This is an optimization exercise on Yosys and OpenROAD, whose aim is small area, a short achievable clock period and few clock cycles per item, not a production implementation.
In this exercise RTL edits were held to simulation tests only and were not proved equivalent to the original.
Not every run is shown, and edits may drop behaviour that the tests do not exercise.
Power figures rest on the tool's default switching activity, not on a simulated workload.

`flow/config.mk`:
```
export PLATFORM = sky130hd
export DESIGN_NAME = converter
export DESIGN_NICKNAME = converter
export VERILOG_FILES = /design/flow/design.v
export SDC_FILE = /design/flow/constraint.sdc
export NUM_CORES = 4
export LEC_CHECK = 0
export CAP_MARGIN = 20
export CORE_MARGIN = 4
export CORE_UTILIZATION = 40
export PLACE_DENSITY = 0.6
export SETUP_SLACK_MARGIN = 3.5
export SLEW_MARGIN = 20
export SYNTH_HIERARCHICAL = 1
```
`flow/constraint.sdc`:
```
create_clock -name core_clock -period 10.0 [get_ports {clk}]
set_input_delay 2.0000 -clock core_clock [delete_from_list [all_inputs] [get_ports {clk}]]
set_output_delay 2.0000 -clock core_clock [all_outputs]
set_load 0.01 [all_outputs]
```
`flow/design.v`:
```
module converter (clk, rst, number_in, valid_in, conv_type, select, reverse, number_out, valid_out);
input clk, rst;
input reverse;
input valid_in;
input [31:0] number_in;
input [1:0]  conv_type;
input [2:0]  select;
output [31:0] number_out;
output valid_out;
wire [5:0] set_in = {conv_type, select, reverse};
reg [31:0] factor_in;
always @* begin
  case (set_in)
    6'b00_000_0: factor_in = 32'h41cb3333; 6'b00_000_1: factor_in = 32'h3d214270;
    6'b00_001_0: factor_in = 32'h40228f5c; 6'b00_001_1: factor_in = 32'h3ec9930c;
    6'b00_010_0: factor_in = 32'h3cd013a9; 6'b00_010_1: factor_in = 32'h421d7afb;
    6'b00_011_0: factor_in = 32'h3e9c0ebf; 6'b00_011_1: factor_in = 32'h4051f944;
    6'b00_100_0: factor_in = 32'h399fcd90; 6'b00_100_1: factor_in = 32'h454d0d70;
    6'b00_101_0: factor_in = 32'h3f6a161e; 6'b00_101_1: factor_in = 32'h3f8bfb83;
    6'b00_110_0: factor_in = 32'h3a6fb458; 6'b00_110_1: factor_in = 32'h4488b3a0;
    6'b00_111_0: factor_in = 32'h3fcdfd8b; 6'b00_111_1: factor_in = 32'h3f1f1349;
    6'b01_000_0: factor_in = 32'h46dd7c00; 6'b01_000_1: factor_in = 32'h3813f27b;
    6'b01_001_0: factor_in = 32'h41e2cccd; 6'b01_001_1: factor_in = 32'h3d107acc;
    6'b01_010_0: factor_in = 32'h43e2cccd; 6'b01_010_1: factor_in = 32'h3b107ab7;
    6'b01_011_0: factor_in = 32'h3ee83e42; 6'b01_011_1: factor_in = 32'h400d17ee;
    6'b01_100_0: factor_in = 32'h40cb35a8; 6'b01_100_1: factor_in = 32'h3e214091;
    6'b01_101_0: factor_in = 32'h424b353f; 6'b01_101_1: factor_in = 32'h3ca140c2;
    6'b01_110_0: factor_in = 32'h4462cccd; 6'b01_110_1: factor_in = 32'h3a907ab7;
    6'b01_111_0: factor_in = 32'h3f683e42; 6'b01_111_1: factor_in = 32'h3f8d17ee;
    6'b10_000_0: factor_in = 32'h41831893; 6'b10_000_1: factor_in = 32'h3d79f341;
    6'b10_001_0: factor_in = 32'h3ce7ff58; 6'b10_001_1: factor_in = 32'h420d3e31;
    6'b10_010_0: factor_in = 32'h41ec978d; 6'b10_010_1: factor_in = 32'h3d0a7f80;
    6'b10_011_0: factor_in = 32'h3cf2452c; 6'b10_011_1: factor_in = 32'h42074102;
    6'b10_100_0: factor_in = 32'h43ec999a; 6'b10_100_1: factor_in = 32'h3b0a7eca;
    6'b10_101_0: factor_in = 32'h3ef24745; 6'b10_101_1: factor_in = 32'h40073fd5;
    6'b10_110_0: factor_in = 32'h407243fe; 6'b10_110_1: factor_in = 32'h3e8741a8;
    6'b10_111_0: factor_in = 32'h3b781479; 6'b10_111_1: factor_in = 32'h43841621;
    default: factor_in = set_in[0] ? 32'h3fe66666 : 32'h3f0e38e4;  
  endcase
end
reg [30:0] factor;
reg [1:0]  mode_r;
always @(posedge clk) begin
  factor <= factor_in[30:0];
  mode_r <= {conv_type == 2'b11, reverse};
end
wire temp = mode_r[1];
wire fc2  = temp & ~mode_r[0];   
wire c2f  = temp &  mode_r[0];   
reg  [35:0] t_r;                               
wire [31:0] add_y;
fp_add_post u_post (.st(t_r), .y(add_y));
wire [31:0] a = fc2 ? add_y : number_in;      
wire [47:0] ra, rb;
sigmul u_mul (.x({1'b1, a[22:0]}), .c({1'b1, factor[22:0]}), .ra(ra), .rb(rb));
wire [24:0] lo = {1'b0, ra[23:0]} + {1'b0, rb[23:0]};
reg [23:0] m_ra, m_rb;
reg        m_c, m_s, m_p;
reg [7:0]  m_e;
reg        v1, v2;
always @(posedge clk) begin
  v1   <= valid_in & ~rst;
  v2   <= v1 & ~rst;
  m_ra <= ra[47:24];
  m_rb <= rb[47:24];
  m_c  <= lo[24];
  m_s  <= a[31];
  m_e  <= a[30:23] + factor[30:23] - 8'd127;
  m_p  <= {1'b1, a[22:0]} >= 24'h8e38e4;
end
wire [23:0] P = m_ra + m_rb + {23'd0, m_c};
wire [31:0] mul_y = {m_s, m_e + {7'd0, P[23]}, P[23] ? P[22:0] : {P[21:0], 1'b0}};
wire [31:0] cf_y  = {m_s, m_e + {7'd0, m_p}, m_p ? P[22:0] : {P[21:0], 1'b0}};   
wire [35:0] add_st;
fp_add_pre u_add (.a(c2f ? cf_y : number_in), .sb(~c2f), .st(add_st));
always @(posedge clk) t_r <= add_st;
assign number_out = c2f ? add_y : mul_y;
assign valid_out  = temp ? v2 : v1;
endmodule   
module sigmul(x, c, ra, rb);
input  [23:0] x;
input  [23:0] c;
output [47:0] ra, rb;
wire [26:0] cc = {2'b00, c, 1'b0};
wire [11:0] neg, one, two;
assign neg[0] = cc[2] & ~(cc[1] & cc[0]);
assign one[0] = cc[1] ^ cc[0];
assign two[0] = (cc[2] & ~cc[1] & ~cc[0]) | (~cc[2] & cc[1] & cc[0]);
wire [24:0] xn0 = {1'b0, x} ^ {25{neg[0]}};
wire [24:0] pp0 = ({25{one[0]}} & xn0) | ({25{two[0]}} & {xn0[23:0], neg[0]});
assign neg[1] = cc[4] & ~(cc[3] & cc[2]);
assign one[1] = cc[3] ^ cc[2];
assign two[1] = (cc[4] & ~cc[3] & ~cc[2]) | (~cc[4] & cc[3] & cc[2]);
wire [24:0] xn1 = {1'b0, x} ^ {25{neg[1]}};
wire [24:0] pp1 = ({25{one[1]}} & xn1) | ({25{two[1]}} & {xn1[23:0], neg[1]});
assign neg[2] = cc[6] & ~(cc[5] & cc[4]);
assign one[2] = cc[5] ^ cc[4];
assign two[2] = (cc[6] & ~cc[5] & ~cc[4]) | (~cc[6] & cc[5] & cc[4]);
wire [24:0] xn2 = {1'b0, x} ^ {25{neg[2]}};
wire [24:0] pp2 = ({25{one[2]}} & xn2) | ({25{two[2]}} & {xn2[23:0], neg[2]});
assign neg[3] = cc[8] & ~(cc[7] & cc[6]);
assign one[3] = cc[7] ^ cc[6];
assign two[3] = (cc[8] & ~cc[7] & ~cc[6]) | (~cc[8] & cc[7] & cc[6]);
wire [24:0] xn3 = {1'b0, x} ^ {25{neg[3]}};
wire [24:0] pp3 = ({25{one[3]}} & xn3) | ({25{two[3]}} & {xn3[23:0], neg[3]});
assign neg[4] = cc[10] & ~(cc[9] & cc[8]);
assign one[4] = cc[9] ^ cc[8];
assign two[4] = (cc[10] & ~cc[9] & ~cc[8]) | (~cc[10] & cc[9] & cc[8]);
wire [24:0] xn4 = {1'b0, x} ^ {25{neg[4]}};
wire [24:0] pp4 = ({25{one[4]}} & xn4) | ({25{two[4]}} & {xn4[23:0], neg[4]});
assign neg[5] = cc[12] & ~(cc[11] & cc[10]);
assign one[5] = cc[11] ^ cc[10];
assign two[5] = (cc[12] & ~cc[11] & ~cc[10]) | (~cc[12] & cc[11] & cc[10]);
wire [24:0] xn5 = {1'b0, x} ^ {25{neg[5]}};
wire [24:0] pp5 = ({25{one[5]}} & xn5) | ({25{two[5]}} & {xn5[23:0], neg[5]});
assign neg[6] = cc[14] & ~(cc[13] & cc[12]);
assign one[6] = cc[13] ^ cc[12];
assign two[6] = (cc[14] & ~cc[13] & ~cc[12]) | (~cc[14] & cc[13] & cc[12]);
wire [24:0] xn6 = {1'b0, x} ^ {25{neg[6]}};
wire [24:0] pp6 = ({25{one[6]}} & xn6) | ({25{two[6]}} & {xn6[23:0], neg[6]});
assign neg[7] = cc[16] & ~(cc[15] & cc[14]);
assign one[7] = cc[15] ^ cc[14];
assign two[7] = (cc[16] & ~cc[15] & ~cc[14]) | (~cc[16] & cc[15] & cc[14]);
wire [24:0] xn7 = {1'b0, x} ^ {25{neg[7]}};
wire [24:0] pp7 = ({25{one[7]}} & xn7) | ({25{two[7]}} & {xn7[23:0], neg[7]});
assign neg[8] = cc[18] & ~(cc[17] & cc[16]);
assign one[8] = cc[17] ^ cc[16];
assign two[8] = (cc[18] & ~cc[17] & ~cc[16]) | (~cc[18] & cc[17] & cc[16]);
wire [24:0] xn8 = {1'b0, x} ^ {25{neg[8]}};
wire [24:0] pp8 = ({25{one[8]}} & xn8) | ({25{two[8]}} & {xn8[23:0], neg[8]});
assign neg[9] = cc[20] & ~(cc[19] & cc[18]);
assign one[9] = cc[19] ^ cc[18];
assign two[9] = (cc[20] & ~cc[19] & ~cc[18]) | (~cc[20] & cc[19] & cc[18]);
wire [24:0] xn9 = {1'b0, x} ^ {25{neg[9]}};
wire [24:0] pp9 = ({25{one[9]}} & xn9) | ({25{two[9]}} & {xn9[23:0], neg[9]});
assign neg[10] = cc[22] & ~(cc[21] & cc[20]);
assign one[10] = cc[21] ^ cc[20];
assign two[10] = (cc[22] & ~cc[21] & ~cc[20]) | (~cc[22] & cc[21] & cc[20]);
wire [24:0] xn10 = {1'b0, x} ^ {25{neg[10]}};
wire [24:0] pp10 = ({25{one[10]}} & xn10) | ({25{two[10]}} & {xn10[23:0], neg[10]});
assign neg[11] = cc[24] & ~(cc[23] & cc[22]);
assign one[11] = cc[23] ^ cc[22];
assign two[11] = (cc[24] & ~cc[23] & ~cc[22]) | (~cc[24] & cc[23] & cc[22]);
wire [24:0] xn11 = {1'b0, x} ^ {25{neg[11]}};
wire [24:0] pp11 = ({25{one[11]}} & xn11) | ({25{two[11]}} & {xn11[23:0], neg[11]});
wire [47:0] hneg = {neg[11], 1'b0, neg[10], 1'b0, neg[9], 1'b0, neg[8], 1'b0, neg[7], 1'b0, neg[6], 1'b0, neg[5], 1'b0, neg[4], 1'b0, neg[3], 1'b0, neg[2], 1'b0, neg[1], 1'b0, neg[0], 25'd0};
wire [47:0] kc = -hneg;
wire s1, c2;
ha u_s1 (.a(pp0[16]), .b(pp1[14]), .s(s1), .co(c2));
wire s3, c4;
ha u_s3 (.a(pp0[17]), .b(pp1[15]), .s(s3), .co(c4));
wire s5, c6;
fa u_s5 (.a(pp0[18]), .b(pp1[16]), .c(pp2[14]), .s(s5), .co(c6));
wire s7, c8;
ha u_s7 (.a(pp3[12]), .b(pp4[10]), .s(s7), .co(c8));
wire s9, c10;
fa u_s9 (.a(pp0[19]), .b(pp1[17]), .c(pp2[15]), .s(s9), .co(c10));
wire s11, c12;
ha u_s11 (.a(pp3[13]), .b(pp4[11]), .s(s11), .co(c12));
wire s13, c14;
fa u_s13 (.a(pp0[20]), .b(pp1[18]), .c(pp2[16]), .s(s13), .co(c14));
wire s15, c16;
fa u_s15 (.a(pp3[14]), .b(pp4[12]), .c(pp5[10]), .s(s15), .co(c16));
wire s17, c18;
ha u_s17 (.a(pp6[8]), .b(pp7[6]), .s(s17), .co(c18));
wire s19, c20;
fa u_s19 (.a(pp0[21]), .b(pp1[19]), .c(pp2[17]), .s(s19), .co(c20));
wire s21, c22;
fa u_s21 (.a(pp3[15]), .b(pp4[13]), .c(pp5[11]), .s(s21), .co(c22));
wire s23, c24;
ha u_s23 (.a(pp6[9]), .b(pp7[7]), .s(s23), .co(c24));
wire s25, c26;
fa u_s25 (.a(pp0[22]), .b(pp1[20]), .c(pp2[18]), .s(s25), .co(c26));
wire s27, c28;
fa u_s27 (.a(pp3[16]), .b(pp4[14]), .c(pp5[12]), .s(s27), .co(c28));
wire s29, c30;
fa u_s29 (.a(pp6[10]), .b(pp7[8]), .c(pp8[6]), .s(s29), .co(c30));
wire s31, c32;
ha u_s31 (.a(pp9[4]), .b(pp10[2]), .s(s31), .co(c32));
wire s33, c34;
fa u_s33 (.a(pp0[23]), .b(pp1[21]), .c(pp2[19]), .s(s33), .co(c34));
wire s35, c36;
fa u_s35 (.a(pp3[17]), .b(pp4[15]), .c(pp5[13]), .s(s35), .co(c36));
wire s37, c38;
fa u_s37 (.a(pp6[11]), .b(pp7[9]), .c(pp8[7]), .s(s37), .co(c38));
wire s39, c40;
ha u_s39 (.a(pp9[5]), .b(pp10[3]), .s(s39), .co(c40));
wire s41, c42;
fa u_s41 (.a(pp0[24]), .b(pp1[22]), .c(pp2[20]), .s(s41), .co(c42));
wire s43, c44;
fa u_s43 (.a(pp3[18]), .b(pp4[16]), .c(pp5[14]), .s(s43), .co(c44));
wire s45, c46;
fa u_s45 (.a(pp6[12]), .b(pp7[10]), .c(pp8[8]), .s(s45), .co(c46));
wire s47, c48;
fa u_s47 (.a(pp9[6]), .b(pp10[4]), .c(pp11[2]), .s(s47), .co(c48));
wire s49, c50;
fa u_s49 (.a(pp1[23]), .b(pp2[21]), .c(pp3[19]), .s(s49), .co(c50));
wire s51, c52;
fa u_s51 (.a(pp4[17]), .b(pp5[15]), .c(pp6[13]), .s(s51), .co(c52));
wire s53, c54;
fa u_s53 (.a(pp7[11]), .b(pp8[9]), .c(pp9[7]), .s(s53), .co(c54));
wire s55, c56;
fa u_s55 (.a(pp10[5]), .b(pp11[3]), .c(x[1]), .s(s55), .co(c56));
wire s57, c58;
fa u_s57 (.a(pp1[24]), .b(pp2[22]), .c(pp3[20]), .s(s57), .co(c58));
wire s59, c60;
fa u_s59 (.a(pp4[18]), .b(pp5[16]), .c(pp6[14]), .s(s59), .co(c60));
wire s61, c62;
fa u_s61 (.a(pp7[12]), .b(pp8[10]), .c(pp9[8]), .s(s61), .co(c62));
wire s63, c64;
fa u_s63 (.a(pp10[6]), .b(pp11[4]), .c(x[2]), .s(s63), .co(c64));
wire s65, c66;
fa u_s65 (.a(pp2[23]), .b(pp3[21]), .c(pp4[19]), .s(s65), .co(c66));
wire s67, c68;
fa u_s67 (.a(pp5[17]), .b(pp6[15]), .c(pp7[13]), .s(s67), .co(c68));
wire s69, c70;
fa u_s69 (.a(pp8[11]), .b(pp9[9]), .c(pp10[7]), .s(s69), .co(c70));
wire s71, c72;
ha u_s71 (.a(pp11[5]), .b(x[3]), .s(s71), .co(c72));
wire s73, c74;
fa u_s73 (.a(pp2[24]), .b(pp3[22]), .c(pp4[20]), .s(s73), .co(c74));
wire s75, c76;
fa u_s75 (.a(pp5[18]), .b(pp6[16]), .c(pp7[14]), .s(s75), .co(c76));
wire s77, c78;
fa u_s77 (.a(pp8[12]), .b(pp9[10]), .c(pp10[8]), .s(s77), .co(c78));
wire s79, c80;
ha u_s79 (.a(pp11[6]), .b(x[4]), .s(s79), .co(c80));
wire s81, c82;
fa u_s81 (.a(pp3[23]), .b(pp4[21]), .c(pp5[19]), .s(s81), .co(c82));
wire s83, c84;
fa u_s83 (.a(pp6[17]), .b(pp7[15]), .c(pp8[13]), .s(s83), .co(c84));
wire s85, c86;
fa u_s85 (.a(pp9[11]), .b(pp10[9]), .c(pp11[7]), .s(s85), .co(c86));
wire s87, c88;
fa u_s87 (.a(pp3[24]), .b(pp4[22]), .c(pp5[20]), .s(s87), .co(c88));
wire s89, c90;
fa u_s89 (.a(pp6[18]), .b(pp7[16]), .c(pp8[14]), .s(s89), .co(c90));
wire s91, c92;
ha u_s91 (.a(pp9[12]), .b(pp10[10]), .s(s91), .co(c92));
wire s93, c94;
fa u_s93 (.a(pp4[23]), .b(pp5[21]), .c(pp6[19]), .s(s93), .co(c94));
wire s95, c96;
fa u_s95 (.a(pp7[17]), .b(pp8[15]), .c(pp9[13]), .s(s95), .co(c96));
wire s97, c98;
fa u_s97 (.a(pp4[24]), .b(pp5[22]), .c(pp6[20]), .s(s97), .co(c98));
wire s99, c100;
ha u_s99 (.a(pp7[18]), .b(pp8[16]), .s(s99), .co(c100));
wire s101, c102;
fa u_s101 (.a(pp5[23]), .b(pp6[21]), .c(pp7[19]), .s(s101), .co(c102));
wire s103, c104;
ha u_s103 (.a(pp5[24]), .b(pp6[22]), .s(s103), .co(c104));
wire s105, c106;
ha u_s105 (.a(pp0[10]), .b(pp1[8]), .s(s105), .co(c106));
wire s107, c108;
ha u_s107 (.a(pp0[11]), .b(pp1[9]), .s(s107), .co(c108));
wire s109, c110;
fa u_s109 (.a(pp0[12]), .b(pp1[10]), .c(pp2[8]), .s(s109), .co(c110));
wire s111, c112;
ha u_s111 (.a(pp3[6]), .b(pp4[4]), .s(s111), .co(c112));
wire s113, c114;
fa u_s113 (.a(pp0[13]), .b(pp1[11]), .c(pp2[9]), .s(s113), .co(c114));
wire s115, c116;
ha u_s115 (.a(pp3[7]), .b(pp4[5]), .s(s115), .co(c116));
wire s117, c118;
fa u_s117 (.a(pp0[14]), .b(pp1[12]), .c(pp2[10]), .s(s117), .co(c118));
wire s119, c120;
fa u_s119 (.a(pp3[8]), .b(pp4[6]), .c(pp5[4]), .s(s119), .co(c120));
wire s121, c122;
ha u_s121 (.a(pp6[2]), .b(pp7[0]), .s(s121), .co(c122));
wire s123, c124;
fa u_s123 (.a(pp0[15]), .b(pp1[13]), .c(pp2[11]), .s(s123), .co(c124));
wire s125, c126;
fa u_s125 (.a(pp3[9]), .b(pp4[7]), .c(pp5[5]), .s(s125), .co(c126));
wire s127, c128;
ha u_s127 (.a(pp6[3]), .b(pp7[1]), .s(s127), .co(c128));
wire s129, c130;
fa u_s129 (.a(pp2[12]), .b(pp3[10]), .c(pp4[8]), .s(s129), .co(c130));
wire s131, c132;
fa u_s131 (.a(pp5[6]), .b(pp6[4]), .c(pp7[2]), .s(s131), .co(c132));
wire s133, c134;
fa u_s133 (.a(pp8[0]), .b(neg[8]), .c(s1), .s(s133), .co(c134));
wire s135, c136;
fa u_s135 (.a(pp2[13]), .b(pp3[11]), .c(pp4[9]), .s(s135), .co(c136));
wire s137, c138;
fa u_s137 (.a(pp5[7]), .b(pp6[5]), .c(pp7[3]), .s(s137), .co(c138));
wire s139, c140;
fa u_s139 (.a(pp8[1]), .b(c2), .c(s3), .s(s139), .co(c140));
wire s141, c142;
fa u_s141 (.a(pp5[8]), .b(pp6[6]), .c(pp7[4]), .s(s141), .co(c142));
wire s143, c144;
fa u_s143 (.a(pp8[2]), .b(pp9[0]), .c(neg[9]), .s(s143), .co(c144));
wire s145, c146;
fa u_s145 (.a(c4), .b(s5), .c(s7), .s(s145), .co(c146));
wire s147, c148;
fa u_s147 (.a(pp5[9]), .b(pp6[7]), .c(pp7[5]), .s(s147), .co(c148));
wire s149, c150;
fa u_s149 (.a(pp8[3]), .b(pp9[1]), .c(c6), .s(s149), .co(c150));
wire s151, c152;
fa u_s151 (.a(c8), .b(s9), .c(s11), .s(s151), .co(c152));
wire s153, c154;
fa u_s153 (.a(pp8[4]), .b(pp9[2]), .c(pp10[0]), .s(s153), .co(c154));
wire s155, c156;
fa u_s155 (.a(neg[10]), .b(c10), .c(c12), .s(s155), .co(c156));
wire s157, c158;
fa u_s157 (.a(s13), .b(s15), .c(s17), .s(s157), .co(c158));
wire s159, c160;
fa u_s159 (.a(pp8[5]), .b(pp9[3]), .c(pp10[1]), .s(s159), .co(c160));
wire s161, c162;
fa u_s161 (.a(c14), .b(c16), .c(c18), .s(s161), .co(c162));
wire s163, c164;
fa u_s163 (.a(s19), .b(s21), .c(s23), .s(s163), .co(c164));
wire s165, c166;
fa u_s165 (.a(pp11[0]), .b(neg[11]), .c(c20), .s(s165), .co(c166));
wire s167, c168;
fa u_s167 (.a(c22), .b(c24), .c(s25), .s(s167), .co(c168));
wire s169, c170;
fa u_s169 (.a(s27), .b(s29), .c(s31), .s(s169), .co(c170));
wire s171, c172;
fa u_s171 (.a(pp11[1]), .b(c26), .c(c28), .s(s171), .co(c172));
wire s173, c174;
fa u_s173 (.a(c30), .b(c32), .c(s33), .s(s173), .co(c174));
wire s175, c176;
fa u_s175 (.a(s35), .b(s37), .c(s39), .s(s175), .co(c176));
wire s177, c178;
fa u_s177 (.a(x[0]), .b(c34), .c(c36), .s(s177), .co(c178));
wire s179, c180;
fa u_s179 (.a(c38), .b(c40), .c(s41), .s(s179), .co(c180));
wire s181, c182;
fa u_s181 (.a(s43), .b(s45), .c(s47), .s(s181), .co(c182));
wire s183, c184;
fa u_s183 (.a(kc[25]), .b(c42), .c(c44), .s(s183), .co(c184));
wire s185, c186;
fa u_s185 (.a(c46), .b(c48), .c(s49), .s(s185), .co(c186));
wire s187, c188;
fa u_s187 (.a(s51), .b(s53), .c(s55), .s(s187), .co(c188));
wire s189, c190;
fa u_s189 (.a(kc[26]), .b(c50), .c(c52), .s(s189), .co(c190));
wire s191, c192;
fa u_s191 (.a(c54), .b(c56), .c(s57), .s(s191), .co(c192));
wire s193, c194;
fa u_s193 (.a(s59), .b(s61), .c(s63), .s(s193), .co(c194));
wire s195, c196;
fa u_s195 (.a(kc[27]), .b(c58), .c(c60), .s(s195), .co(c196));
wire s197, c198;
fa u_s197 (.a(c62), .b(c64), .c(s65), .s(s197), .co(c198));
wire s199, c200;
fa u_s199 (.a(s67), .b(s69), .c(s71), .s(s199), .co(c200));
wire s201, c202;
fa u_s201 (.a(kc[28]), .b(c66), .c(c68), .s(s201), .co(c202));
wire s203, c204;
fa u_s203 (.a(c70), .b(c72), .c(s73), .s(s203), .co(c204));
wire s205, c206;
fa u_s205 (.a(s75), .b(s77), .c(s79), .s(s205), .co(c206));
wire s207, c208;
fa u_s207 (.a(x[5]), .b(kc[29]), .c(c74), .s(s207), .co(c208));
wire s209, c210;
fa u_s209 (.a(c76), .b(c78), .c(c80), .s(s209), .co(c210));
wire s211, c212;
fa u_s211 (.a(s81), .b(s83), .c(s85), .s(s211), .co(c212));
wire s213, c214;
fa u_s213 (.a(pp11[8]), .b(x[6]), .c(kc[30]), .s(s213), .co(c214));
wire s215, c216;
fa u_s215 (.a(c82), .b(c84), .c(c86), .s(s215), .co(c216));
wire s217, c218;
fa u_s217 (.a(s87), .b(s89), .c(s91), .s(s217), .co(c218));
wire s219, c220;
fa u_s219 (.a(pp10[11]), .b(pp11[9]), .c(x[7]), .s(s219), .co(c220));
wire s221, c222;
fa u_s221 (.a(kc[31]), .b(c88), .c(c90), .s(s221), .co(c222));
wire s223, c224;
fa u_s223 (.a(c92), .b(s93), .c(s95), .s(s223), .co(c224));
wire s225, c226;
fa u_s225 (.a(pp9[14]), .b(pp10[12]), .c(pp11[10]), .s(s225), .co(c226));
wire s227, c228;
fa u_s227 (.a(x[8]), .b(kc[32]), .c(c94), .s(s227), .co(c228));
wire s229, c230;
fa u_s229 (.a(c96), .b(s97), .c(s99), .s(s229), .co(c230));
wire s231, c232;
fa u_s231 (.a(pp8[17]), .b(pp9[15]), .c(pp10[13]), .s(s231), .co(c232));
wire s233, c234;
fa u_s233 (.a(pp11[11]), .b(x[9]), .c(kc[33]), .s(s233), .co(c234));
wire s235, c236;
fa u_s235 (.a(c98), .b(c100), .c(s101), .s(s235), .co(c236));
wire s237, c238;
fa u_s237 (.a(pp7[20]), .b(pp8[18]), .c(pp9[16]), .s(s237), .co(c238));
wire s239, c240;
fa u_s239 (.a(pp10[14]), .b(pp11[12]), .c(x[10]), .s(s239), .co(c240));
wire s241, c242;
fa u_s241 (.a(kc[34]), .b(c102), .c(s103), .s(s241), .co(c242));
wire s243, c244;
fa u_s243 (.a(pp6[23]), .b(pp7[21]), .c(pp8[19]), .s(s243), .co(c244));
wire s245, c246;
fa u_s245 (.a(pp9[17]), .b(pp10[15]), .c(pp11[13]), .s(s245), .co(c246));
wire s247, c248;
fa u_s247 (.a(x[11]), .b(kc[35]), .c(c104), .s(s247), .co(c248));
wire s249, c250;
fa u_s249 (.a(pp6[24]), .b(pp7[22]), .c(pp8[20]), .s(s249), .co(c250));
wire s251, c252;
fa u_s251 (.a(pp9[18]), .b(pp10[16]), .c(pp11[14]), .s(s251), .co(c252));
wire s253, c254;
ha u_s253 (.a(x[12]), .b(kc[36]), .s(s253), .co(c254));
wire s255, c256;
fa u_s255 (.a(pp7[23]), .b(pp8[21]), .c(pp9[19]), .s(s255), .co(c256));
wire s257, c258;
fa u_s257 (.a(pp10[17]), .b(pp11[15]), .c(x[13]), .s(s257), .co(c258));
wire s259, c260;
fa u_s259 (.a(pp7[24]), .b(pp8[22]), .c(pp9[20]), .s(s259), .co(c260));
wire s261, c262;
ha u_s261 (.a(pp10[18]), .b(pp11[16]), .s(s261), .co(c262));
wire s263, c264;
fa u_s263 (.a(pp8[23]), .b(pp9[21]), .c(pp10[19]), .s(s263), .co(c264));
wire s265, c266;
ha u_s265 (.a(pp8[24]), .b(pp9[22]), .s(s265), .co(c266));
wire s267, c268;
ha u_s267 (.a(pp0[6]), .b(pp1[4]), .s(s267), .co(c268));
wire s269, c270;
ha u_s269 (.a(pp0[7]), .b(pp1[5]), .s(s269), .co(c270));
wire s271, c272;
fa u_s271 (.a(pp0[8]), .b(pp1[6]), .c(pp2[4]), .s(s271), .co(c272));
wire s273, c274;
ha u_s273 (.a(pp3[2]), .b(pp4[0]), .s(s273), .co(c274));
wire s275, c276;
fa u_s275 (.a(pp0[9]), .b(pp1[7]), .c(pp2[5]), .s(s275), .co(c276));
wire s277, c278;
ha u_s277 (.a(pp3[3]), .b(pp4[1]), .s(s277), .co(c278));
wire s279, c280;
fa u_s279 (.a(pp2[6]), .b(pp3[4]), .c(pp4[2]), .s(s279), .co(c280));
wire s281, c282;
fa u_s281 (.a(pp5[0]), .b(neg[5]), .c(s105), .s(s281), .co(c282));
wire s283, c284;
fa u_s283 (.a(pp2[7]), .b(pp3[5]), .c(pp4[3]), .s(s283), .co(c284));
wire s285, c286;
fa u_s285 (.a(pp5[1]), .b(c106), .c(s107), .s(s285), .co(c286));
wire s287, c288;
fa u_s287 (.a(pp5[2]), .b(pp6[0]), .c(neg[6]), .s(s287), .co(c288));
wire s289, c290;
fa u_s289 (.a(c108), .b(s109), .c(s111), .s(s289), .co(c290));
wire s291, c292;
fa u_s291 (.a(pp5[3]), .b(pp6[1]), .c(c110), .s(s291), .co(c292));
wire s293, c294;
fa u_s293 (.a(c112), .b(s113), .c(s115), .s(s293), .co(c294));
wire s295, c296;
fa u_s295 (.a(neg[7]), .b(c114), .c(c116), .s(s295), .co(c296));
wire s297, c298;
fa u_s297 (.a(s117), .b(s119), .c(s121), .s(s297), .co(c298));
wire s299, c300;
fa u_s299 (.a(c118), .b(c120), .c(c122), .s(s299), .co(c300));
wire s301, c302;
fa u_s301 (.a(s123), .b(s125), .c(s127), .s(s301), .co(c302));
wire s303, c304;
fa u_s303 (.a(c124), .b(c126), .c(c128), .s(s303), .co(c304));
wire s305, c306;
fa u_s305 (.a(s129), .b(s131), .c(s133), .s(s305), .co(c306));
wire s307, c308;
fa u_s307 (.a(c130), .b(c132), .c(c134), .s(s307), .co(c308));
wire s309, c310;
fa u_s309 (.a(s135), .b(s137), .c(s139), .s(s309), .co(c310));
wire s311, c312;
fa u_s311 (.a(c136), .b(c138), .c(c140), .s(s311), .co(c312));
wire s313, c314;
fa u_s313 (.a(s141), .b(s143), .c(s145), .s(s313), .co(c314));
wire s315, c316;
fa u_s315 (.a(c142), .b(c144), .c(c146), .s(s315), .co(c316));
wire s317, c318;
fa u_s317 (.a(s147), .b(s149), .c(s151), .s(s317), .co(c318));
wire s319, c320;
fa u_s319 (.a(c148), .b(c150), .c(c152), .s(s319), .co(c320));
wire s321, c322;
fa u_s321 (.a(s153), .b(s155), .c(s157), .s(s321), .co(c322));
wire s323, c324;
fa u_s323 (.a(c154), .b(c156), .c(c158), .s(s323), .co(c324));
wire s325, c326;
fa u_s325 (.a(s159), .b(s161), .c(s163), .s(s325), .co(c326));
wire s327, c328;
fa u_s327 (.a(c160), .b(c162), .c(c164), .s(s327), .co(c328));
wire s329, c330;
fa u_s329 (.a(s165), .b(s167), .c(s169), .s(s329), .co(c330));
wire s331, c332;
fa u_s331 (.a(c166), .b(c168), .c(c170), .s(s331), .co(c332));
wire s333, c334;
fa u_s333 (.a(s171), .b(s173), .c(s175), .s(s333), .co(c334));
wire s335, c336;
fa u_s335 (.a(c172), .b(c174), .c(c176), .s(s335), .co(c336));
wire s337, c338;
fa u_s337 (.a(s177), .b(s179), .c(s181), .s(s337), .co(c338));
wire s339, c340;
fa u_s339 (.a(c178), .b(c180), .c(c182), .s(s339), .co(c340));
wire s341, c342;
fa u_s341 (.a(s183), .b(s185), .c(s187), .s(s341), .co(c342));
wire s343, c344;
fa u_s343 (.a(c184), .b(c186), .c(c188), .s(s343), .co(c344));
wire s345, c346;
fa u_s345 (.a(s189), .b(s191), .c(s193), .s(s345), .co(c346));
wire s347, c348;
fa u_s347 (.a(c190), .b(c192), .c(c194), .s(s347), .co(c348));
wire s349, c350;
fa u_s349 (.a(s195), .b(s197), .c(s199), .s(s349), .co(c350));
wire s351, c352;
fa u_s351 (.a(c196), .b(c198), .c(c200), .s(s351), .co(c352));
wire s353, c354;
fa u_s353 (.a(s201), .b(s203), .c(s205), .s(s353), .co(c354));
wire s355, c356;
fa u_s355 (.a(c202), .b(c204), .c(c206), .s(s355), .co(c356));
wire s357, c358;
fa u_s357 (.a(s207), .b(s209), .c(s211), .s(s357), .co(c358));
wire s359, c360;
fa u_s359 (.a(c208), .b(c210), .c(c212), .s(s359), .co(c360));
wire s361, c362;
fa u_s361 (.a(s213), .b(s215), .c(s217), .s(s361), .co(c362));
wire s363, c364;
fa u_s363 (.a(c214), .b(c216), .c(c218), .s(s363), .co(c364));
wire s365, c366;
fa u_s365 (.a(s219), .b(s221), .c(s223), .s(s365), .co(c366));
wire s367, c368;
fa u_s367 (.a(c220), .b(c222), .c(c224), .s(s367), .co(c368));
wire s369, c370;
fa u_s369 (.a(s225), .b(s227), .c(s229), .s(s369), .co(c370));
wire s371, c372;
fa u_s371 (.a(c226), .b(c228), .c(c230), .s(s371), .co(c372));
wire s373, c374;
fa u_s373 (.a(s231), .b(s233), .c(s235), .s(s373), .co(c374));
wire s375, c376;
fa u_s375 (.a(c232), .b(c234), .c(c236), .s(s375), .co(c376));
wire s377, c378;
fa u_s377 (.a(s237), .b(s239), .c(s241), .s(s377), .co(c378));
wire s379, c380;
fa u_s379 (.a(c238), .b(c240), .c(c242), .s(s379), .co(c380));
wire s381, c382;
fa u_s381 (.a(s243), .b(s245), .c(s247), .s(s381), .co(c382));
wire s383, c384;
fa u_s383 (.a(c244), .b(c246), .c(c248), .s(s383), .co(c384));
wire s385, c386;
fa u_s385 (.a(s249), .b(s251), .c(s253), .s(s385), .co(c386));
wire s387, c388;
fa u_s387 (.a(kc[37]), .b(c250), .c(c252), .s(s387), .co(c388));
wire s389, c390;
fa u_s389 (.a(c254), .b(s255), .c(s257), .s(s389), .co(c390));
wire s391, c392;
fa u_s391 (.a(x[14]), .b(kc[38]), .c(c256), .s(s391), .co(c392));
wire s393, c394;
fa u_s393 (.a(c258), .b(s259), .c(s261), .s(s393), .co(c394));
wire s395, c396;
fa u_s395 (.a(pp11[17]), .b(x[15]), .c(kc[39]), .s(s395), .co(c396));
wire s397, c398;
fa u_s397 (.a(c260), .b(c262), .c(s263), .s(s397), .co(c398));
wire s399, c400;
fa u_s399 (.a(pp10[20]), .b(pp11[18]), .c(x[16]), .s(s399), .co(c400));
wire s401, c402;
fa u_s401 (.a(kc[40]), .b(c264), .c(s265), .s(s401), .co(c402));
wire s403, c404;
fa u_s403 (.a(pp9[23]), .b(pp10[21]), .c(pp11[19]), .s(s403), .co(c404));
wire s405, c406;
fa u_s405 (.a(x[17]), .b(kc[41]), .c(c266), .s(s405), .co(c406));
wire s407, c408;
fa u_s407 (.a(pp9[24]), .b(pp10[22]), .c(pp11[20]), .s(s407), .co(c408));
wire s409, c410;
ha u_s409 (.a(x[18]), .b(kc[42]), .s(s409), .co(c410));
wire s411, c412;
fa u_s411 (.a(pp10[23]), .b(pp11[21]), .c(x[19]), .s(s411), .co(c412));
wire s413, c414;
ha u_s413 (.a(pp10[24]), .b(pp11[22]), .s(s413), .co(c414));
wire s415, c416;
ha u_s415 (.a(pp0[4]), .b(pp1[2]), .s(s415), .co(c416));
wire s417, c418;
ha u_s417 (.a(pp0[5]), .b(pp1[3]), .s(s417), .co(c418));
wire s419, c420;
fa u_s419 (.a(pp2[2]), .b(pp3[0]), .c(neg[3]), .s(s419), .co(c420));
wire s421, c422;
fa u_s421 (.a(pp2[3]), .b(pp3[1]), .c(c268), .s(s421), .co(c422));
wire s423, c424;
fa u_s423 (.a(neg[4]), .b(c270), .c(s271), .s(s423), .co(c424));
wire s425, c426;
fa u_s425 (.a(c272), .b(c274), .c(s275), .s(s425), .co(c426));
wire s427, c428;
fa u_s427 (.a(c276), .b(c278), .c(s279), .s(s427), .co(c428));
wire s429, c430;
fa u_s429 (.a(c280), .b(c282), .c(s283), .s(s429), .co(c430));
wire s431, c432;
fa u_s431 (.a(c284), .b(c286), .c(s287), .s(s431), .co(c432));
wire s433, c434;
fa u_s433 (.a(c288), .b(c290), .c(s291), .s(s433), .co(c434));
wire s435, c436;
fa u_s435 (.a(c292), .b(c294), .c(s295), .s(s435), .co(c436));
wire s437, c438;
fa u_s437 (.a(c296), .b(c298), .c(s299), .s(s437), .co(c438));
wire s439, c440;
fa u_s439 (.a(c300), .b(c302), .c(s303), .s(s439), .co(c440));
wire s441, c442;
fa u_s441 (.a(c304), .b(c306), .c(s307), .s(s441), .co(c442));
wire s443, c444;
fa u_s443 (.a(c308), .b(c310), .c(s311), .s(s443), .co(c444));
wire s445, c446;
fa u_s445 (.a(c312), .b(c314), .c(s315), .s(s445), .co(c446));
wire s447, c448;
fa u_s447 (.a(c316), .b(c318), .c(s319), .s(s447), .co(c448));
wire s449, c450;
fa u_s449 (.a(c320), .b(c322), .c(s323), .s(s449), .co(c450));
wire s451, c452;
fa u_s451 (.a(c324), .b(c326), .c(s327), .s(s451), .co(c452));
wire s453, c454;
fa u_s453 (.a(c328), .b(c330), .c(s331), .s(s453), .co(c454));
wire s455, c456;
fa u_s455 (.a(c332), .b(c334), .c(s335), .s(s455), .co(c456));
wire s457, c458;
fa u_s457 (.a(c336), .b(c338), .c(s339), .s(s457), .co(c458));
wire s459, c460;
fa u_s459 (.a(c340), .b(c342), .c(s343), .s(s459), .co(c460));
wire s461, c462;
fa u_s461 (.a(c344), .b(c346), .c(s347), .s(s461), .co(c462));
wire s463, c464;
fa u_s463 (.a(c348), .b(c350), .c(s351), .s(s463), .co(c464));
wire s465, c466;
fa u_s465 (.a(c352), .b(c354), .c(s355), .s(s465), .co(c466));
wire s467, c468;
fa u_s467 (.a(c356), .b(c358), .c(s359), .s(s467), .co(c468));
wire s469, c470;
fa u_s469 (.a(c360), .b(c362), .c(s363), .s(s469), .co(c470));
wire s471, c472;
fa u_s471 (.a(c364), .b(c366), .c(s367), .s(s471), .co(c472));
wire s473, c474;
fa u_s473 (.a(c368), .b(c370), .c(s371), .s(s473), .co(c474));
wire s475, c476;
fa u_s475 (.a(c372), .b(c374), .c(s375), .s(s475), .co(c476));
wire s477, c478;
fa u_s477 (.a(c376), .b(c378), .c(s379), .s(s477), .co(c478));
wire s479, c480;
fa u_s479 (.a(c380), .b(c382), .c(s383), .s(s479), .co(c480));
wire s481, c482;
fa u_s481 (.a(c384), .b(c386), .c(s387), .s(s481), .co(c482));
wire s483, c484;
fa u_s483 (.a(c388), .b(c390), .c(s391), .s(s483), .co(c484));
wire s485, c486;
fa u_s485 (.a(c392), .b(c394), .c(s395), .s(s485), .co(c486));
wire s487, c488;
fa u_s487 (.a(c396), .b(c398), .c(s399), .s(s487), .co(c488));
wire s489, c490;
fa u_s489 (.a(c400), .b(c402), .c(s403), .s(s489), .co(c490));
wire s491, c492;
fa u_s491 (.a(c404), .b(c406), .c(s407), .s(s491), .co(c492));
wire s493, c494;
fa u_s493 (.a(kc[43]), .b(c408), .c(c410), .s(s493), .co(c494));
wire s495, c496;
fa u_s495 (.a(x[20]), .b(kc[44]), .c(c412), .s(s495), .co(c496));
wire s497, c498;
fa u_s497 (.a(pp11[23]), .b(x[21]), .c(kc[45]), .s(s497), .co(c498));
wire s499, c500;
ha u_s499 (.a(pp11[24]), .b(x[22]), .s(s499), .co(c500));
wire s501, c502;
ha u_s501 (.a(pp0[2]), .b(pp1[0]), .s(s501), .co(c502));
wire s503, c504;
ha u_s503 (.a(pp0[3]), .b(pp1[1]), .s(s503), .co(c504));
wire s505, c506;
fa u_s505 (.a(pp2[0]), .b(neg[2]), .c(s415), .s(s505), .co(c506));
wire s507, c508;
fa u_s507 (.a(pp2[1]), .b(c416), .c(s417), .s(s507), .co(c508));
wire s509, c510;
fa u_s509 (.a(s267), .b(c418), .c(s419), .s(s509), .co(c510));
wire s511, c512;
fa u_s511 (.a(s269), .b(c420), .c(s421), .s(s511), .co(c512));
wire s513, c514;
fa u_s513 (.a(s273), .b(c422), .c(s423), .s(s513), .co(c514));
wire s515, c516;
fa u_s515 (.a(s277), .b(c424), .c(s425), .s(s515), .co(c516));
wire s517, c518;
fa u_s517 (.a(s281), .b(c426), .c(s427), .s(s517), .co(c518));
wire s519, c520;
fa u_s519 (.a(s285), .b(c428), .c(s429), .s(s519), .co(c520));
wire s521, c522;
fa u_s521 (.a(s289), .b(c430), .c(s431), .s(s521), .co(c522));
wire s523, c524;
fa u_s523 (.a(s293), .b(c432), .c(s433), .s(s523), .co(c524));
wire s525, c526;
fa u_s525 (.a(s297), .b(c434), .c(s435), .s(s525), .co(c526));
wire s527, c528;
fa u_s527 (.a(s301), .b(c436), .c(s437), .s(s527), .co(c528));
wire s529, c530;
fa u_s529 (.a(s305), .b(c438), .c(s439), .s(s529), .co(c530));
wire s531, c532;
fa u_s531 (.a(s309), .b(c440), .c(s441), .s(s531), .co(c532));
wire s533, c534;
fa u_s533 (.a(s313), .b(c442), .c(s443), .s(s533), .co(c534));
wire s535, c536;
fa u_s535 (.a(s317), .b(c444), .c(s445), .s(s535), .co(c536));
wire s537, c538;
fa u_s537 (.a(s321), .b(c446), .c(s447), .s(s537), .co(c538));
wire s539, c540;
fa u_s539 (.a(s325), .b(c448), .c(s449), .s(s539), .co(c540));
wire s541, c542;
fa u_s541 (.a(s329), .b(c450), .c(s451), .s(s541), .co(c542));
wire s543, c544;
fa u_s543 (.a(s333), .b(c452), .c(s453), .s(s543), .co(c544));
wire s545, c546;
fa u_s545 (.a(s337), .b(c454), .c(s455), .s(s545), .co(c546));
wire s547, c548;
fa u_s547 (.a(s341), .b(c456), .c(s457), .s(s547), .co(c548));
wire s549, c550;
fa u_s549 (.a(s345), .b(c458), .c(s459), .s(s549), .co(c550));
wire s551, c552;
fa u_s551 (.a(s349), .b(c460), .c(s461), .s(s551), .co(c552));
wire s553, c554;
fa u_s553 (.a(s353), .b(c462), .c(s463), .s(s553), .co(c554));
wire s555, c556;
fa u_s555 (.a(s357), .b(c464), .c(s465), .s(s555), .co(c556));
wire s557, c558;
fa u_s557 (.a(s361), .b(c466), .c(s467), .s(s557), .co(c558));
wire s559, c560;
fa u_s559 (.a(s365), .b(c468), .c(s469), .s(s559), .co(c560));
wire s561, c562;
fa u_s561 (.a(s369), .b(c470), .c(s471), .s(s561), .co(c562));
wire s563, c564;
fa u_s563 (.a(s373), .b(c472), .c(s473), .s(s563), .co(c564));
wire s565, c566;
fa u_s565 (.a(s377), .b(c474), .c(s475), .s(s565), .co(c566));
wire s567, c568;
fa u_s567 (.a(s381), .b(c476), .c(s477), .s(s567), .co(c568));
wire s569, c570;
fa u_s569 (.a(s385), .b(c478), .c(s479), .s(s569), .co(c570));
wire s571, c572;
fa u_s571 (.a(s389), .b(c480), .c(s481), .s(s571), .co(c572));
wire s573, c574;
fa u_s573 (.a(s393), .b(c482), .c(s483), .s(s573), .co(c574));
wire s575, c576;
fa u_s575 (.a(s397), .b(c484), .c(s485), .s(s575), .co(c576));
wire s577, c578;
fa u_s577 (.a(s401), .b(c486), .c(s487), .s(s577), .co(c578));
wire s579, c580;
fa u_s579 (.a(s405), .b(c488), .c(s489), .s(s579), .co(c580));
wire s581, c582;
fa u_s581 (.a(s409), .b(c490), .c(s491), .s(s581), .co(c582));
wire s583, c584;
fa u_s583 (.a(s411), .b(c492), .c(s493), .s(s583), .co(c584));
wire s585, c586;
fa u_s585 (.a(s413), .b(c494), .c(s495), .s(s585), .co(c586));
wire s587, c588;
fa u_s587 (.a(c414), .b(c496), .c(s497), .s(s587), .co(c588));
wire s589, c590;
fa u_s589 (.a(kc[46]), .b(c498), .c(s499), .s(s589), .co(c590));
wire s591, c592;
fa u_s591 (.a(x[23]), .b(kc[47]), .c(c500), .s(s591), .co(c592));
assign ra = {c590, c588, c586, c584, c582, c580, c578, c576, c574, c572, c570, c568, c566, c564, c562, c560, c558, c556, c554, c552, c550, c548, c546, c544, c542, c540, c538, c536, c534, c532, c530, c528, c526, c524, c522, c520, c518, c516, c514, c512, c510, c508, c506, c504, c502, neg[1], pp0[1], pp0[0]};
assign rb = {s591, s589, s587, s585, s583, s581, s579, s577, s575, s573, s571, s569, s567, s565, s563, s561, s559, s557, s555, s553, s551, s549, s547, s545, s543, s541, s539, s537, s535, s533, s531, s529, s527, s525, s523, s521, s519, s517, s515, s513, s511, s509, s507, s505, s503, s501, 1'b0, neg[0]};
endmodule
module fa(a, b, c, s, co);
input a, b, c;
output s, co;
assign s = a ^ b ^ c;
assign co = (a & b) | (a & c) | (b & c);
endmodule
module ha(a, b, s, co);
input a, b;
output s, co;
assign s = a ^ b;
assign co = a & b;
endmodule
module fp_add_pre(a, sb, st);
input  [31:0] a;
input         sb;
output [35:0] st;
wire        sa  = a[31];
wire [7:0]  fe  = a[30:23];
wire [22:0] fr  = a[22:0];
wire [23:0] ma  = {1'b1, fr};
wire        sub = sa ^ sb;
wire        big   = fe >= 8'd132;
wire        eq    = fe == 8'd132;
wire        one_below = fe == 8'd131;
wire        killb = fe >= 8'd156;             
wire        killa = fe <= 8'd108;             
wire [7:0]  ds    = 8'd132 - fe;
reg  [23:0] mb, ms;
integer i;
always @* begin
  for (i = 0; i < 24; i = i + 1) begin
    mb[i] = (fe >= 8'd155 - i) & ~killb;
    ms[i] = (fe >= 8'd132 - i);
  end
end
reg  [23:0] cb, wo;
integer s;
always @* begin
  cb = {(ma[22:0] ^ {23{sub}}) | ~mb[22:0], 1'b1};
  wo = {ma[22:0] & ms[22:0], 1'b0};
  for (s = 1; s < 24; s = s * 2) begin
    cb = cb & (cb << s | ((24'd1 << s) - 24'd1));
    wo = wo | (wo << s);
  end
end
wire [23:0] tb   = ma ^ (mb & cb);
wire        ovn  = cb[23] & ~killb;          
wire [1:0]  c_big = ovn ? (sub ? 2'd1 : 2'd2) : 2'd0;
wire [7:0]  f_big = ovn ? (sub ? fe - 8'd1 : fe + 8'd1) : fe;
wire [23:0] zn = ma ^ wo;                    
wire [23:0] z  = sub ? zn : ma;
wire [24:0] zs = $signed({sub, z}) >>> ds[4:0];
wire [23:0] ts = killa ? 24'd0 : zs[23:0];
wire [1:0]  c_small = sub ? 2'd1 : 2'd0;
wire [7:0]  f_small = (sub & ~killa) ? 8'd131 : 8'd132;
wire [21:0] negv = zn[22:1];
wire        vz   = ~|fr[22:1];
wire [22:0] N    = eq ? fr : {vz, negv};
wire [31:0] Np   = {N, 1'b1, 8'd0};
reg  [15:0] v1, c1;
reg  [7:0]  v2; reg [15:0] c2;
reg  [3:0]  v3; reg [11:0] c3;
reg  [1:0]  v4; reg [7:0]  c4;
reg  [4:0]  lz;
integer g;
always @* begin
  for (g = 0; g < 16; g = g + 1) begin
    v1[g] = Np[2*g+1] | Np[2*g];
    c1[g] = ~Np[2*g+1];
  end
  for (g = 0; g < 8; g = g + 1) begin
    v2[g] = v1[2*g+1] | v1[2*g];
    c2[2*g+:2] = v1[2*g+1] ? {1'b0, c1[2*g+1]} : {1'b1, c1[2*g]};
  end
  for (g = 0; g < 4; g = g + 1) begin
    v3[g] = v2[2*g+1] | v2[2*g];
    c3[3*g+:3] = v2[2*g+1] ? {1'b0, c2[2*(2*g+1)+:2]} : {1'b1, c2[2*(2*g)+:2]};
  end
  for (g = 0; g < 2; g = g + 1) begin
    v4[g] = v3[2*g+1] | v3[2*g];
    c4[4*g+:4] = v3[2*g+1] ? {1'b0, c3[3*(2*g+1)+:3]} : {1'b1, c3[3*(2*g)+:3]};
  end
  lz = v4[1] ? {1'b0, c4[7:4]} : {1'b1, c4[3:0]};
end
wire        near = sub & (eq | one_below);
wire        sgn  = (sub & ~big) ? sb : sa;
assign st = near ? {sgn, 1'b1, 1'b0, N, 2'd0, 3'd0, lz}
          : big  ? {sgn, 1'b0, tb, c_big, f_big}
          :        {sgn, 1'b0, ts, c_small, f_small};
endmodule
module fp_add_post(st, y);
input  [35:0] st;
output [31:0] y;
wire        sgn  = st[35];
wire        near = st[34];
wire [23:0] v    = st[33:10];
wire [1:0]  code = st[9:8];
wire [7:0]  f    = st[7:0];
wire [4:0]  lz   = f[4:0];
wire [22:0] N    = v[22:0];
wire [22:0] n4 = lz[4] ? {N[6:0], 16'd0} : N;
wire [22:0] n3 = lz[3] ? {n4[14:0], 8'd0} : n4;
wire [22:0] n2 = lz[2] ? {n3[18:0], 4'd0} : n3;
wire [22:0] n1s = lz[1] ? {n2[20:0], 2'd0} : n2;
wire [22:0] n0 = lz[0] ? {n1s[21:0], 1'b0} : n1s;
wire        nzero  = lz == 5'd23;
wire [22:0] m_near = {n0[21:0], 1'b0};
wire [7:0]  f_near = nzero ? 8'd1 : 8'd131 - {3'd0, lz};
wire [22:0] m_far = code[0] ? {v[21:0], 1'b0} : code[1] ? v[23:1] : v[22:0];
assign y = near ? {sgn, f_near, m_near} : {sgn, f, m_far};
endmodule
```
`flow/run.sh`:
```
#!/bin/bash
# synth_recipe.tcl (not shown) runs the flow's synth.tcl, then flattens the netlist and writes it again
# the make line also repeats each setting of config.mk as NAME=value (left out here)
make -C /OpenROAD-flow-scripts/flow DESIGN_CONFIG=/design/flow/config.mk WORK_HOME=/design/flow/orfs CLKGATE_MAP_FILE= SYNTH_SCRIPT=/design/flow/synth_recipe.tcl finish
```
==> run_results.csv, run 1 <==
group,metric,value,unit
worst_setup_path,startpoint_type,"primary input",
synthesis,synth_area,29000,um2
clocking,numCtsBuffers,17,
power_and_ir_drop,p_per_area,401,nW/um2
route,drc_errors,0,
route,drt_first_pass_iters,8,
clocking,cts-root-buf,"clkbuf_16",
clocking,clock_latency,0.47,ns
timing,tightest_slew,1.02,ns
global_route,grt_max_degree,71,
global_route,met2_usage,39.2,%
timing,fin_skew,0.0174,ns
route,via_per_inst,6.35,
timing,tns,0,ns
route,vias,28300,
clocking,cts_hold_buf,0,
worst_setup_path,crit_path_end_kind,"register",
clocking,cts_sinks,128,
floorplan,core,71600,um2
timing,setup_ws,3.64,ns
layout,final_layout_size_suffix_gt1_share,10.2,%
timing,hold_viol,0,
floorplan,die-area,76800,um2
route,first_iter_violations,3789,
worst_setup_path,critPathArrivalTime,6.67,ns
min_path,min_path_type,"register to register",
synthesis,async_flop_share,0,%
power_and_ir_drop,leakage,11.7,nW
clocking,clock_path_buffers,2,
worst_setup_path,path_class,"primary input to register",
power_and_ir_drop,ir_drop,0.000411,V
global_route,grt_pass1_vias,26100,
global_route,gr-total-overflow,0,
synthesis,syn_area_per_cell,7.90,um2
timing,setup_viol,0,
timing,finalMaxSlewViolations,0,
global_route,grt_pass1_wl,164000,um
clocking,cts_tree,"built",
timing,rsz0062_at_grt,"false",
worst_setup_path,crit_fanout,16,
timing,finalCritPeriodShare,63.6,%
synthesis,synth_area_leaders,"fa_1, xnor2_1, dfxtp_1",
outcome,outcome,"complete, no violations",
synthesis,yosysSeqAreaShare,8.85,%
job,maxCapViolations,0,
placed_design,portBuffers,73,
route,final_antenna_net_count,0,
global_route,grt-busiest-layer,"met2",
global_route,antenna_found_initial,0,
timing,period_minus_slack,6.36,ns
synthesis,yosysMostFrequentCell,"nand2_1",
global_route,met3_usage,8.19,%
placed_design,place_congestion,0.973,
floorplan,start_util,40.4,%
layout,nets,3917,
clocking,clkSlewWorstSetupHoldPaths,0.06,ns
route,wl,110000,um
Testbench counts for the RTL of run 1, summed over its fixed seeds: cycles 3,804, items 2,503.
run 1: what timing repair did:
action | CTS | global route
cloned | 0 | 1
resized for setup | 34 | 64
setup buffers | 6 | 29
endpoints found under the setup margin | 36 | 35
pin swaps | 8 | 13
run 1: per-module statistics from Yosys, one instance, submodules excluded:
module	flops+latches	area (um2)	cells	copies in the design
converter	128	8230	1099	1
fa	0	20.0	1	263
fp_add_post	0	1940	265	1
fp_add_pre	0	6360	989	1
ha	0	12.5	1	33
sigmul	0	6740	1018	1
run 1: power by group:
| group | switching, mW | total, mW | internal (mW) | leakage [nW] |
|---|---|---|---|---|
| logic | 6.09 | 10.8 | 4.72 | 10.3 |
| clock network | 0.243 | 0.603 | 0.360 | 0.264 |
| registers | 0.159 | 0.969 | 0.809 | 1.08 |
run 1: kinds of logic after synthesis:
kind of cell | synth area share, %
buffers and inverters | 9.00
multiplexers | 5.97
other | 0.0259
XOR/XNOR | 12.4
AO/OA/AOI/OAI | 24.4
flip-flops | 8.85
AND/OR/NAND/NOR | 15.8
adder cells (fa/ha/maj) | 23.6
run 1: final timing paths:
check                     start  endpoint  slack [ns]  depth (start not counted)
setup reg to reg            m_c   t_r[27]        3.81                         24
hold / removal          t_r[35]       m_s        0.44                          2
hold reg to reg         t_r[35]       m_s        0.44                          2
setup / recovery  number_in[24]    t_r[0]        3.64                         16
run 1: layer usage:
layer / up-vias / wire length (um)
met5: - / 0
met1: 13600 / 47200
met4: 0 / 4000
met3: 231 / 13200
li1: 12700 / -
met2: 1735 / 45300
run 1: metrics by stage:
stage / instances / utilization (%) / area, um2 / hold slack (ns)
finish: 4453 / 43.1 / 30800 / 0.441
floorplan: 3673 / - / 29000 / 0.434
global placement: 4385 / 41.4 / 29600 / 0.434
global route: 4452 / 43.1 / 30800 / 0.457
CTS: 4422 / 42.4 / 30400 / 0.441
detailed placement: 4385 / 41.4 / 29600 / 0.436
run 1: layout make-up:
class	count	area (um2)	area share (%)
inverters	88	333	1.08
clock buffers	19	433	1.40
multi-input cells	3026	24200	78.4
well taps	950	1190	3.85
flip-flops and latches	128	2560	8.31
clock inverters	12	120	0.389
repair buffers	229	2040	6.61
diodes	1	2.50	0.00811
run 1: state kept, by name, summed over array words and instances (netlist names):
| signal | flops |
|---|---|
| m_rb | 24 |
| m_e | 8 |
| m_ra | 24 |
| m_c | 1 |
| v2 | 1 |
| m_p | 1 |
| v1 | 1 |
| m_s | 1 |
| factor | 29 |
| mode_r | 2 |
| t_r | 36 |
run 1: critical path, stage by stage:
cell	delay, ns
clkdlybuf4s50_1	0.56
nand2_1	0.08
nand2_1	0.07
buf_4	0.24
inv_1	0.19
ha_1	0.28
nand2b_1	0.24
a21oi_1	0.36
o22ai_1	0.16
o211a_1	0.28
or4_1	0.65
a211oi_2	0.41
o2111ai_4	0.36
or3_1	0.40
o311ai_0	0.18
o311ai_1	0.20
run 1: layout by cell type (no fill, tap or decap), drive strengths merged, types with 35 or more instances in the layout:
cell           instances
a21oi                187
a31oi                 39
buf                  159
clkdlybuf4s50         61
dfxtp                128
fa                   267
ha                   119
inv                   79
mux2i                112
nand2                399
nand2b                35
nand3                 92
nor2                 243
nor3                  67
o211ai                42
o21ai                231
o22ai                287
xnor2                376
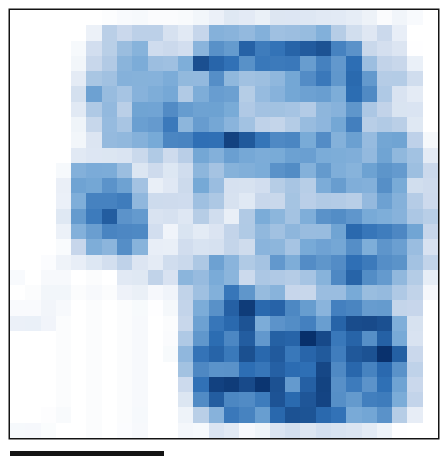
(run_1/wire_density.png)
Scale bar: 100 um. 28 x 28 tiles, from white (low) to dark blue (high), scaled to the fullest tile. Values are wire area over tile area, all layers added.
nearly empty tiles = 22%
emptiest ninth of the die = south-west
tiles over half the peak = 29%
fullest tile = 0.74
mean over tiles = 0.25

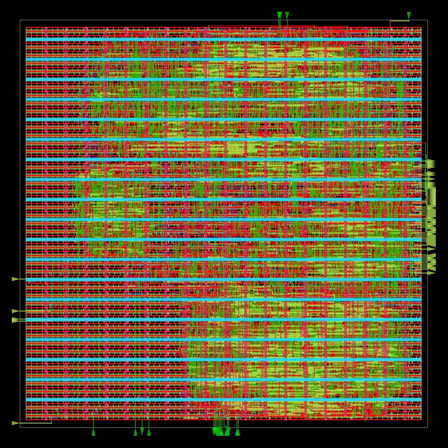
(run_1/final_all.png)
Final Core Density: 43.1%
Die W: 277 um
num rows: 98
die height: 277 um
non-filler cells, final: 4453

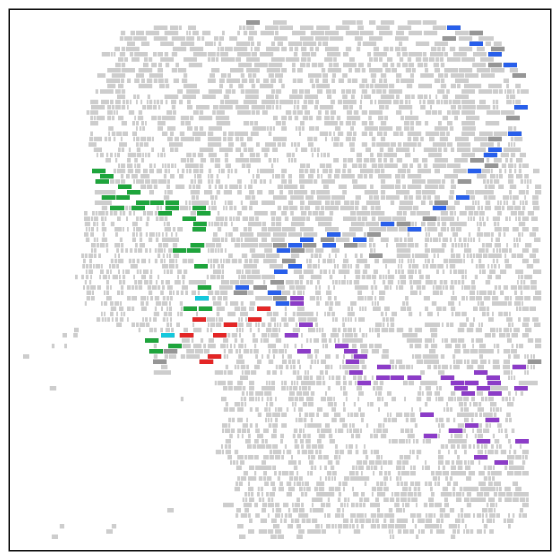
(run_1/registers.png)
Other sequential cells in the stronger gray, the rest of the logic in the fainter gray.
purple -> t_r  # flops 36
blue -> m_rb  # flops 24
red -> m_e  # flops 8, where center
green -> factor  # flops 29
cyan -> mode_r  # flops 2
not colored = 29

==> run_1/clock_map.png <==
Scale bar: 100 um.
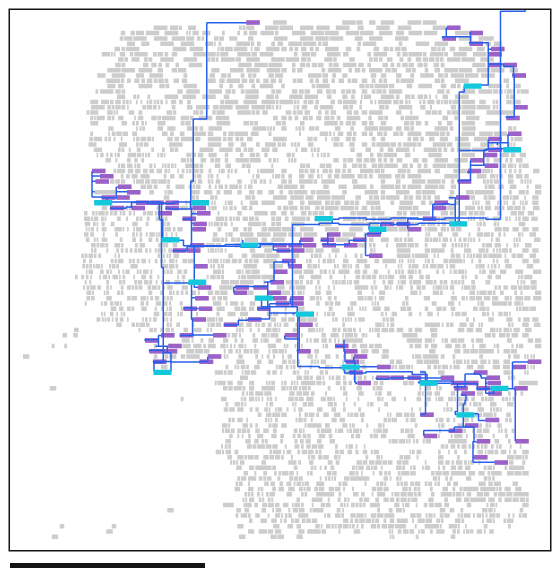

==> run 1 -> run 2 <==
==> flow/flow/run.sh (new file) <==
#!/bin/bash
# The standard layout (standard.sh: ORFS synthesis through finish, unchanged),
# except that the input and output ports are buffered with buf_2 cells, which the
# timing repair can size, rather than the delay buffers buffer_ports picks by default.
set -euo pipefail
export BUFFER_PORTS_ARGS="-buffer_cell sky130_fd_sc_hd__buf_2"
bash standard.sh > standard.log 2>&1
==> flow/standard.sh (new file) <==
#!/bin/bash
# synth_recipe.tcl (not shown) runs the flow's synth.tcl, then flattens the netlist and writes it again
# the make line also repeats each setting of config.mk as NAME=value (left out here)
make -C /OpenROAD-flow-scripts/flow DESIGN_CONFIG=/design/flow/config.mk WORK_HOME=/design/flow/orfs CLKGATE_MAP_FILE= SYNTH_SCRIPT=/design/flow/synth_recipe.tcl "${@:-finish}"
removed: flow/run.sh
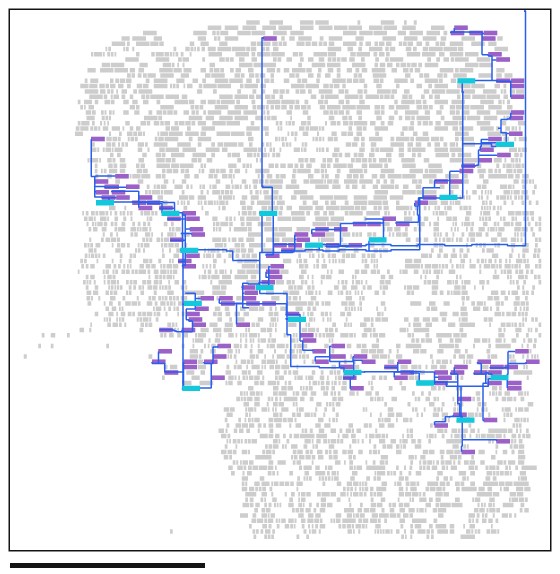
(run_2/clock_map.png)
Scale bar: 100 um.
blue -> clock wires  # length 2130 um
cyan -> cells driving clock nets  # count 17
purple -> flip-flops  # count 128
routed clock nets = 18

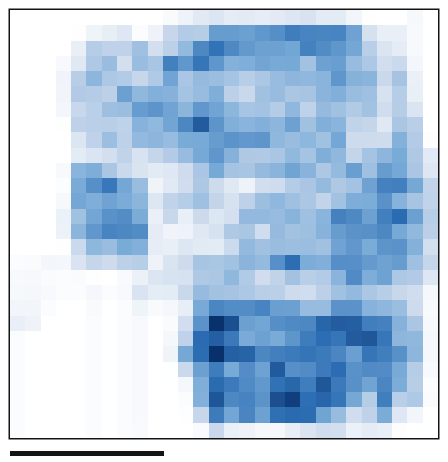
(run_2/wire_density.png)
Scale bar: 100 um. 28 x 28 tiles, from white (low) to dark blue (high), scaled to the fullest tile. Values are wire area over tile area, all layers added.
tiles over half the peak = 24%
emptiest ninth of the die = south-west
fullest tile = 0.82
nearly empty tiles = 22%
mean over tiles = 0.25

==> run 2 against run 1 <==
Wire length rose by 0.32%. Clock power rose by 7.1%. Global-route usage rose by 0.34 points. Worst setup slack got worse by 0.023 ns. Critical path type is now register to output port. Critical endpoint is now number_out[27]. Largest cell class unchanged.
==> run_results.csv, run 2 <==
group,metric,value,unit
outcome,outcome,"complete, no violations",
route,wl,110000,um
layout,largest_reg_flops,36,
worst_setup_path,rr_startpoint,"m_c",
synthesis,syn_area_per_cell,7.90,um2
floorplan,start_util,40.4,%
floorplan,die_h,277,um
worst_setup_path,max_stage_delay,0.45,ns
worst_setup_path,reg2reg_slack,3.66,ns
layout,final_layout_size_suffix_gt1_share,11.1,%
clocking,cts_hold_buf,0,
power_and_ir_drop,p_per_area,406,nW/um2
job,maxCapViolations,0,
clocking,cts_sinks,128,
route,drt_first_pass_iters,6,
clocking,numCtsBuffers,17,
power_and_ir_drop,ir_drop,0.000456,V
layout,regMostFlops,"t_r",
route,final_antenna_net_count,0,
timing,tightest_slew,1.10,ns
timing,fin_skew,0.0135,ns
worst_setup_path,cp_cell_sequence,"fa_1 > a21oi_2 > o211ai_1 > and4_4 > o31a_1 > or2_1 > a211o_1 > clkbuf_8 > ha_2 > ha_1 > nand3_1 > xor2_1 > o21ai_1 > buf_2",
floorplan,core,71600,um2
synthesis,yosysMostFrequentCell,"nand2_1",
timing,period_minus_slack,6.38,ns
clocking,cts-root-buf,"clkbuf_16",
worst_setup_path,cpMaxStageDelayCell,"fa_1",
worst_setup_path,crit_path_end_kind,"output port",
layout,antenna_cells,0,
worst_setup_path,reg2reg_depth,23,
worst_setup_path,path_depth,14,
timing,finalCritPeriodShare,63.8,%
route,via_per_inst,6.36,
min_path,min_path_type,"register to register",
min_path,hold_path.startpoint,"t_r[35]",
min_path,hold_depth,2,
layout,reg_top3,"t_r x36, factor x29",
synthesis,synth_area_leaders,"fa_1, xnor2_1, dfxtp_1",
min_path,whs_endpoint,"m_s",
synthesis,synth_area,29000,um2
placed_design,dpl_cell_area,29300,um2
timing,tns,0,ns
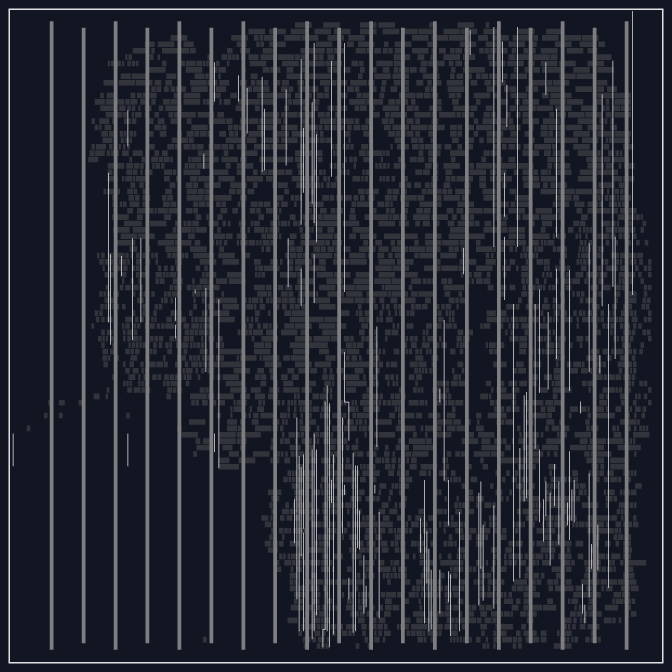
(run_2/met4.png)
Supply wires on this layer in gray. Cells faint in the background.
longest straight run = 120 um
wire length on this layer = 4550 um
nets with wire on the layer = 100
main direction = vertical

run 2: cell counts after synthesis:
No cell type changed its count.
run 2: how the worst max path moves through the flow:
stage,from,endpoint,slack [ns]
floorplan,number_in[17],m_c,3.66
global placement,number_in[10],m_c,3.13
detailed placement,number_in[10],m_c,3.17
CTS,m_c,number_out[25],3.45
global route,m_c,t_r[27],3.46
finish,m_c,number_out[27],3.62
run 2: stage by stage:
step	utilization, %	hold WS [ns]	std cells
finish	42.0	0.447	4421
global route	42.0	0.472	4421
CTS	41.7	0.451	4412
detailed placement	40.9	0.444	4381
global placement	40.9	0.434	4381
floorplan	-	0.434	3673
run 2: per-module statistics from Yosys (local to each module, per instance):
module	times used	cells inside	area (um2)
fp_add_pre	1	989	6360
fp_add_post	1	265	1940
converter	1	1099	8230
sigmul	1	1018	6740
ha	33	1	12.5
fa	263	1	20.0
run 2: metal layers:
metal	GRT usage [%]	vias up	wire (um)
met5	0	-	10
met4	10.4	2	4550
met3	8.99	247	13500
met2	39.1	1734	44500
met1	39.0	13500	47500
li1	-	12600	-
run 2: cell families after synthesis:
logic type,after synthesis,share of synthesized area (%)
buffers and inverters,520,9.00
AND/OR/NAND/NOR,997,15.8
adder cells (fa/ha/maj),386,23.6
other,2,0.0259
XOR/XNOR,405,12.4
flip-flops,128,8.85
AO/OA/AOI/OAI,1076,24.4
multiplexers,153,5.97
run 2: final cells by class:
cell class / count / area [um2]
well taps: 950 / 1190
inverters: 88 / 339
fillers: 7357 / 41600
multi-input cells: 3025 / 24000
flip-flops and latches: 128 / 2570
clock buffers: 20 / 467
clock inverters: 11 / 138
repair buffers: 199 / 1320
run 2: report_power, final:
group | leakage (nW) | switching (mW) | internal (mW) | total [mW]
sequential | 1.08 | 0.171 | 0.811 | 0.982
combinational | 10.0 | 6.14 | 4.43 | 10.6
clock | 0.293 | 0.240 | 0.406 | 0.646
total | 11.4 | 6.55 | 5.64 | 12.2
run 2: what timing repair did:
action,in CTS,in global routing
endpoints found under the setup margin,15,35
pin swaps,0,5
resized for setup,9,28
buffers inserted,0,9
run 2: worst register-to-register path, stage by stage, from the launching register on:
cell and delay, ns:
dfxtp_1 0.38, fa_1 0.46, fa_1 0.44, a21oi_2 0.22, o211ai_1 0.19, a2111oi_4 0.37, buf_4 0.20, o311ai_0 0.21
a21oi_1 0.23, xnor2_1 0.16, mux2i_1 0.17, a21oi_1 0.12, buf_4 0.26, a2111oi_2 0.35, o221ai_1 0.21, a211oi_4 0.36
buf_4 0.20, o211ai_4 0.11, or3_1 0.42, o211ai_2 0.14, inv_2 0.05, mux4_2 0.55, a2111oi_4 0.35, a211oi_2 0.06
==> run_2/registers.png <==
Other sequential cells in the stronger gray, the rest of the logic in the fainter gray.
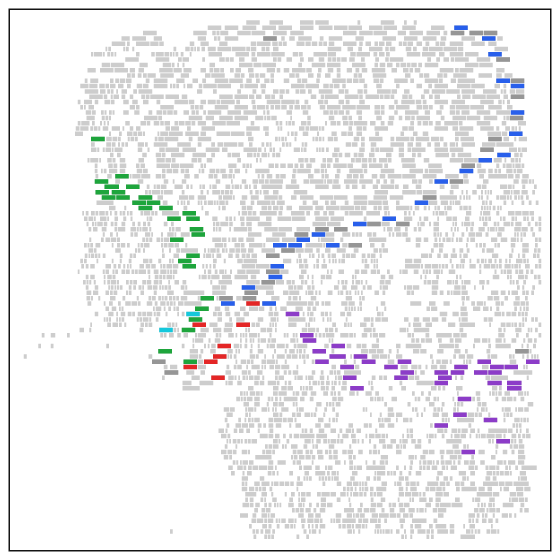

==> run 2 -> run 3 <==
--- a/flow/design.v
+++ b/flow/design.v
@@ -41,10 +41,9 @@
 reg [30:0] factor;
-reg [1:0]  mode_r;
+reg        temp, fc2, c2f;
 always @(posedge clk) begin
   factor <= factor_in[30:0];
-  mode_r <= {conv_type == 2'b11, reverse};
+  temp   <= conv_type == 2'b11;
+  fc2    <= (conv_type == 2'b11) & ~reverse;   
+  c2f    <= (conv_type == 2'b11) &  reverse;   
 end
-wire temp = mode_r[1];
-wire fc2  = temp & ~mode_r[0];   
-wire c2f  = temp &  mode_r[0];   
 reg  [35:0] t_r;                               
@@ -58,3 +57,4 @@
 reg        m_c, m_s, m_p;
-reg [7:0]  m_e;
+reg [7:0]  m_e, m_ecf;
+wire       p47_cf = {1'b1, a[22:0]} >= 24'h8e38e4;
 reg        v1, v2;
@@ -68,3 +68,4 @@
   m_e  <= a[30:23] + factor[30:23] - 8'd127;
-  m_p  <= {1'b1, a[22:0]} >= 24'h8e38e4;
+  m_p  <= p47_cf;
+  m_ecf <= a[30:23] + factor[30:23] - 8'd127 + {7'd0, p47_cf};
 end
@@ -72,3 +73,3 @@
 wire [31:0] mul_y = {m_s, m_e + {7'd0, P[23]}, P[23] ? P[22:0] : {P[21:0], 1'b0}};
-wire [31:0] cf_y  = {m_s, m_e + {7'd0, m_p}, m_p ? P[22:0] : {P[21:0], 1'b0}};   
+wire [31:0] cf_y  = {m_s, m_ecf, m_p ? P[22:0] : {P[21:0], 1'b0}};   
 wire [35:0] add_st;
@@ -763,8 +764,59 @@
 wire        sub = sa ^ sb;
-wire        big   = fe >= 8'd132;
+function ge8;                                
+input [7:0] v;
+input [7:0] k;
+integer j;
+reg eqp, r;
+begin
+  eqp = 1'b1;
+  r   = 1'b0;
+  for (j = 7; j >= 0; j = j - 1) begin
+    r   = r | (eqp & v[j] & ~k[j]);
+    eqp = eqp & ~(v[j] ^ k[j]);
+  end
+  ge8 = r | eqp;
+end
+endfunction
+wire        big   = ge8(fe, 8'd132);
 wire        eq    = fe == 8'd132;
 wire        one_below = fe == 8'd131;
-wire        killb = fe >= 8'd156;             
-wire        killa = fe <= 8'd108;             
-wire [7:0]  ds    = 8'd132 - fe;
+wire        killb = ge8(fe, 8'd156);         
+wire        killa = ~ge8(fe, 8'd109);        
+reg  [4:0]  ds;                              
+always @* begin
+  case (fe[4:0])
+    5'd0: ds = 5'd4;
+    5'd1: ds = 5'd3;
+    5'd2: ds = 5'd2;
+    5'd3: ds = 5'd1;
+    5'd4: ds = 5'd0;
+    5'd5: ds = 5'd31;
+    5'd6: ds = 5'd30;
+    5'd7: ds = 5'd29;
+    5'd8: ds = 5'd28;
+    5'd9: ds = 5'd27;
+    5'd10: ds = 5'd26;
+    5'd11: ds = 5'd25;
+    5'd12: ds = 5'd24;
+    5'd13: ds = 5'd23;
+    5'd14: ds = 5'd22;
+    5'd15: ds = 5'd21;
+    5'd16: ds = 5'd20;
+    5'd17: ds = 5'd19;
+    5'd18: ds = 5'd18;
+    5'd19: ds = 5'd17;
+    5'd20: ds = 5'd16;
+    5'd21: ds = 5'd15;
+    5'd22: ds = 5'd14;
+    5'd23: ds = 5'd13;
+    5'd24: ds = 5'd12;
+    5'd25: ds = 5'd11;
+    5'd26: ds = 5'd10;
+    5'd27: ds = 5'd9;
+    5'd28: ds = 5'd8;
+    5'd29: ds = 5'd7;
+    5'd30: ds = 5'd6;
+    5'd31: ds = 5'd5;
+  endcase
+end
 reg  [23:0] mb, ms;
@@ -773,4 +825,4 @@
   for (i = 0; i < 24; i = i + 1) begin
-    mb[i] = (fe >= 8'd155 - i) & ~killb;
-    ms[i] = (fe >= 8'd132 - i);
+    mb[i] = ge8(fe, 8'd155 - i[7:0]) & ~killb;
+    ms[i] = ge8(fe, 8'd132 - i[7:0]);
   end
@@ -793,3 +845,3 @@
 wire [23:0] z  = sub ? zn : ma;
-wire [24:0] zs = $signed({sub, z}) >>> ds[4:0];
+wire [24:0] zs = $signed({sub, z}) >>> ds;
 wire [23:0] ts = killa ? 24'd0 : zs[23:0];
==> flow/run.sh (new file) <==
#!/bin/bash
# synth_recipe.tcl (not shown) runs the flow's synth.tcl, then flattens the netlist and writes it again
# the make line also repeats each setting of config.mk as NAME=value (left out here)
make -C /OpenROAD-flow-scripts/flow DESIGN_CONFIG=/design/flow/config.mk WORK_HOME=/design/flow/orfs CLKGATE_MAP_FILE= SYNTH_SCRIPT=/design/flow/synth_recipe.tcl finish
--- a/flow/config.mk
+++ b/flow/config.mk
@@ -11,3 +11,3 @@
 export PLACE_DENSITY = 0.6
-export SETUP_SLACK_MARGIN = 3.5
+export SETUP_SLACK_MARGIN = 4.0
 export SLEW_MARGIN = 20
removed: flow/flow/run.sh
removed: flow/standard.sh
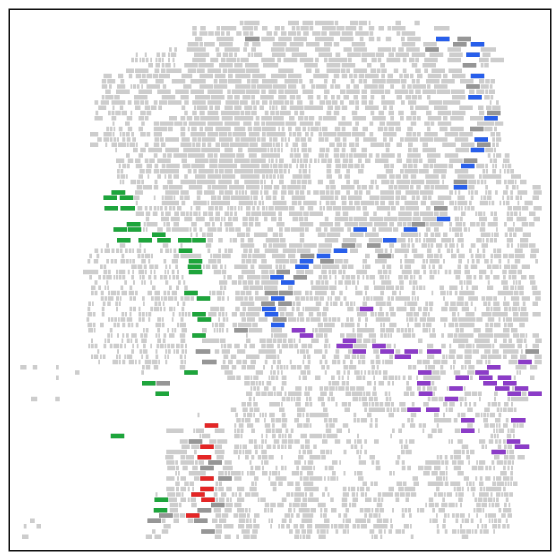
(run_3/registers.png)
Other sequential cells in the stronger gray, the rest of the logic in the fainter gray.
red -> m_e  # flops 8
green -> factor  # flops 29, where west
blue -> m_rb  # flops 24
purple -> t_r  # flops 36
not colored = 40

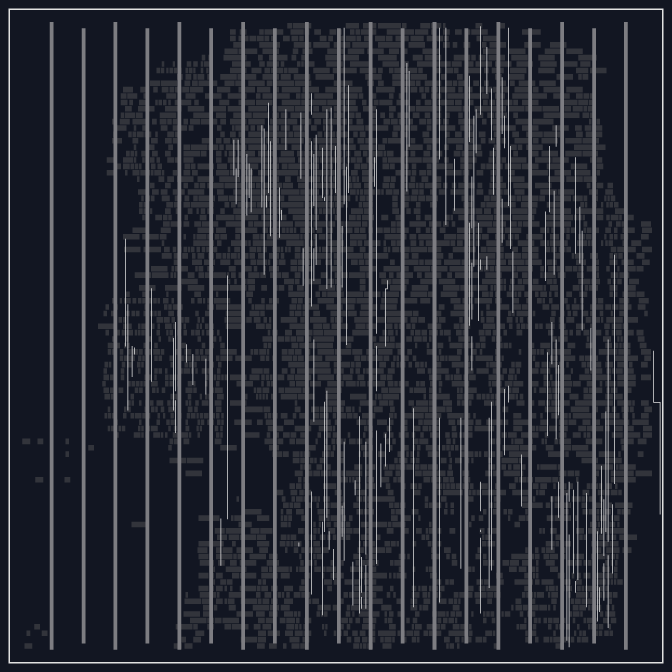
(run_3/met4.png)
Supply wires on this layer in gray. Cells faint in the background.
share of all routed wire = 3.9%
main direction = vertical

==> run 3 against run 2 <==
Largest cell class unchanged. Worst setup slack improved by 0.43 ns. Clock power increased by 2%. Non-clock buffer count increased by 102. Largest power group unchanged. Combinational power increased by about 10%. Sequential power increased by 4%. Cell count increased by 0.93%. Area after synthesis increased by 0.20%. Critical path depth increased by 1. Count of clock-buffer cells in the layout decreased by 1. Worst hold slack improved by 0.015 ns.
==> run_results.csv, run 3 <==
group,metric,value,unit
synthesis,yosysMostFrequentCell,"xnor2_1",
power_and_ir_drop,ir_drop,0.000479,V
layout,reg_top3,"t_r x36, factor x29",
synthesis,synth_mux_area_share,6.18,%
job,maxCapViolations,0,
worst_setup_path,reg2reg_slack,4.12,ns
route,drt-met1-wl,47800,um
timing,tightest_slew,1.09,ns
layout,regMostFlops,"t_r",
timing,fin_skew,0.0241,ns
route,wl_met2,49600,um
clocking,cts-root-buf,"clkbuf_16",
timing,hold_ws,0.462,ns
route,dr_wl_met3,14100,um
route,via_per_inst,6.58,
worst_setup_path,reg2reg_depth,20,
route,routed.top_layer,"met5",
synthesis,synthAdderAreaFrac,23.5,%
outcome,outcome,"complete, no violations",
route,final_antenna_net_count,0,
placed_design,dpl_cell_area,29400,um2
synthesis,synth_area_leaders,"fa_1, xnor2_1, dfxtp_1",
worst_setup_path,crit_path_end_kind,"register",
timing,finalCritPeriodShare,59.5,%
synthesis,synth_top_family_by_area,"compound AO/OA/AOI/OAI gates",
floorplan,die_h,277,um
placed_design,place_inst,4277,
synthesis,synth_area,29000,um2
synthesis,syn_area_per_cell,8.05,um2
Testbench counts for the RTL of run 3, summed over its fixed seeds: cycles 3,804, items 2,503.
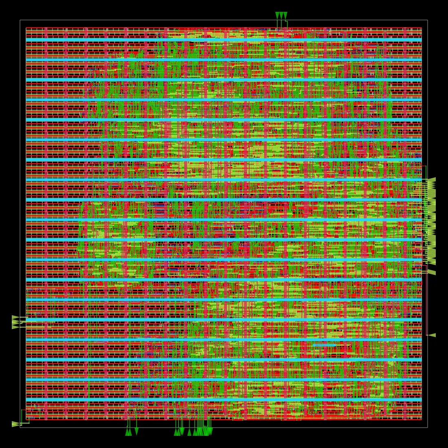
(run_3/final_all.png)
Final Core Density: 46.0%
non-filler cells, final: 4462
Routed WL: 116000 um

-- run 3: repair_timing --
item | 4_1_cts | 5_1_grt
setup endpoints to repair | 58 | 52
pin swaps | 23 | 74
hold buffers | 0 | 0
endpoints found under the hold margin | 0 | 0
cloned | 4 | 3
resized for setup | 100 | 246
setup buffers | 64 | 81
-- run 3: worst max-delay path, cell delays in order --
cell,delay (ns)
clkdlybuf4s50_1,0.44
mux2_4,0.42
xnor2_2,0.30
o22ai_1,0.13
ha_1,0.24
fa_1,0.50
fa_1,0.53
fa_1,0.55
ha_4,0.30
nand4_1,0.09
nor2_2,0.19
o21ai_2,0.08
a21oi_2,0.23
o2111ai_2,0.16
a31oi_1,0.17
-- run 3: where the power goes --
part	switching [mW]	internal (mW)
clock network	0.281	0.380
registers	0.155	0.864
logic	6.57	5.15
-- run 3: cell type report --
cell class | count | area (um2)
Antenna cell | 1 | 2.50
Clock buffer | 19 | 443
Clock inverter | 13 | 158
Fill cell | 6959 | 38800
Inverter | 79 | 308
Multi-Input combinational cell | 2961 | 25400
Sequential cell | 137 | 2760
Tap cell | 950 | 1190
Timing Repair Buffer | 301 | 2720
Timing Repair inverter | 1 | 5.00
-- run 3: layer usage --
layer / up-vias / global-route usage, %
li1: 12900 / -
met1: 14200 / 39.5
met2: 1965 / 42.3
met3: 293 / 7.91
met4: 2 / 9.99
met5: - / 0
-- run 3: worst min path at each step --
stage / start / endpoint / slack (ns) / depth (start not counted)
after floorplan: v1 / v2 / 0.43 / 1
after global placement: v1 / v2 / 0.44 / 1
after detailed placement: v1 / v2 / 0.45 / 1
after CTS: v1 / v2 / 0.47 / 1
after global routing: v1 / v2 / 0.48 / 1
final: v1 / v2 / 0.46 / 1
-- run 3: Yosys stat by module, one instance, submodules excluded --
| module | flops+latches | times used | cell area (um2) | cells |
|---|---|---|---|---|
| sigmul | 0 | 1 | 6770 | 1019 |
| fp_add_post | 0 | 1 | 1940 | 265 |
| ha | 0 | 33 | 12.5 | 1 |
| fp_add_pre | 0 | 1 | 6140 | 984 |
| converter | 137 | 1 | 8490 | 1040 |
| fa | 0 | 263 | 20.0 | 1 |
-- run 3: cell families after synthesis --
kind of cell / Yosys count
flip-flops: 137
adder cells (fa/ha/maj): 384
XOR/XNOR: 388
multiplexers: 157
other: 2
AND/OR/NAND/NOR: 874
AO/OA/AOI/OAI: 1146
buffers and inverters: 516
==> run_3/wire_density.png <==
Scale bar: 100 um. 28 x 28 tiles, from white (low) to dark blue (high), scaled to the fullest tile. Values are wire area over tile area, all layers added.
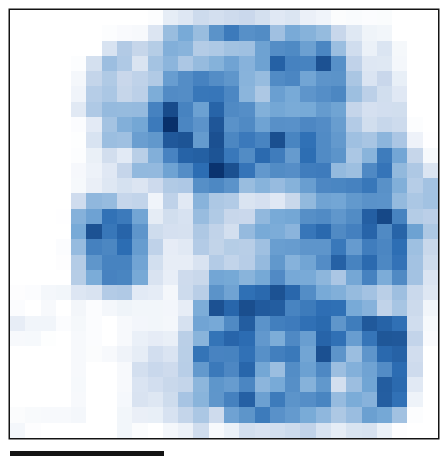

==> run 3 -> run 4 <==
==> flow/flow/run.sh (new file) <==
#!/bin/bash
# The standard layout (standard.sh: ORFS synthesis through finish, unchanged),
# except that the input and output ports are buffered with buf_2 cells, which the
# timing repair can size, rather than the delay buffers buffer_ports picks by default.
set -euo pipefail
export BUFFER_PORTS_ARGS="-buffer_cell sky130_fd_sc_hd__buf_2"
bash standard.sh > standard.log 2>&1
==> flow/standard.sh (new file) <==
#!/bin/bash
# synth_recipe.tcl (not shown) runs the flow's synth.tcl, then flattens the netlist and writes it again
# the make line also repeats each setting of config.mk as NAME=value (left out here)
make -C /OpenROAD-flow-scripts/flow DESIGN_CONFIG=/design/flow/config.mk WORK_HOME=/design/flow/orfs CLKGATE_MAP_FILE= SYNTH_SCRIPT=/design/flow/synth_recipe.tcl "${@:-finish}"
--- a/flow/config.mk
+++ b/flow/config.mk
@@ -9,5 +9,5 @@
 export CORE_MARGIN = 4
-export CORE_UTILIZATION = 40
-export PLACE_DENSITY = 0.6
-export SETUP_SLACK_MARGIN = 4.0
+export CORE_UTILIZATION = 70
+export PLACE_DENSITY = 0.8
+export SETUP_SLACK_MARGIN = 3.75
 export SLEW_MARGIN = 20
removed: flow/run.sh
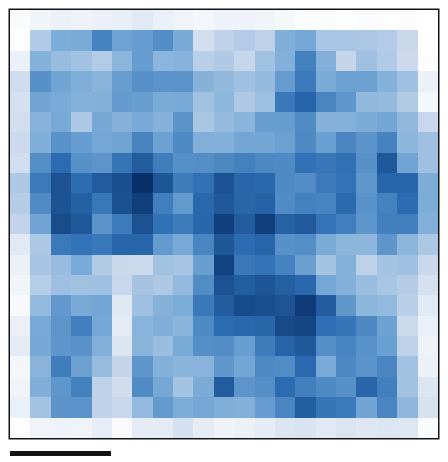
(run_4/wire_density.png)
Scale bar: 50 um. 21 x 21 tiles, from white (low) to dark blue (high), scaled to the fullest tile. Values are wire area over tile area, all layers added.
nearly empty tiles = 2.3%
densest ninth of the die = center
fullest tile = 1.0
mean over tiles = 0.49
tiles over half the peak = 50%

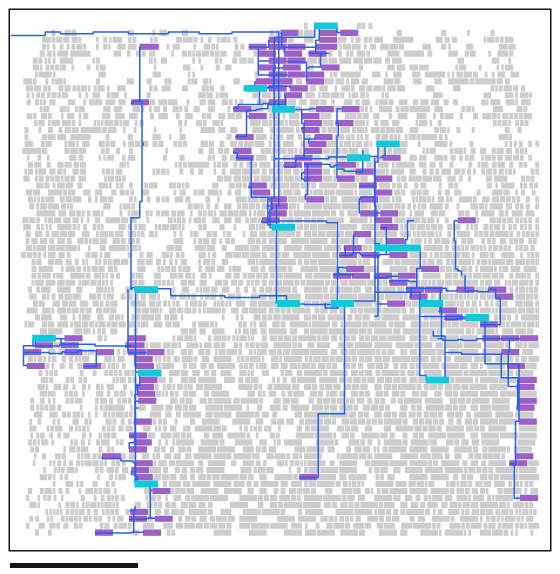
(run_4/clock_map.png)
Scale bar: 50 um.
blue -> clock wires  # length 2240 um
purple -> flip-flops  # count 137
cyan -> cells driving clock nets  # count 17
routed clock nets = 18

==> run 4 against run 3 <==
Still clean. Synthesized cell count is the same. Core utilization grew 26 points. Power shrank 4.7%. Clock skew grew 0.00064 ns. Global-route usage grew 21 points. Worst hold slack gained 0.014 ns. Worst setup slack lost 0.29 ns. Cell count shrank 13%. Count of clock-buffer cells in the layout shrank 2. Final area shrank 11%. Critical path type is now register to output port.
==> run_results.csv, run 4 <==
group,metric,value,unit
timing,fin_skew,0.0247,ns
layout,final_area,29300,um2
timing,hold_ws,0.476,ns
power_and_ir_drop,ir_drop,0.000396,V
worst_setup_path,startpoint_type,"register",
synthesis,synth_area,29000,um2
layout,layout_common_cells,"xnor2_1, o22ai_1, fa_1, nand2_1, nor2_1",
layout,reg_top3,"t_r x36, factor x29",
layout,fill_cells,3102,
power_and_ir_drop,comb_power_share,87.0,%
clocking,cts-root-buf,"clkbuf_16",
route,drt-met1-wl,40000,um
outcome,outcome,"complete, no violations",
synthesis,yosysMostFrequentCell,"xnor2_1",
route,wl,116000,um
placed_design,place_congestion,1.06,
clocking,clkSlewWorstSetupHoldPaths,0.09,ns
route,routed.top_layer,"met5",
worst_setup_path,crit_path_end_kind,"output port",
timing,tightest_slew,1.18,ns
route,drt_first_pass_iters,14,
placed_design,dpl_cell_area,28400,um2
clocking,cts_hold_buf,0,
floorplan,die_h,212,um
power_and_ir_drop,p_sw,7.02,mW
route,dr_wl_met3,20700,um
synthesis,yosys-top-cells-count,"xnor2_1, o22ai_1, fa_1",
power_and_ir_drop,pwr-share-clk,4.9,%
power_and_ir_drop,intPower,5.75,mW
clocking,cts_tree,"built",
route,wl_met2,45900,um
timing,period_minus_slack,6.24,ns
timing,finalCritPeriodShare,62.4,%
synthesis,synth_area_leaders,"fa_1, xnor2_1, dfxtp_1",
layout,regMostFlops,"t_r",
route,final_antenna_net_count,0,
job,maxCapViolations,0,
route,via_per_inst,7.96,
power_and_ir_drop,seq_power_share,8.1,%
layout,final_util,71.6,%
synthesis,ys_warn_count,8,
synthesis,syn_area_per_cell,8.05,um2
power_and_ir_drop,swShare,55.0,%
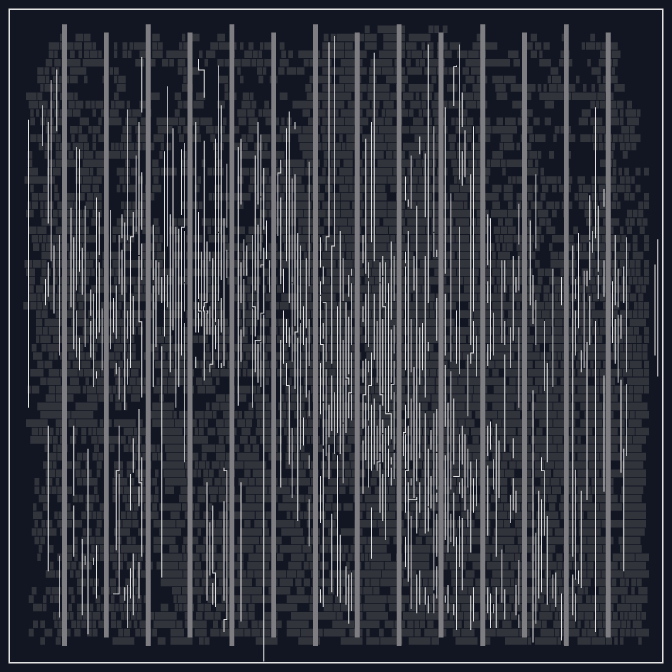
(run_4/met4.png)
Supply wires on this layer in gray. Cells faint in the background.
wire length on this layer = 9830 um
share of all routed wire = 8.5%
longest straight run = 112 um
nets with wire on the layer = 314

## run 4: cell counts after synthesis
No cell type changed its count.
## run 4: per-layer routing
| layer | track usage [%] | up-vias |
|---|---|---|
| met2 | 69.0 | 3216 |
| met1 | 62.3 | 14300 |
| met4 | 28.3 | 2 |
| met5 | 1.29 | - |
| li1 | - | 12500 |
| met3 | 22.7 | 917 |
## run 4: timing repair
action | CTS | global route
setup endpoints to repair | 9 | 30
pin swaps | 0 | 1
resized for setup | 11 | 45
gates cloned | 0 | 1
setup buffers | 0 | 6
## run 4: final cells by class
class | instances | area (um2) | area share, %
Multi-Input combinational cell | 2957 | 24000 | 82.0
Sequential cell | 137 | 2750 | 9.38
Timing Repair Buffer | 151 | 988 | 3.37
Tap cell | 532 | 666 | 2.27
Clock buffer | 17 | 425 | 1.45
Inverter | 79 | 298 | 1.02
Clock inverter | 15 | 134 | 0.457
Antenna cell | 6 | 15.0 | 0.0512
## run 4: stage by stage
step | std cells | power (mW)
floorplan | 3609 | 10.7
global placement | 3848 | 10.9
detailed placement | 3848 | 11.4
CTS | 3880 | 12.2
global route | 3892 | 13.5
finish | 3894 | 12.8
## run 4: worst paths after layout
kind,slack (ns),endpoint,startpoint,cells past startpoint
max,3.76,number_out[29],m_c,14
min,0.48,v2,v1,1
max reg2reg,3.81,t_r[15],m_c,20
min reg2reg,0.48,v2,v1,1
## run 4: worst max-delay path, cell delays in order (launching register included)
cell	delay, ns
dfxtp_1	0.39
fa_2	0.43
a211oi_2	0.30
o211ai_2	0.16
a41oi_4	0.34
a211o_2	0.24
nand4_4	0.18
a21o_4	0.33
nand2_1	0.15
ha_1	0.19
ha_1	0.22
nand3_1	0.13
xor2_1	0.18
o21ai_2	0.30
buf_2	0.20
## run 4: logic make-up (layout without fill, tap and decap cells)
kind of cell	after synthesis	count (layout)	synth area share [%]
XOR/XNOR	388	388	11.7
multiplexers	157	157	6.18
AO/OA/AOI/OAI	1146	1147	25.8
AND/OR/NAND/NOR	874	874	14.4
other	2	13	0.0259
adder cells (fa/ha/maj)	384	384	23.5
flip-flops	137	137	9.45
buffers and inverters	516	262	8.93
## run 4: power groups by stage
stage,Combinational (mW),Sequential (mW),Clock (mW)
floorplan,9.79,0.952,0
global route,11.8,1.05,0.649
global placement,9.84,1.02,0
detailed placement,10.4,1.03,0
finish,11.1,1.04,0.627
CTS,10.5,1.02,0.625
## run 4: Yosys stat by module (local to each module, per instance)
| module | cell area [um2] | cells inside |
|---|---|---|
| converter | 8490 | 1040 |
| sigmul | 6770 | 1019 |
| fp_add_pre | 6140 | 984 |
| fp_add_post | 1940 | 265 |
| fa | 20.0 | 1 |
| ha | 12.5 | 1 |
==> run_4/final_all.png <==
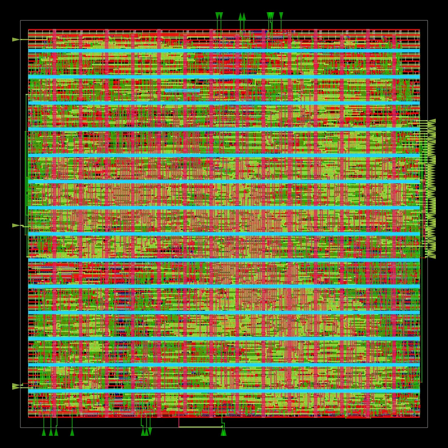

==> run 4 -> run 5 <==
--- a/flow/config.mk
+++ b/flow/config.mk
@@ -9,4 +9,4 @@
 export CORE_MARGIN = 4
-export CORE_UTILIZATION = 70
-export PLACE_DENSITY = 0.8
+export CORE_UTILIZATION = 60
+export PLACE_DENSITY = 0.7
 export SETUP_SLACK_MARGIN = 3.75
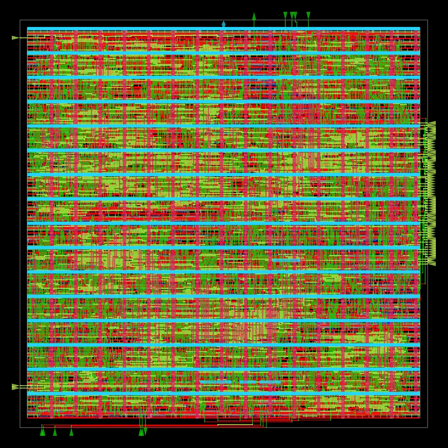
(run_5/final_all.png)
I/O pins: 74
non-filler cells, final: 3967
full die area: 51900 um2
Die W: 228 um

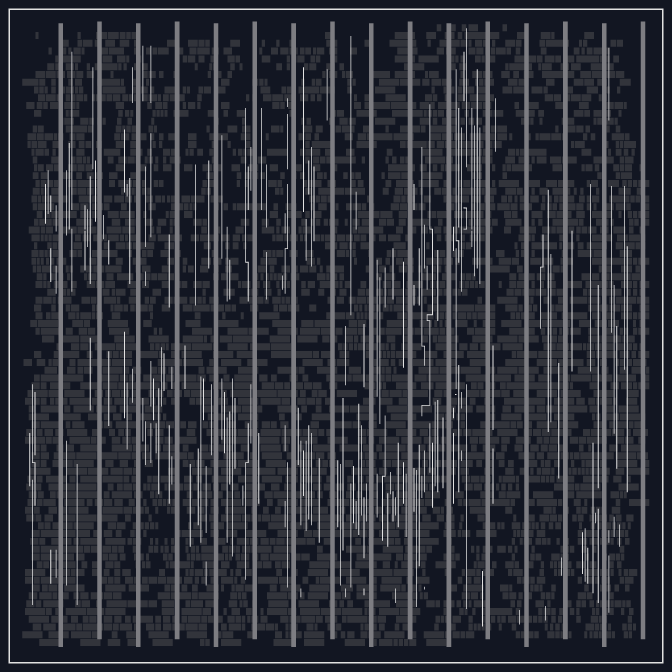
(run_5/met4.png)
Supply wires on this layer in gray. Cells faint in the background.
longest straight run = 97.2 um
nets with wire on the layer = 167
wire length on this layer = 5440 um
main direction = vertical
share of all routed wire = 4.8%

==> run 5 against run 4 <==
Still clean on timing, DRC and antenna. Area after synthesis unchanged. Synthesized cell count unchanged. Die area rose by 16%. Clock power is 7.0% higher. Via count down 5.1%. Core utilization fell by 10 points. Count of clock-buffer cells in the layout rose by 1. Combinational power barely moved. Sequential share of layout area barely moved. Non-clock buffer count fell by 3. Global-route usage is 7.8 points lower. Critical endpoint is now m_c. Largest cell class unchanged.
==> run_results.csv, run 5 <==
group,metric,value,unit
clocking,cts_hold_buf,0,
worst_setup_path,cp_cell_sequence,"buf_4 > clkinv_1 > or3_1 > a31oi_1 > mux2_4 > xnor2_1 > o22ai_1 > fa_1 > fa_1 > fa_1 > fa_1 > ha_1 > nand4_1 > nor2_1 > o21ai_0 > a21oi_1 > o2111ai_1 > a31oi_1",
worst_setup_path,cpMaxStageDelayCell,"fa_1",
worst_setup_path,max_stage_delay,0.53,ns
worst_setup_path,reg2reg_depth,18,
worst_setup_path,cp_num_buf_inv,2,
min_path,hold_path.startpoint,"v1",
outcome,outcome,"complete, no violations",
worst_setup_path,startpoint_type,"register",
timing,finalCritPeriodShare,62.7,%
layout,fill_cells,4323,
layout,regMostFlops,"t_r",
route,drt_first_pass_iters,8,
synthesis,yosys-top-cells-count,"xnor2_1, o22ai_1, fa_1",
layout,layout_common_cells,"xnor2_1, o22ai_1, fa_1, nand2_1, nor2_1",
clocking,cts-root-buf,"clkbuf_16",
synthesis,syn_area_per_cell,8.05,um2
synthesis,yosysMostFrequentCell,"xnor2_1",
synthesis,synth_area,29000,um2
clocking,cts_tree,"built",
layout,reg_top3,"t_r x36, factor x29",
timing,period_minus_slack,6.27,ns
worst_setup_path,path_depth,18,
job,maxCapViolations,0,
worst_setup_path,cp-startpoint,"t_r[0]",
placed_design,place_congestion,1.04,
synthesis,synth_area_leaders,"fa_1, xnor2_1, dfxtp_1",
worst_setup_path,rr_startpoint,"t_r[0]",
route,via_per_inst,7.42,
clocking,clkSlewWorstSetupHoldPaths,0.08,ns
worst_setup_path,crit_path_end_kind,"register",
worst_setup_path,reg2reg_slack,3.73,ns
worst_setup_path,endpoint,"m_c",
route,final_antenna_net_count,0,
worst_setup_path,crit_family,"adder cells",
placed_design,place_inst,3935,
worst_setup_path,cpMostUsedCell,"fa_1",
placed_design,dpl_cell_area,28600,um2
layout,antenna_cells,0,
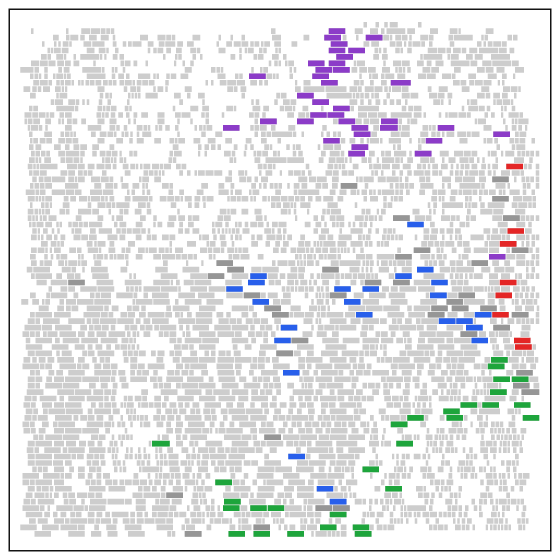
(run_5/registers.png)
Other sequential cells in the stronger gray, the rest of the logic in the fainter gray.
blue -> m_rb  # flops 24
red -> m_e  # flops 8, where east
purple -> t_r  # flops 36, where north
green -> factor  # flops 29
not colored = 40

run 5: cell counts after synthesis:
Identical to the previous run, type by type.
run 5: repair_timing:
action                     4_1_cts  5_1_grt
gates resized for setup          4       28
buffers inserted                 0        0
setup endpoints to repair        2       23
pin swaps                        0        1
run 5: worst min path at each step:
stage	to	slack (ns)	cells after the start
final	v2	0.48	1
after global routing	v2	0.50	1
after CTS	v2	0.48	1
after detailed placement	v2	0.47	1
after global placement	v2	0.44	1
after floorplan	v2	0.43	1
run 5: cell families after synthesis:
| kind of cell | count (synthesis) | share of synthesized area [%] |
|---|---|---|
| AO/OA/AOI/OAI | 1146 | 25.8 |
| AND/OR/NAND/NOR | 874 | 14.4 |
| buffers and inverters | 516 | 8.93 |
| XOR/XNOR | 388 | 11.7 |
| adder cells (fa/ha/maj) | 384 | 23.5 |
| multiplexers | 157 | 6.18 |
| flip-flops | 137 | 9.45 |
| other | 2 | 0.0259 |
run 5: through the flow:
stage / utilization, % / worst slack [ns] / hold slack, ns
2_1_floorplan: - / 3.77 / 0.434
3_3_place_gp: 59.8 / 3.33 / 0.443
3_5_place_dp: 59.8 / 3.31 / 0.466
4_1_cts: 61.1 / 3.70 / 0.478
5_1_grt: 61.4 / 3.63 / 0.500
6_report: 61.4 / 3.73 / 0.478
run 5: per-layer routing:
metal / up-vias / GRT usage (%) / routed length, um
li1: 12500 / - / -
met1: 14100 / 58.0 / 45100
met4: 8 / 15.6 / 5440
met2: 2361 / 59.6 / 45700
met5: - / 0 / 46
met3: 438 / 13.6 / 16100
run 5: report_power, final:
part / leakage [nW] / switching [mW] / internal (mW)
Clock: 0.291 / 0.310 / 0.361
Sequential: 1.15 / 0.181 / 0.862
Combinational: 9.61 / 6.42 / 4.52
Total: 11.1 / 6.91 / 5.74
run 5: final cells by class:
cell class / count / area (um2) / share of cell area (%)
clock buffers: 18 / 439 / 1.50
clock inverters: 14 / 151 / 0.516
inverters: 79 / 302 / 1.03
multi-input cells: 2956 / 24000 / 81.8
flip-flops and latches: 137 / 2750 / 9.38
well taps: 615 / 769 / 2.62
repair buffers: 148 / 928 / 3.17
run 5: per-module statistics from Yosys (local to each module, per instance):
module	area, um2	cells	flip-flops and latches
converter	8490	1040	137
sigmul	6770	1019	0
fp_add_pre	6140	984	0
fp_add_post	1940	265	0
fa	20.0	1	0
ha	12.5	1	0
==> run_5/clock_map.png <==
Scale bar: 50 um.
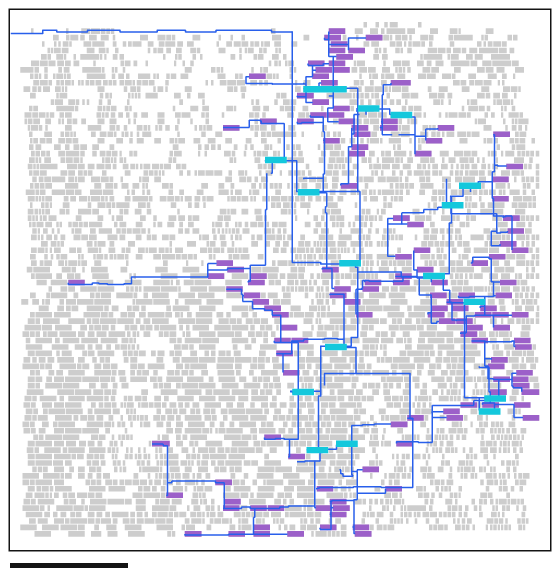

==> run 5 -> run 6 <==
--- a/flow/config.mk
+++ b/flow/config.mk
@@ -11,3 +11,3 @@
 export PLACE_DENSITY = 0.7
-export SETUP_SLACK_MARGIN = 3.75
+export SETUP_SLACK_MARGIN = 4.0
 export SLEW_MARGIN = 20
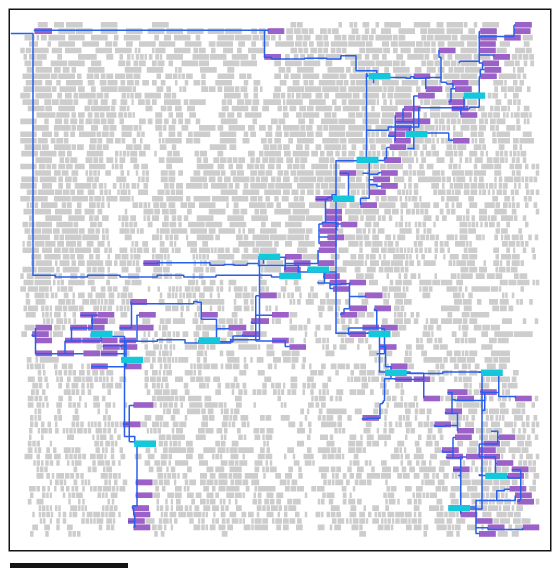
(run_6/clock_map.png)
Scale bar: 50 um.
blue -> clock wires  # length 2180 um
purple -> flip-flops  # count 137
cyan -> cells driving clock nets  # count 17
routed clock nets = 18
flops lie = widely spread

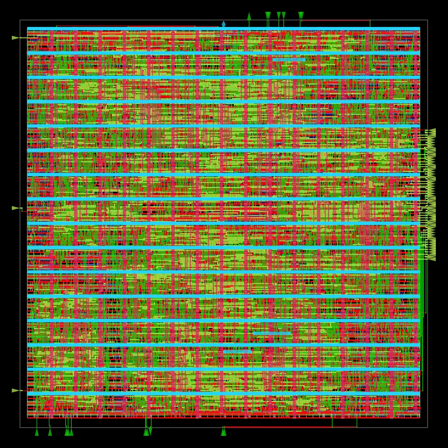
(run_6/final_all.png)
num rows: 80
die height: 228 um
non-filler cells, final: 4024
Final Core Density: 63.0%
final instance area: 30100 um2

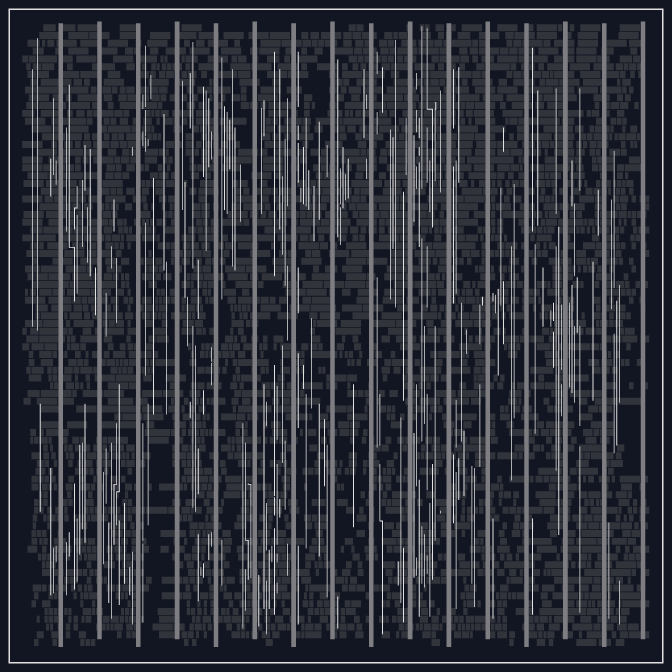
(run_6/met4.png)
Supply wires on this layer in gray. Cells faint in the background.
longest straight run = 107 um
nets with wire on the layer = 194
share of all routed wire = 6.4%
wire length on this layer = 7310 um
main direction = vertical

==> run 6 against run 5 <==
Synthesized cell count did not move. Global-route usage rose by 0.72 points. Critical path depth down 4. Critical path type is now primary input to register. Sequential power about the same. Sequential share of layout area decreased by 0.20 points. Non-clock buffer count increased by 53. Die area did not move. Power grew 0.85%. Area after synthesis stayed put. Fmax up 4.3%. Clock power fell by 5.4%. First-iteration DRC count fell by 3.7%.
==> run_results.csv, run 6 <==
group,metric,value,unit
timing,tightest_slew,1.14,ns
synthesis,synth_top_flop_cell,"dfxtp_1",
placed_design,place_congestion,1.02,
synthesis,synth.distinct_cells,115,
clocking,clkSlewWorstSetupHoldPaths,0.06,ns
min_path,min_path_type,"register to register",
synthesis,ys_ff_latch,137,
placed_design,portBuffers,73,
worst_setup_path,crit_path_end_kind,"register",
timing,hold_viol,0,
synthesis,yosys-top-cells-count,"xnor2_1, o22ai_1, fa_1",
floorplan,die_x,228,um
clocking,numCtsBuffers,17,
layout,reg_top3,"t_r x36, factor x29",
timing,tns,0,ns
layout,largest_reg_flops,36,
clocking,cts_tree,"built",
global_route,antenna_found_initial,4,
timing,period_minus_slack,6.02,ns
timing,slew-limit-headroom,23.9,%
clocking,clock_path_buffers,2,
floorplan,start_util,60.8,%
layout,layout_common_cells,"xnor2_1, o22ai_1, nand2_1, fa_1, nor2_1",
floorplan,io_pins,74,
route,drt-wirelength-per-cell,28.6,um
synthesis,yosysMostFrequentCell,"xnor2_1",
timing,finalCritPeriodShare,60.2,%
floorplan,die-area,51900,um2
min_path,hold_path.startpoint,"v1",
layout,final_common_cell,"xnor2_1",
route,first_iter_violations,4526,
synthesis,syn_area_per_cell,8.05,um2
route,via_per_inst,7.38,
layout,regMostFlops,"t_r",
route,drc_errors,0,
power_and_ir_drop,p_per_area,425,nW/um2
job,maxCapViolations,0,
layout,antenna_cells,0,
route,drt_first_pass_iters,7,
worst_setup_path,required,10.33,ns
clocking,cts_hold_buf,0,
synthesis,synth_area,29000,um2
worst_setup_path,startpoint_type,"primary input",
global_route,grt_pass1_wl,172000,um
clocking,cts_sinks,137,
clocking,cts-root-buf,"clkbuf_16",
worst_setup_path,rr_startpoint,"m_c",
outcome,outcome,"complete, no violations",
worst_setup_path,reg2reg_slack,4.01,ns
layout,final_layout_size_suffix_gt1_share,13.6,%
worst_setup_path,cp-startpoint,"number_in[23]",
synthesis,synth_top_area_share,18.4,%
synthesis,yosysSeqAreaShare,9.45,%
timing,rsz0062_at_grt,"true",
timing,fmax,0.166,GHz
synthesis,synth_area_leaders,"fa_1, xnor2_1, dfxtp_1",
route,final_antenna_net_count,0,
clocking,htree_num_levels,4,
run 6: cell counts after synthesis:
No cell type changed its count.
run 6: per-layer routing:
layer	part of all wire (%)	wire (um)	global-route usage, %	up-vias
li1	-	-	-	12600
met5	0.043	49	0	-
met3	14	16300	14.0	518
met2	42	48800	63.0	2360
met1	37	42800	54.5	14200
met4	6.3	7310	22.2	6
run 6: per-module statistics from Yosys (local to each module, per instance):
module / copies in the design / flip-flops and latches / cells / cell area (um2)
converter: 1 / 137 / 1040 / 8490
fa: 263 / 0 / 1 / 20.0
fp_add_post: 1 / 0 / 265 / 1940
fp_add_pre: 1 / 0 / 984 / 6140
ha: 33 / 0 / 1 / 12.5
sigmul: 1 / 0 / 1019 / 6770
run 6: area by class of cell:
class / instances / area, um2
Clock inverter: 13 / 134
Sequential cell: 137 / 2760
Timing Repair Buffer: 201 / 1390
Clock buffer: 19 / 443
Inverter: 79 / 305
Fill cell: 4211 / 17700
Multi-Input combinational cell: 2959 / 24300
Timing Repair inverter: 1 / 5.00
Tap cell: 615 / 769
run 6: stage by stage:
stage	cells	hold slack [ns]	instance area [um2]	worst slack [ns]	total power, mW
2_1_floorplan	3609	0.434	29100	4.00	10.8
3_3_place_gp	3933	0.450	28600	3.29	11.3
3_5_place_dp	3933	0.457	28600	3.26	11.5
4_1_cts	3977	0.465	29400	3.94	12.4
5_1_grt	4024	0.475	30100	3.79	13.9
6_report	4024	0.464	30100	3.98	12.8
run 6: timing repair:
action                                 in CTS  in global routing
gates resized for setup                    27                 73
setup buffers                              11                 44
cloned                                      1                  3
setup endpoints to repair                  17                 59
endpoints found under the hold margin       0                  0
pin swaps                                   6                 11
run 6: worst paths after layout:
check	to	depth (start not counted)
max	t_r[23]	14
min	v2	1
max reg2reg	t_r[23]	21
min reg2reg	v2	1
run 6: power breakdown:
group	switching (mW)	internal, mW
Clock	0.281	0.354
Combinational	6.42	4.66
Sequential	0.185	0.864
Total	6.89	5.88
run 6: critical path, stage by stage:
cell      delay (ns)
buf_2           0.13
mux2_2          0.38
buf_4           0.36
inv_1           0.07
buf_4           0.28
ha_1            0.34
buf_4           0.42
inv_1           0.57
nand2_1         0.31
o22ai_1         0.13
a311oi_2        0.42
o221ai_1        0.20
o31a_1          0.40
a211o_1         0.28
run 6: logic make-up (layout without fill, tap and decap cells):
group | after synthesis | after routing | synth area share, %
compound gates | 1146 | 1147 | 25.8
simple gates | 874 | 875 | 14.4
buf+inv | 516 | 313 | 8.93
xor+xnor | 388 | 388 | 11.7
fa+ha+maj | 384 | 384 | 23.5
mux | 157 | 158 | 6.18
flops | 137 | 137 | 9.45
other cells | 2 | 7 | 0.0259

afterwards: timing with drivers on the ports:
Ports are ideal in the flow. The routed layouts listed here were re-timed in OpenROAD.
Step 1: set_driving_cell puts a clkbuf_16 on clk and a buf_2 on each other input, an assumption about the parent block.
Step 2 times the ports against the registers' clock, not the clock port: input delays grow and output delays shrink by t, the midpoint of the rising clock arrivals with the driver on.
Slacks: ideal ports / drivers / drivers and shift; pairs: ideal ports / drivers.
run | t (ns) | setup slack, ns | hold WS [ns] | worst setup path after step 2
run 1 | 0.526 | 3.640 / 3.605 / 3.150 | 0.441 / 0.441 / 0.441 | input to register
run 2 | 0.528 | 3.617 / 3.552 / 3.258 | 0.447 / 0.447 / 0.447 | input to register
run 3 | 0.527 | 4.047 / 4.032 / 3.541 | 0.462 / 0.462 / 0.462 | input to register
run 4 | 0.526 | 3.760 / 3.701 / 3.359 | 0.476 / 0.476 / 0.476 | input to register
run 5 | 0.516 | 3.725 / 3.725 / 3.338 | 0.478 / 0.478 / 0.478 | input to register
run 6 | 0.528 | 3.983 / 4.007 / 3.491 | 0.464 / 0.464 / 0.464 | input to register
After both steps setup and hold are still met in every run listed. For run 3, which loses most, drivers alone change the setup slack by -0.015 ns; drivers and shift together by -0.506 ns.
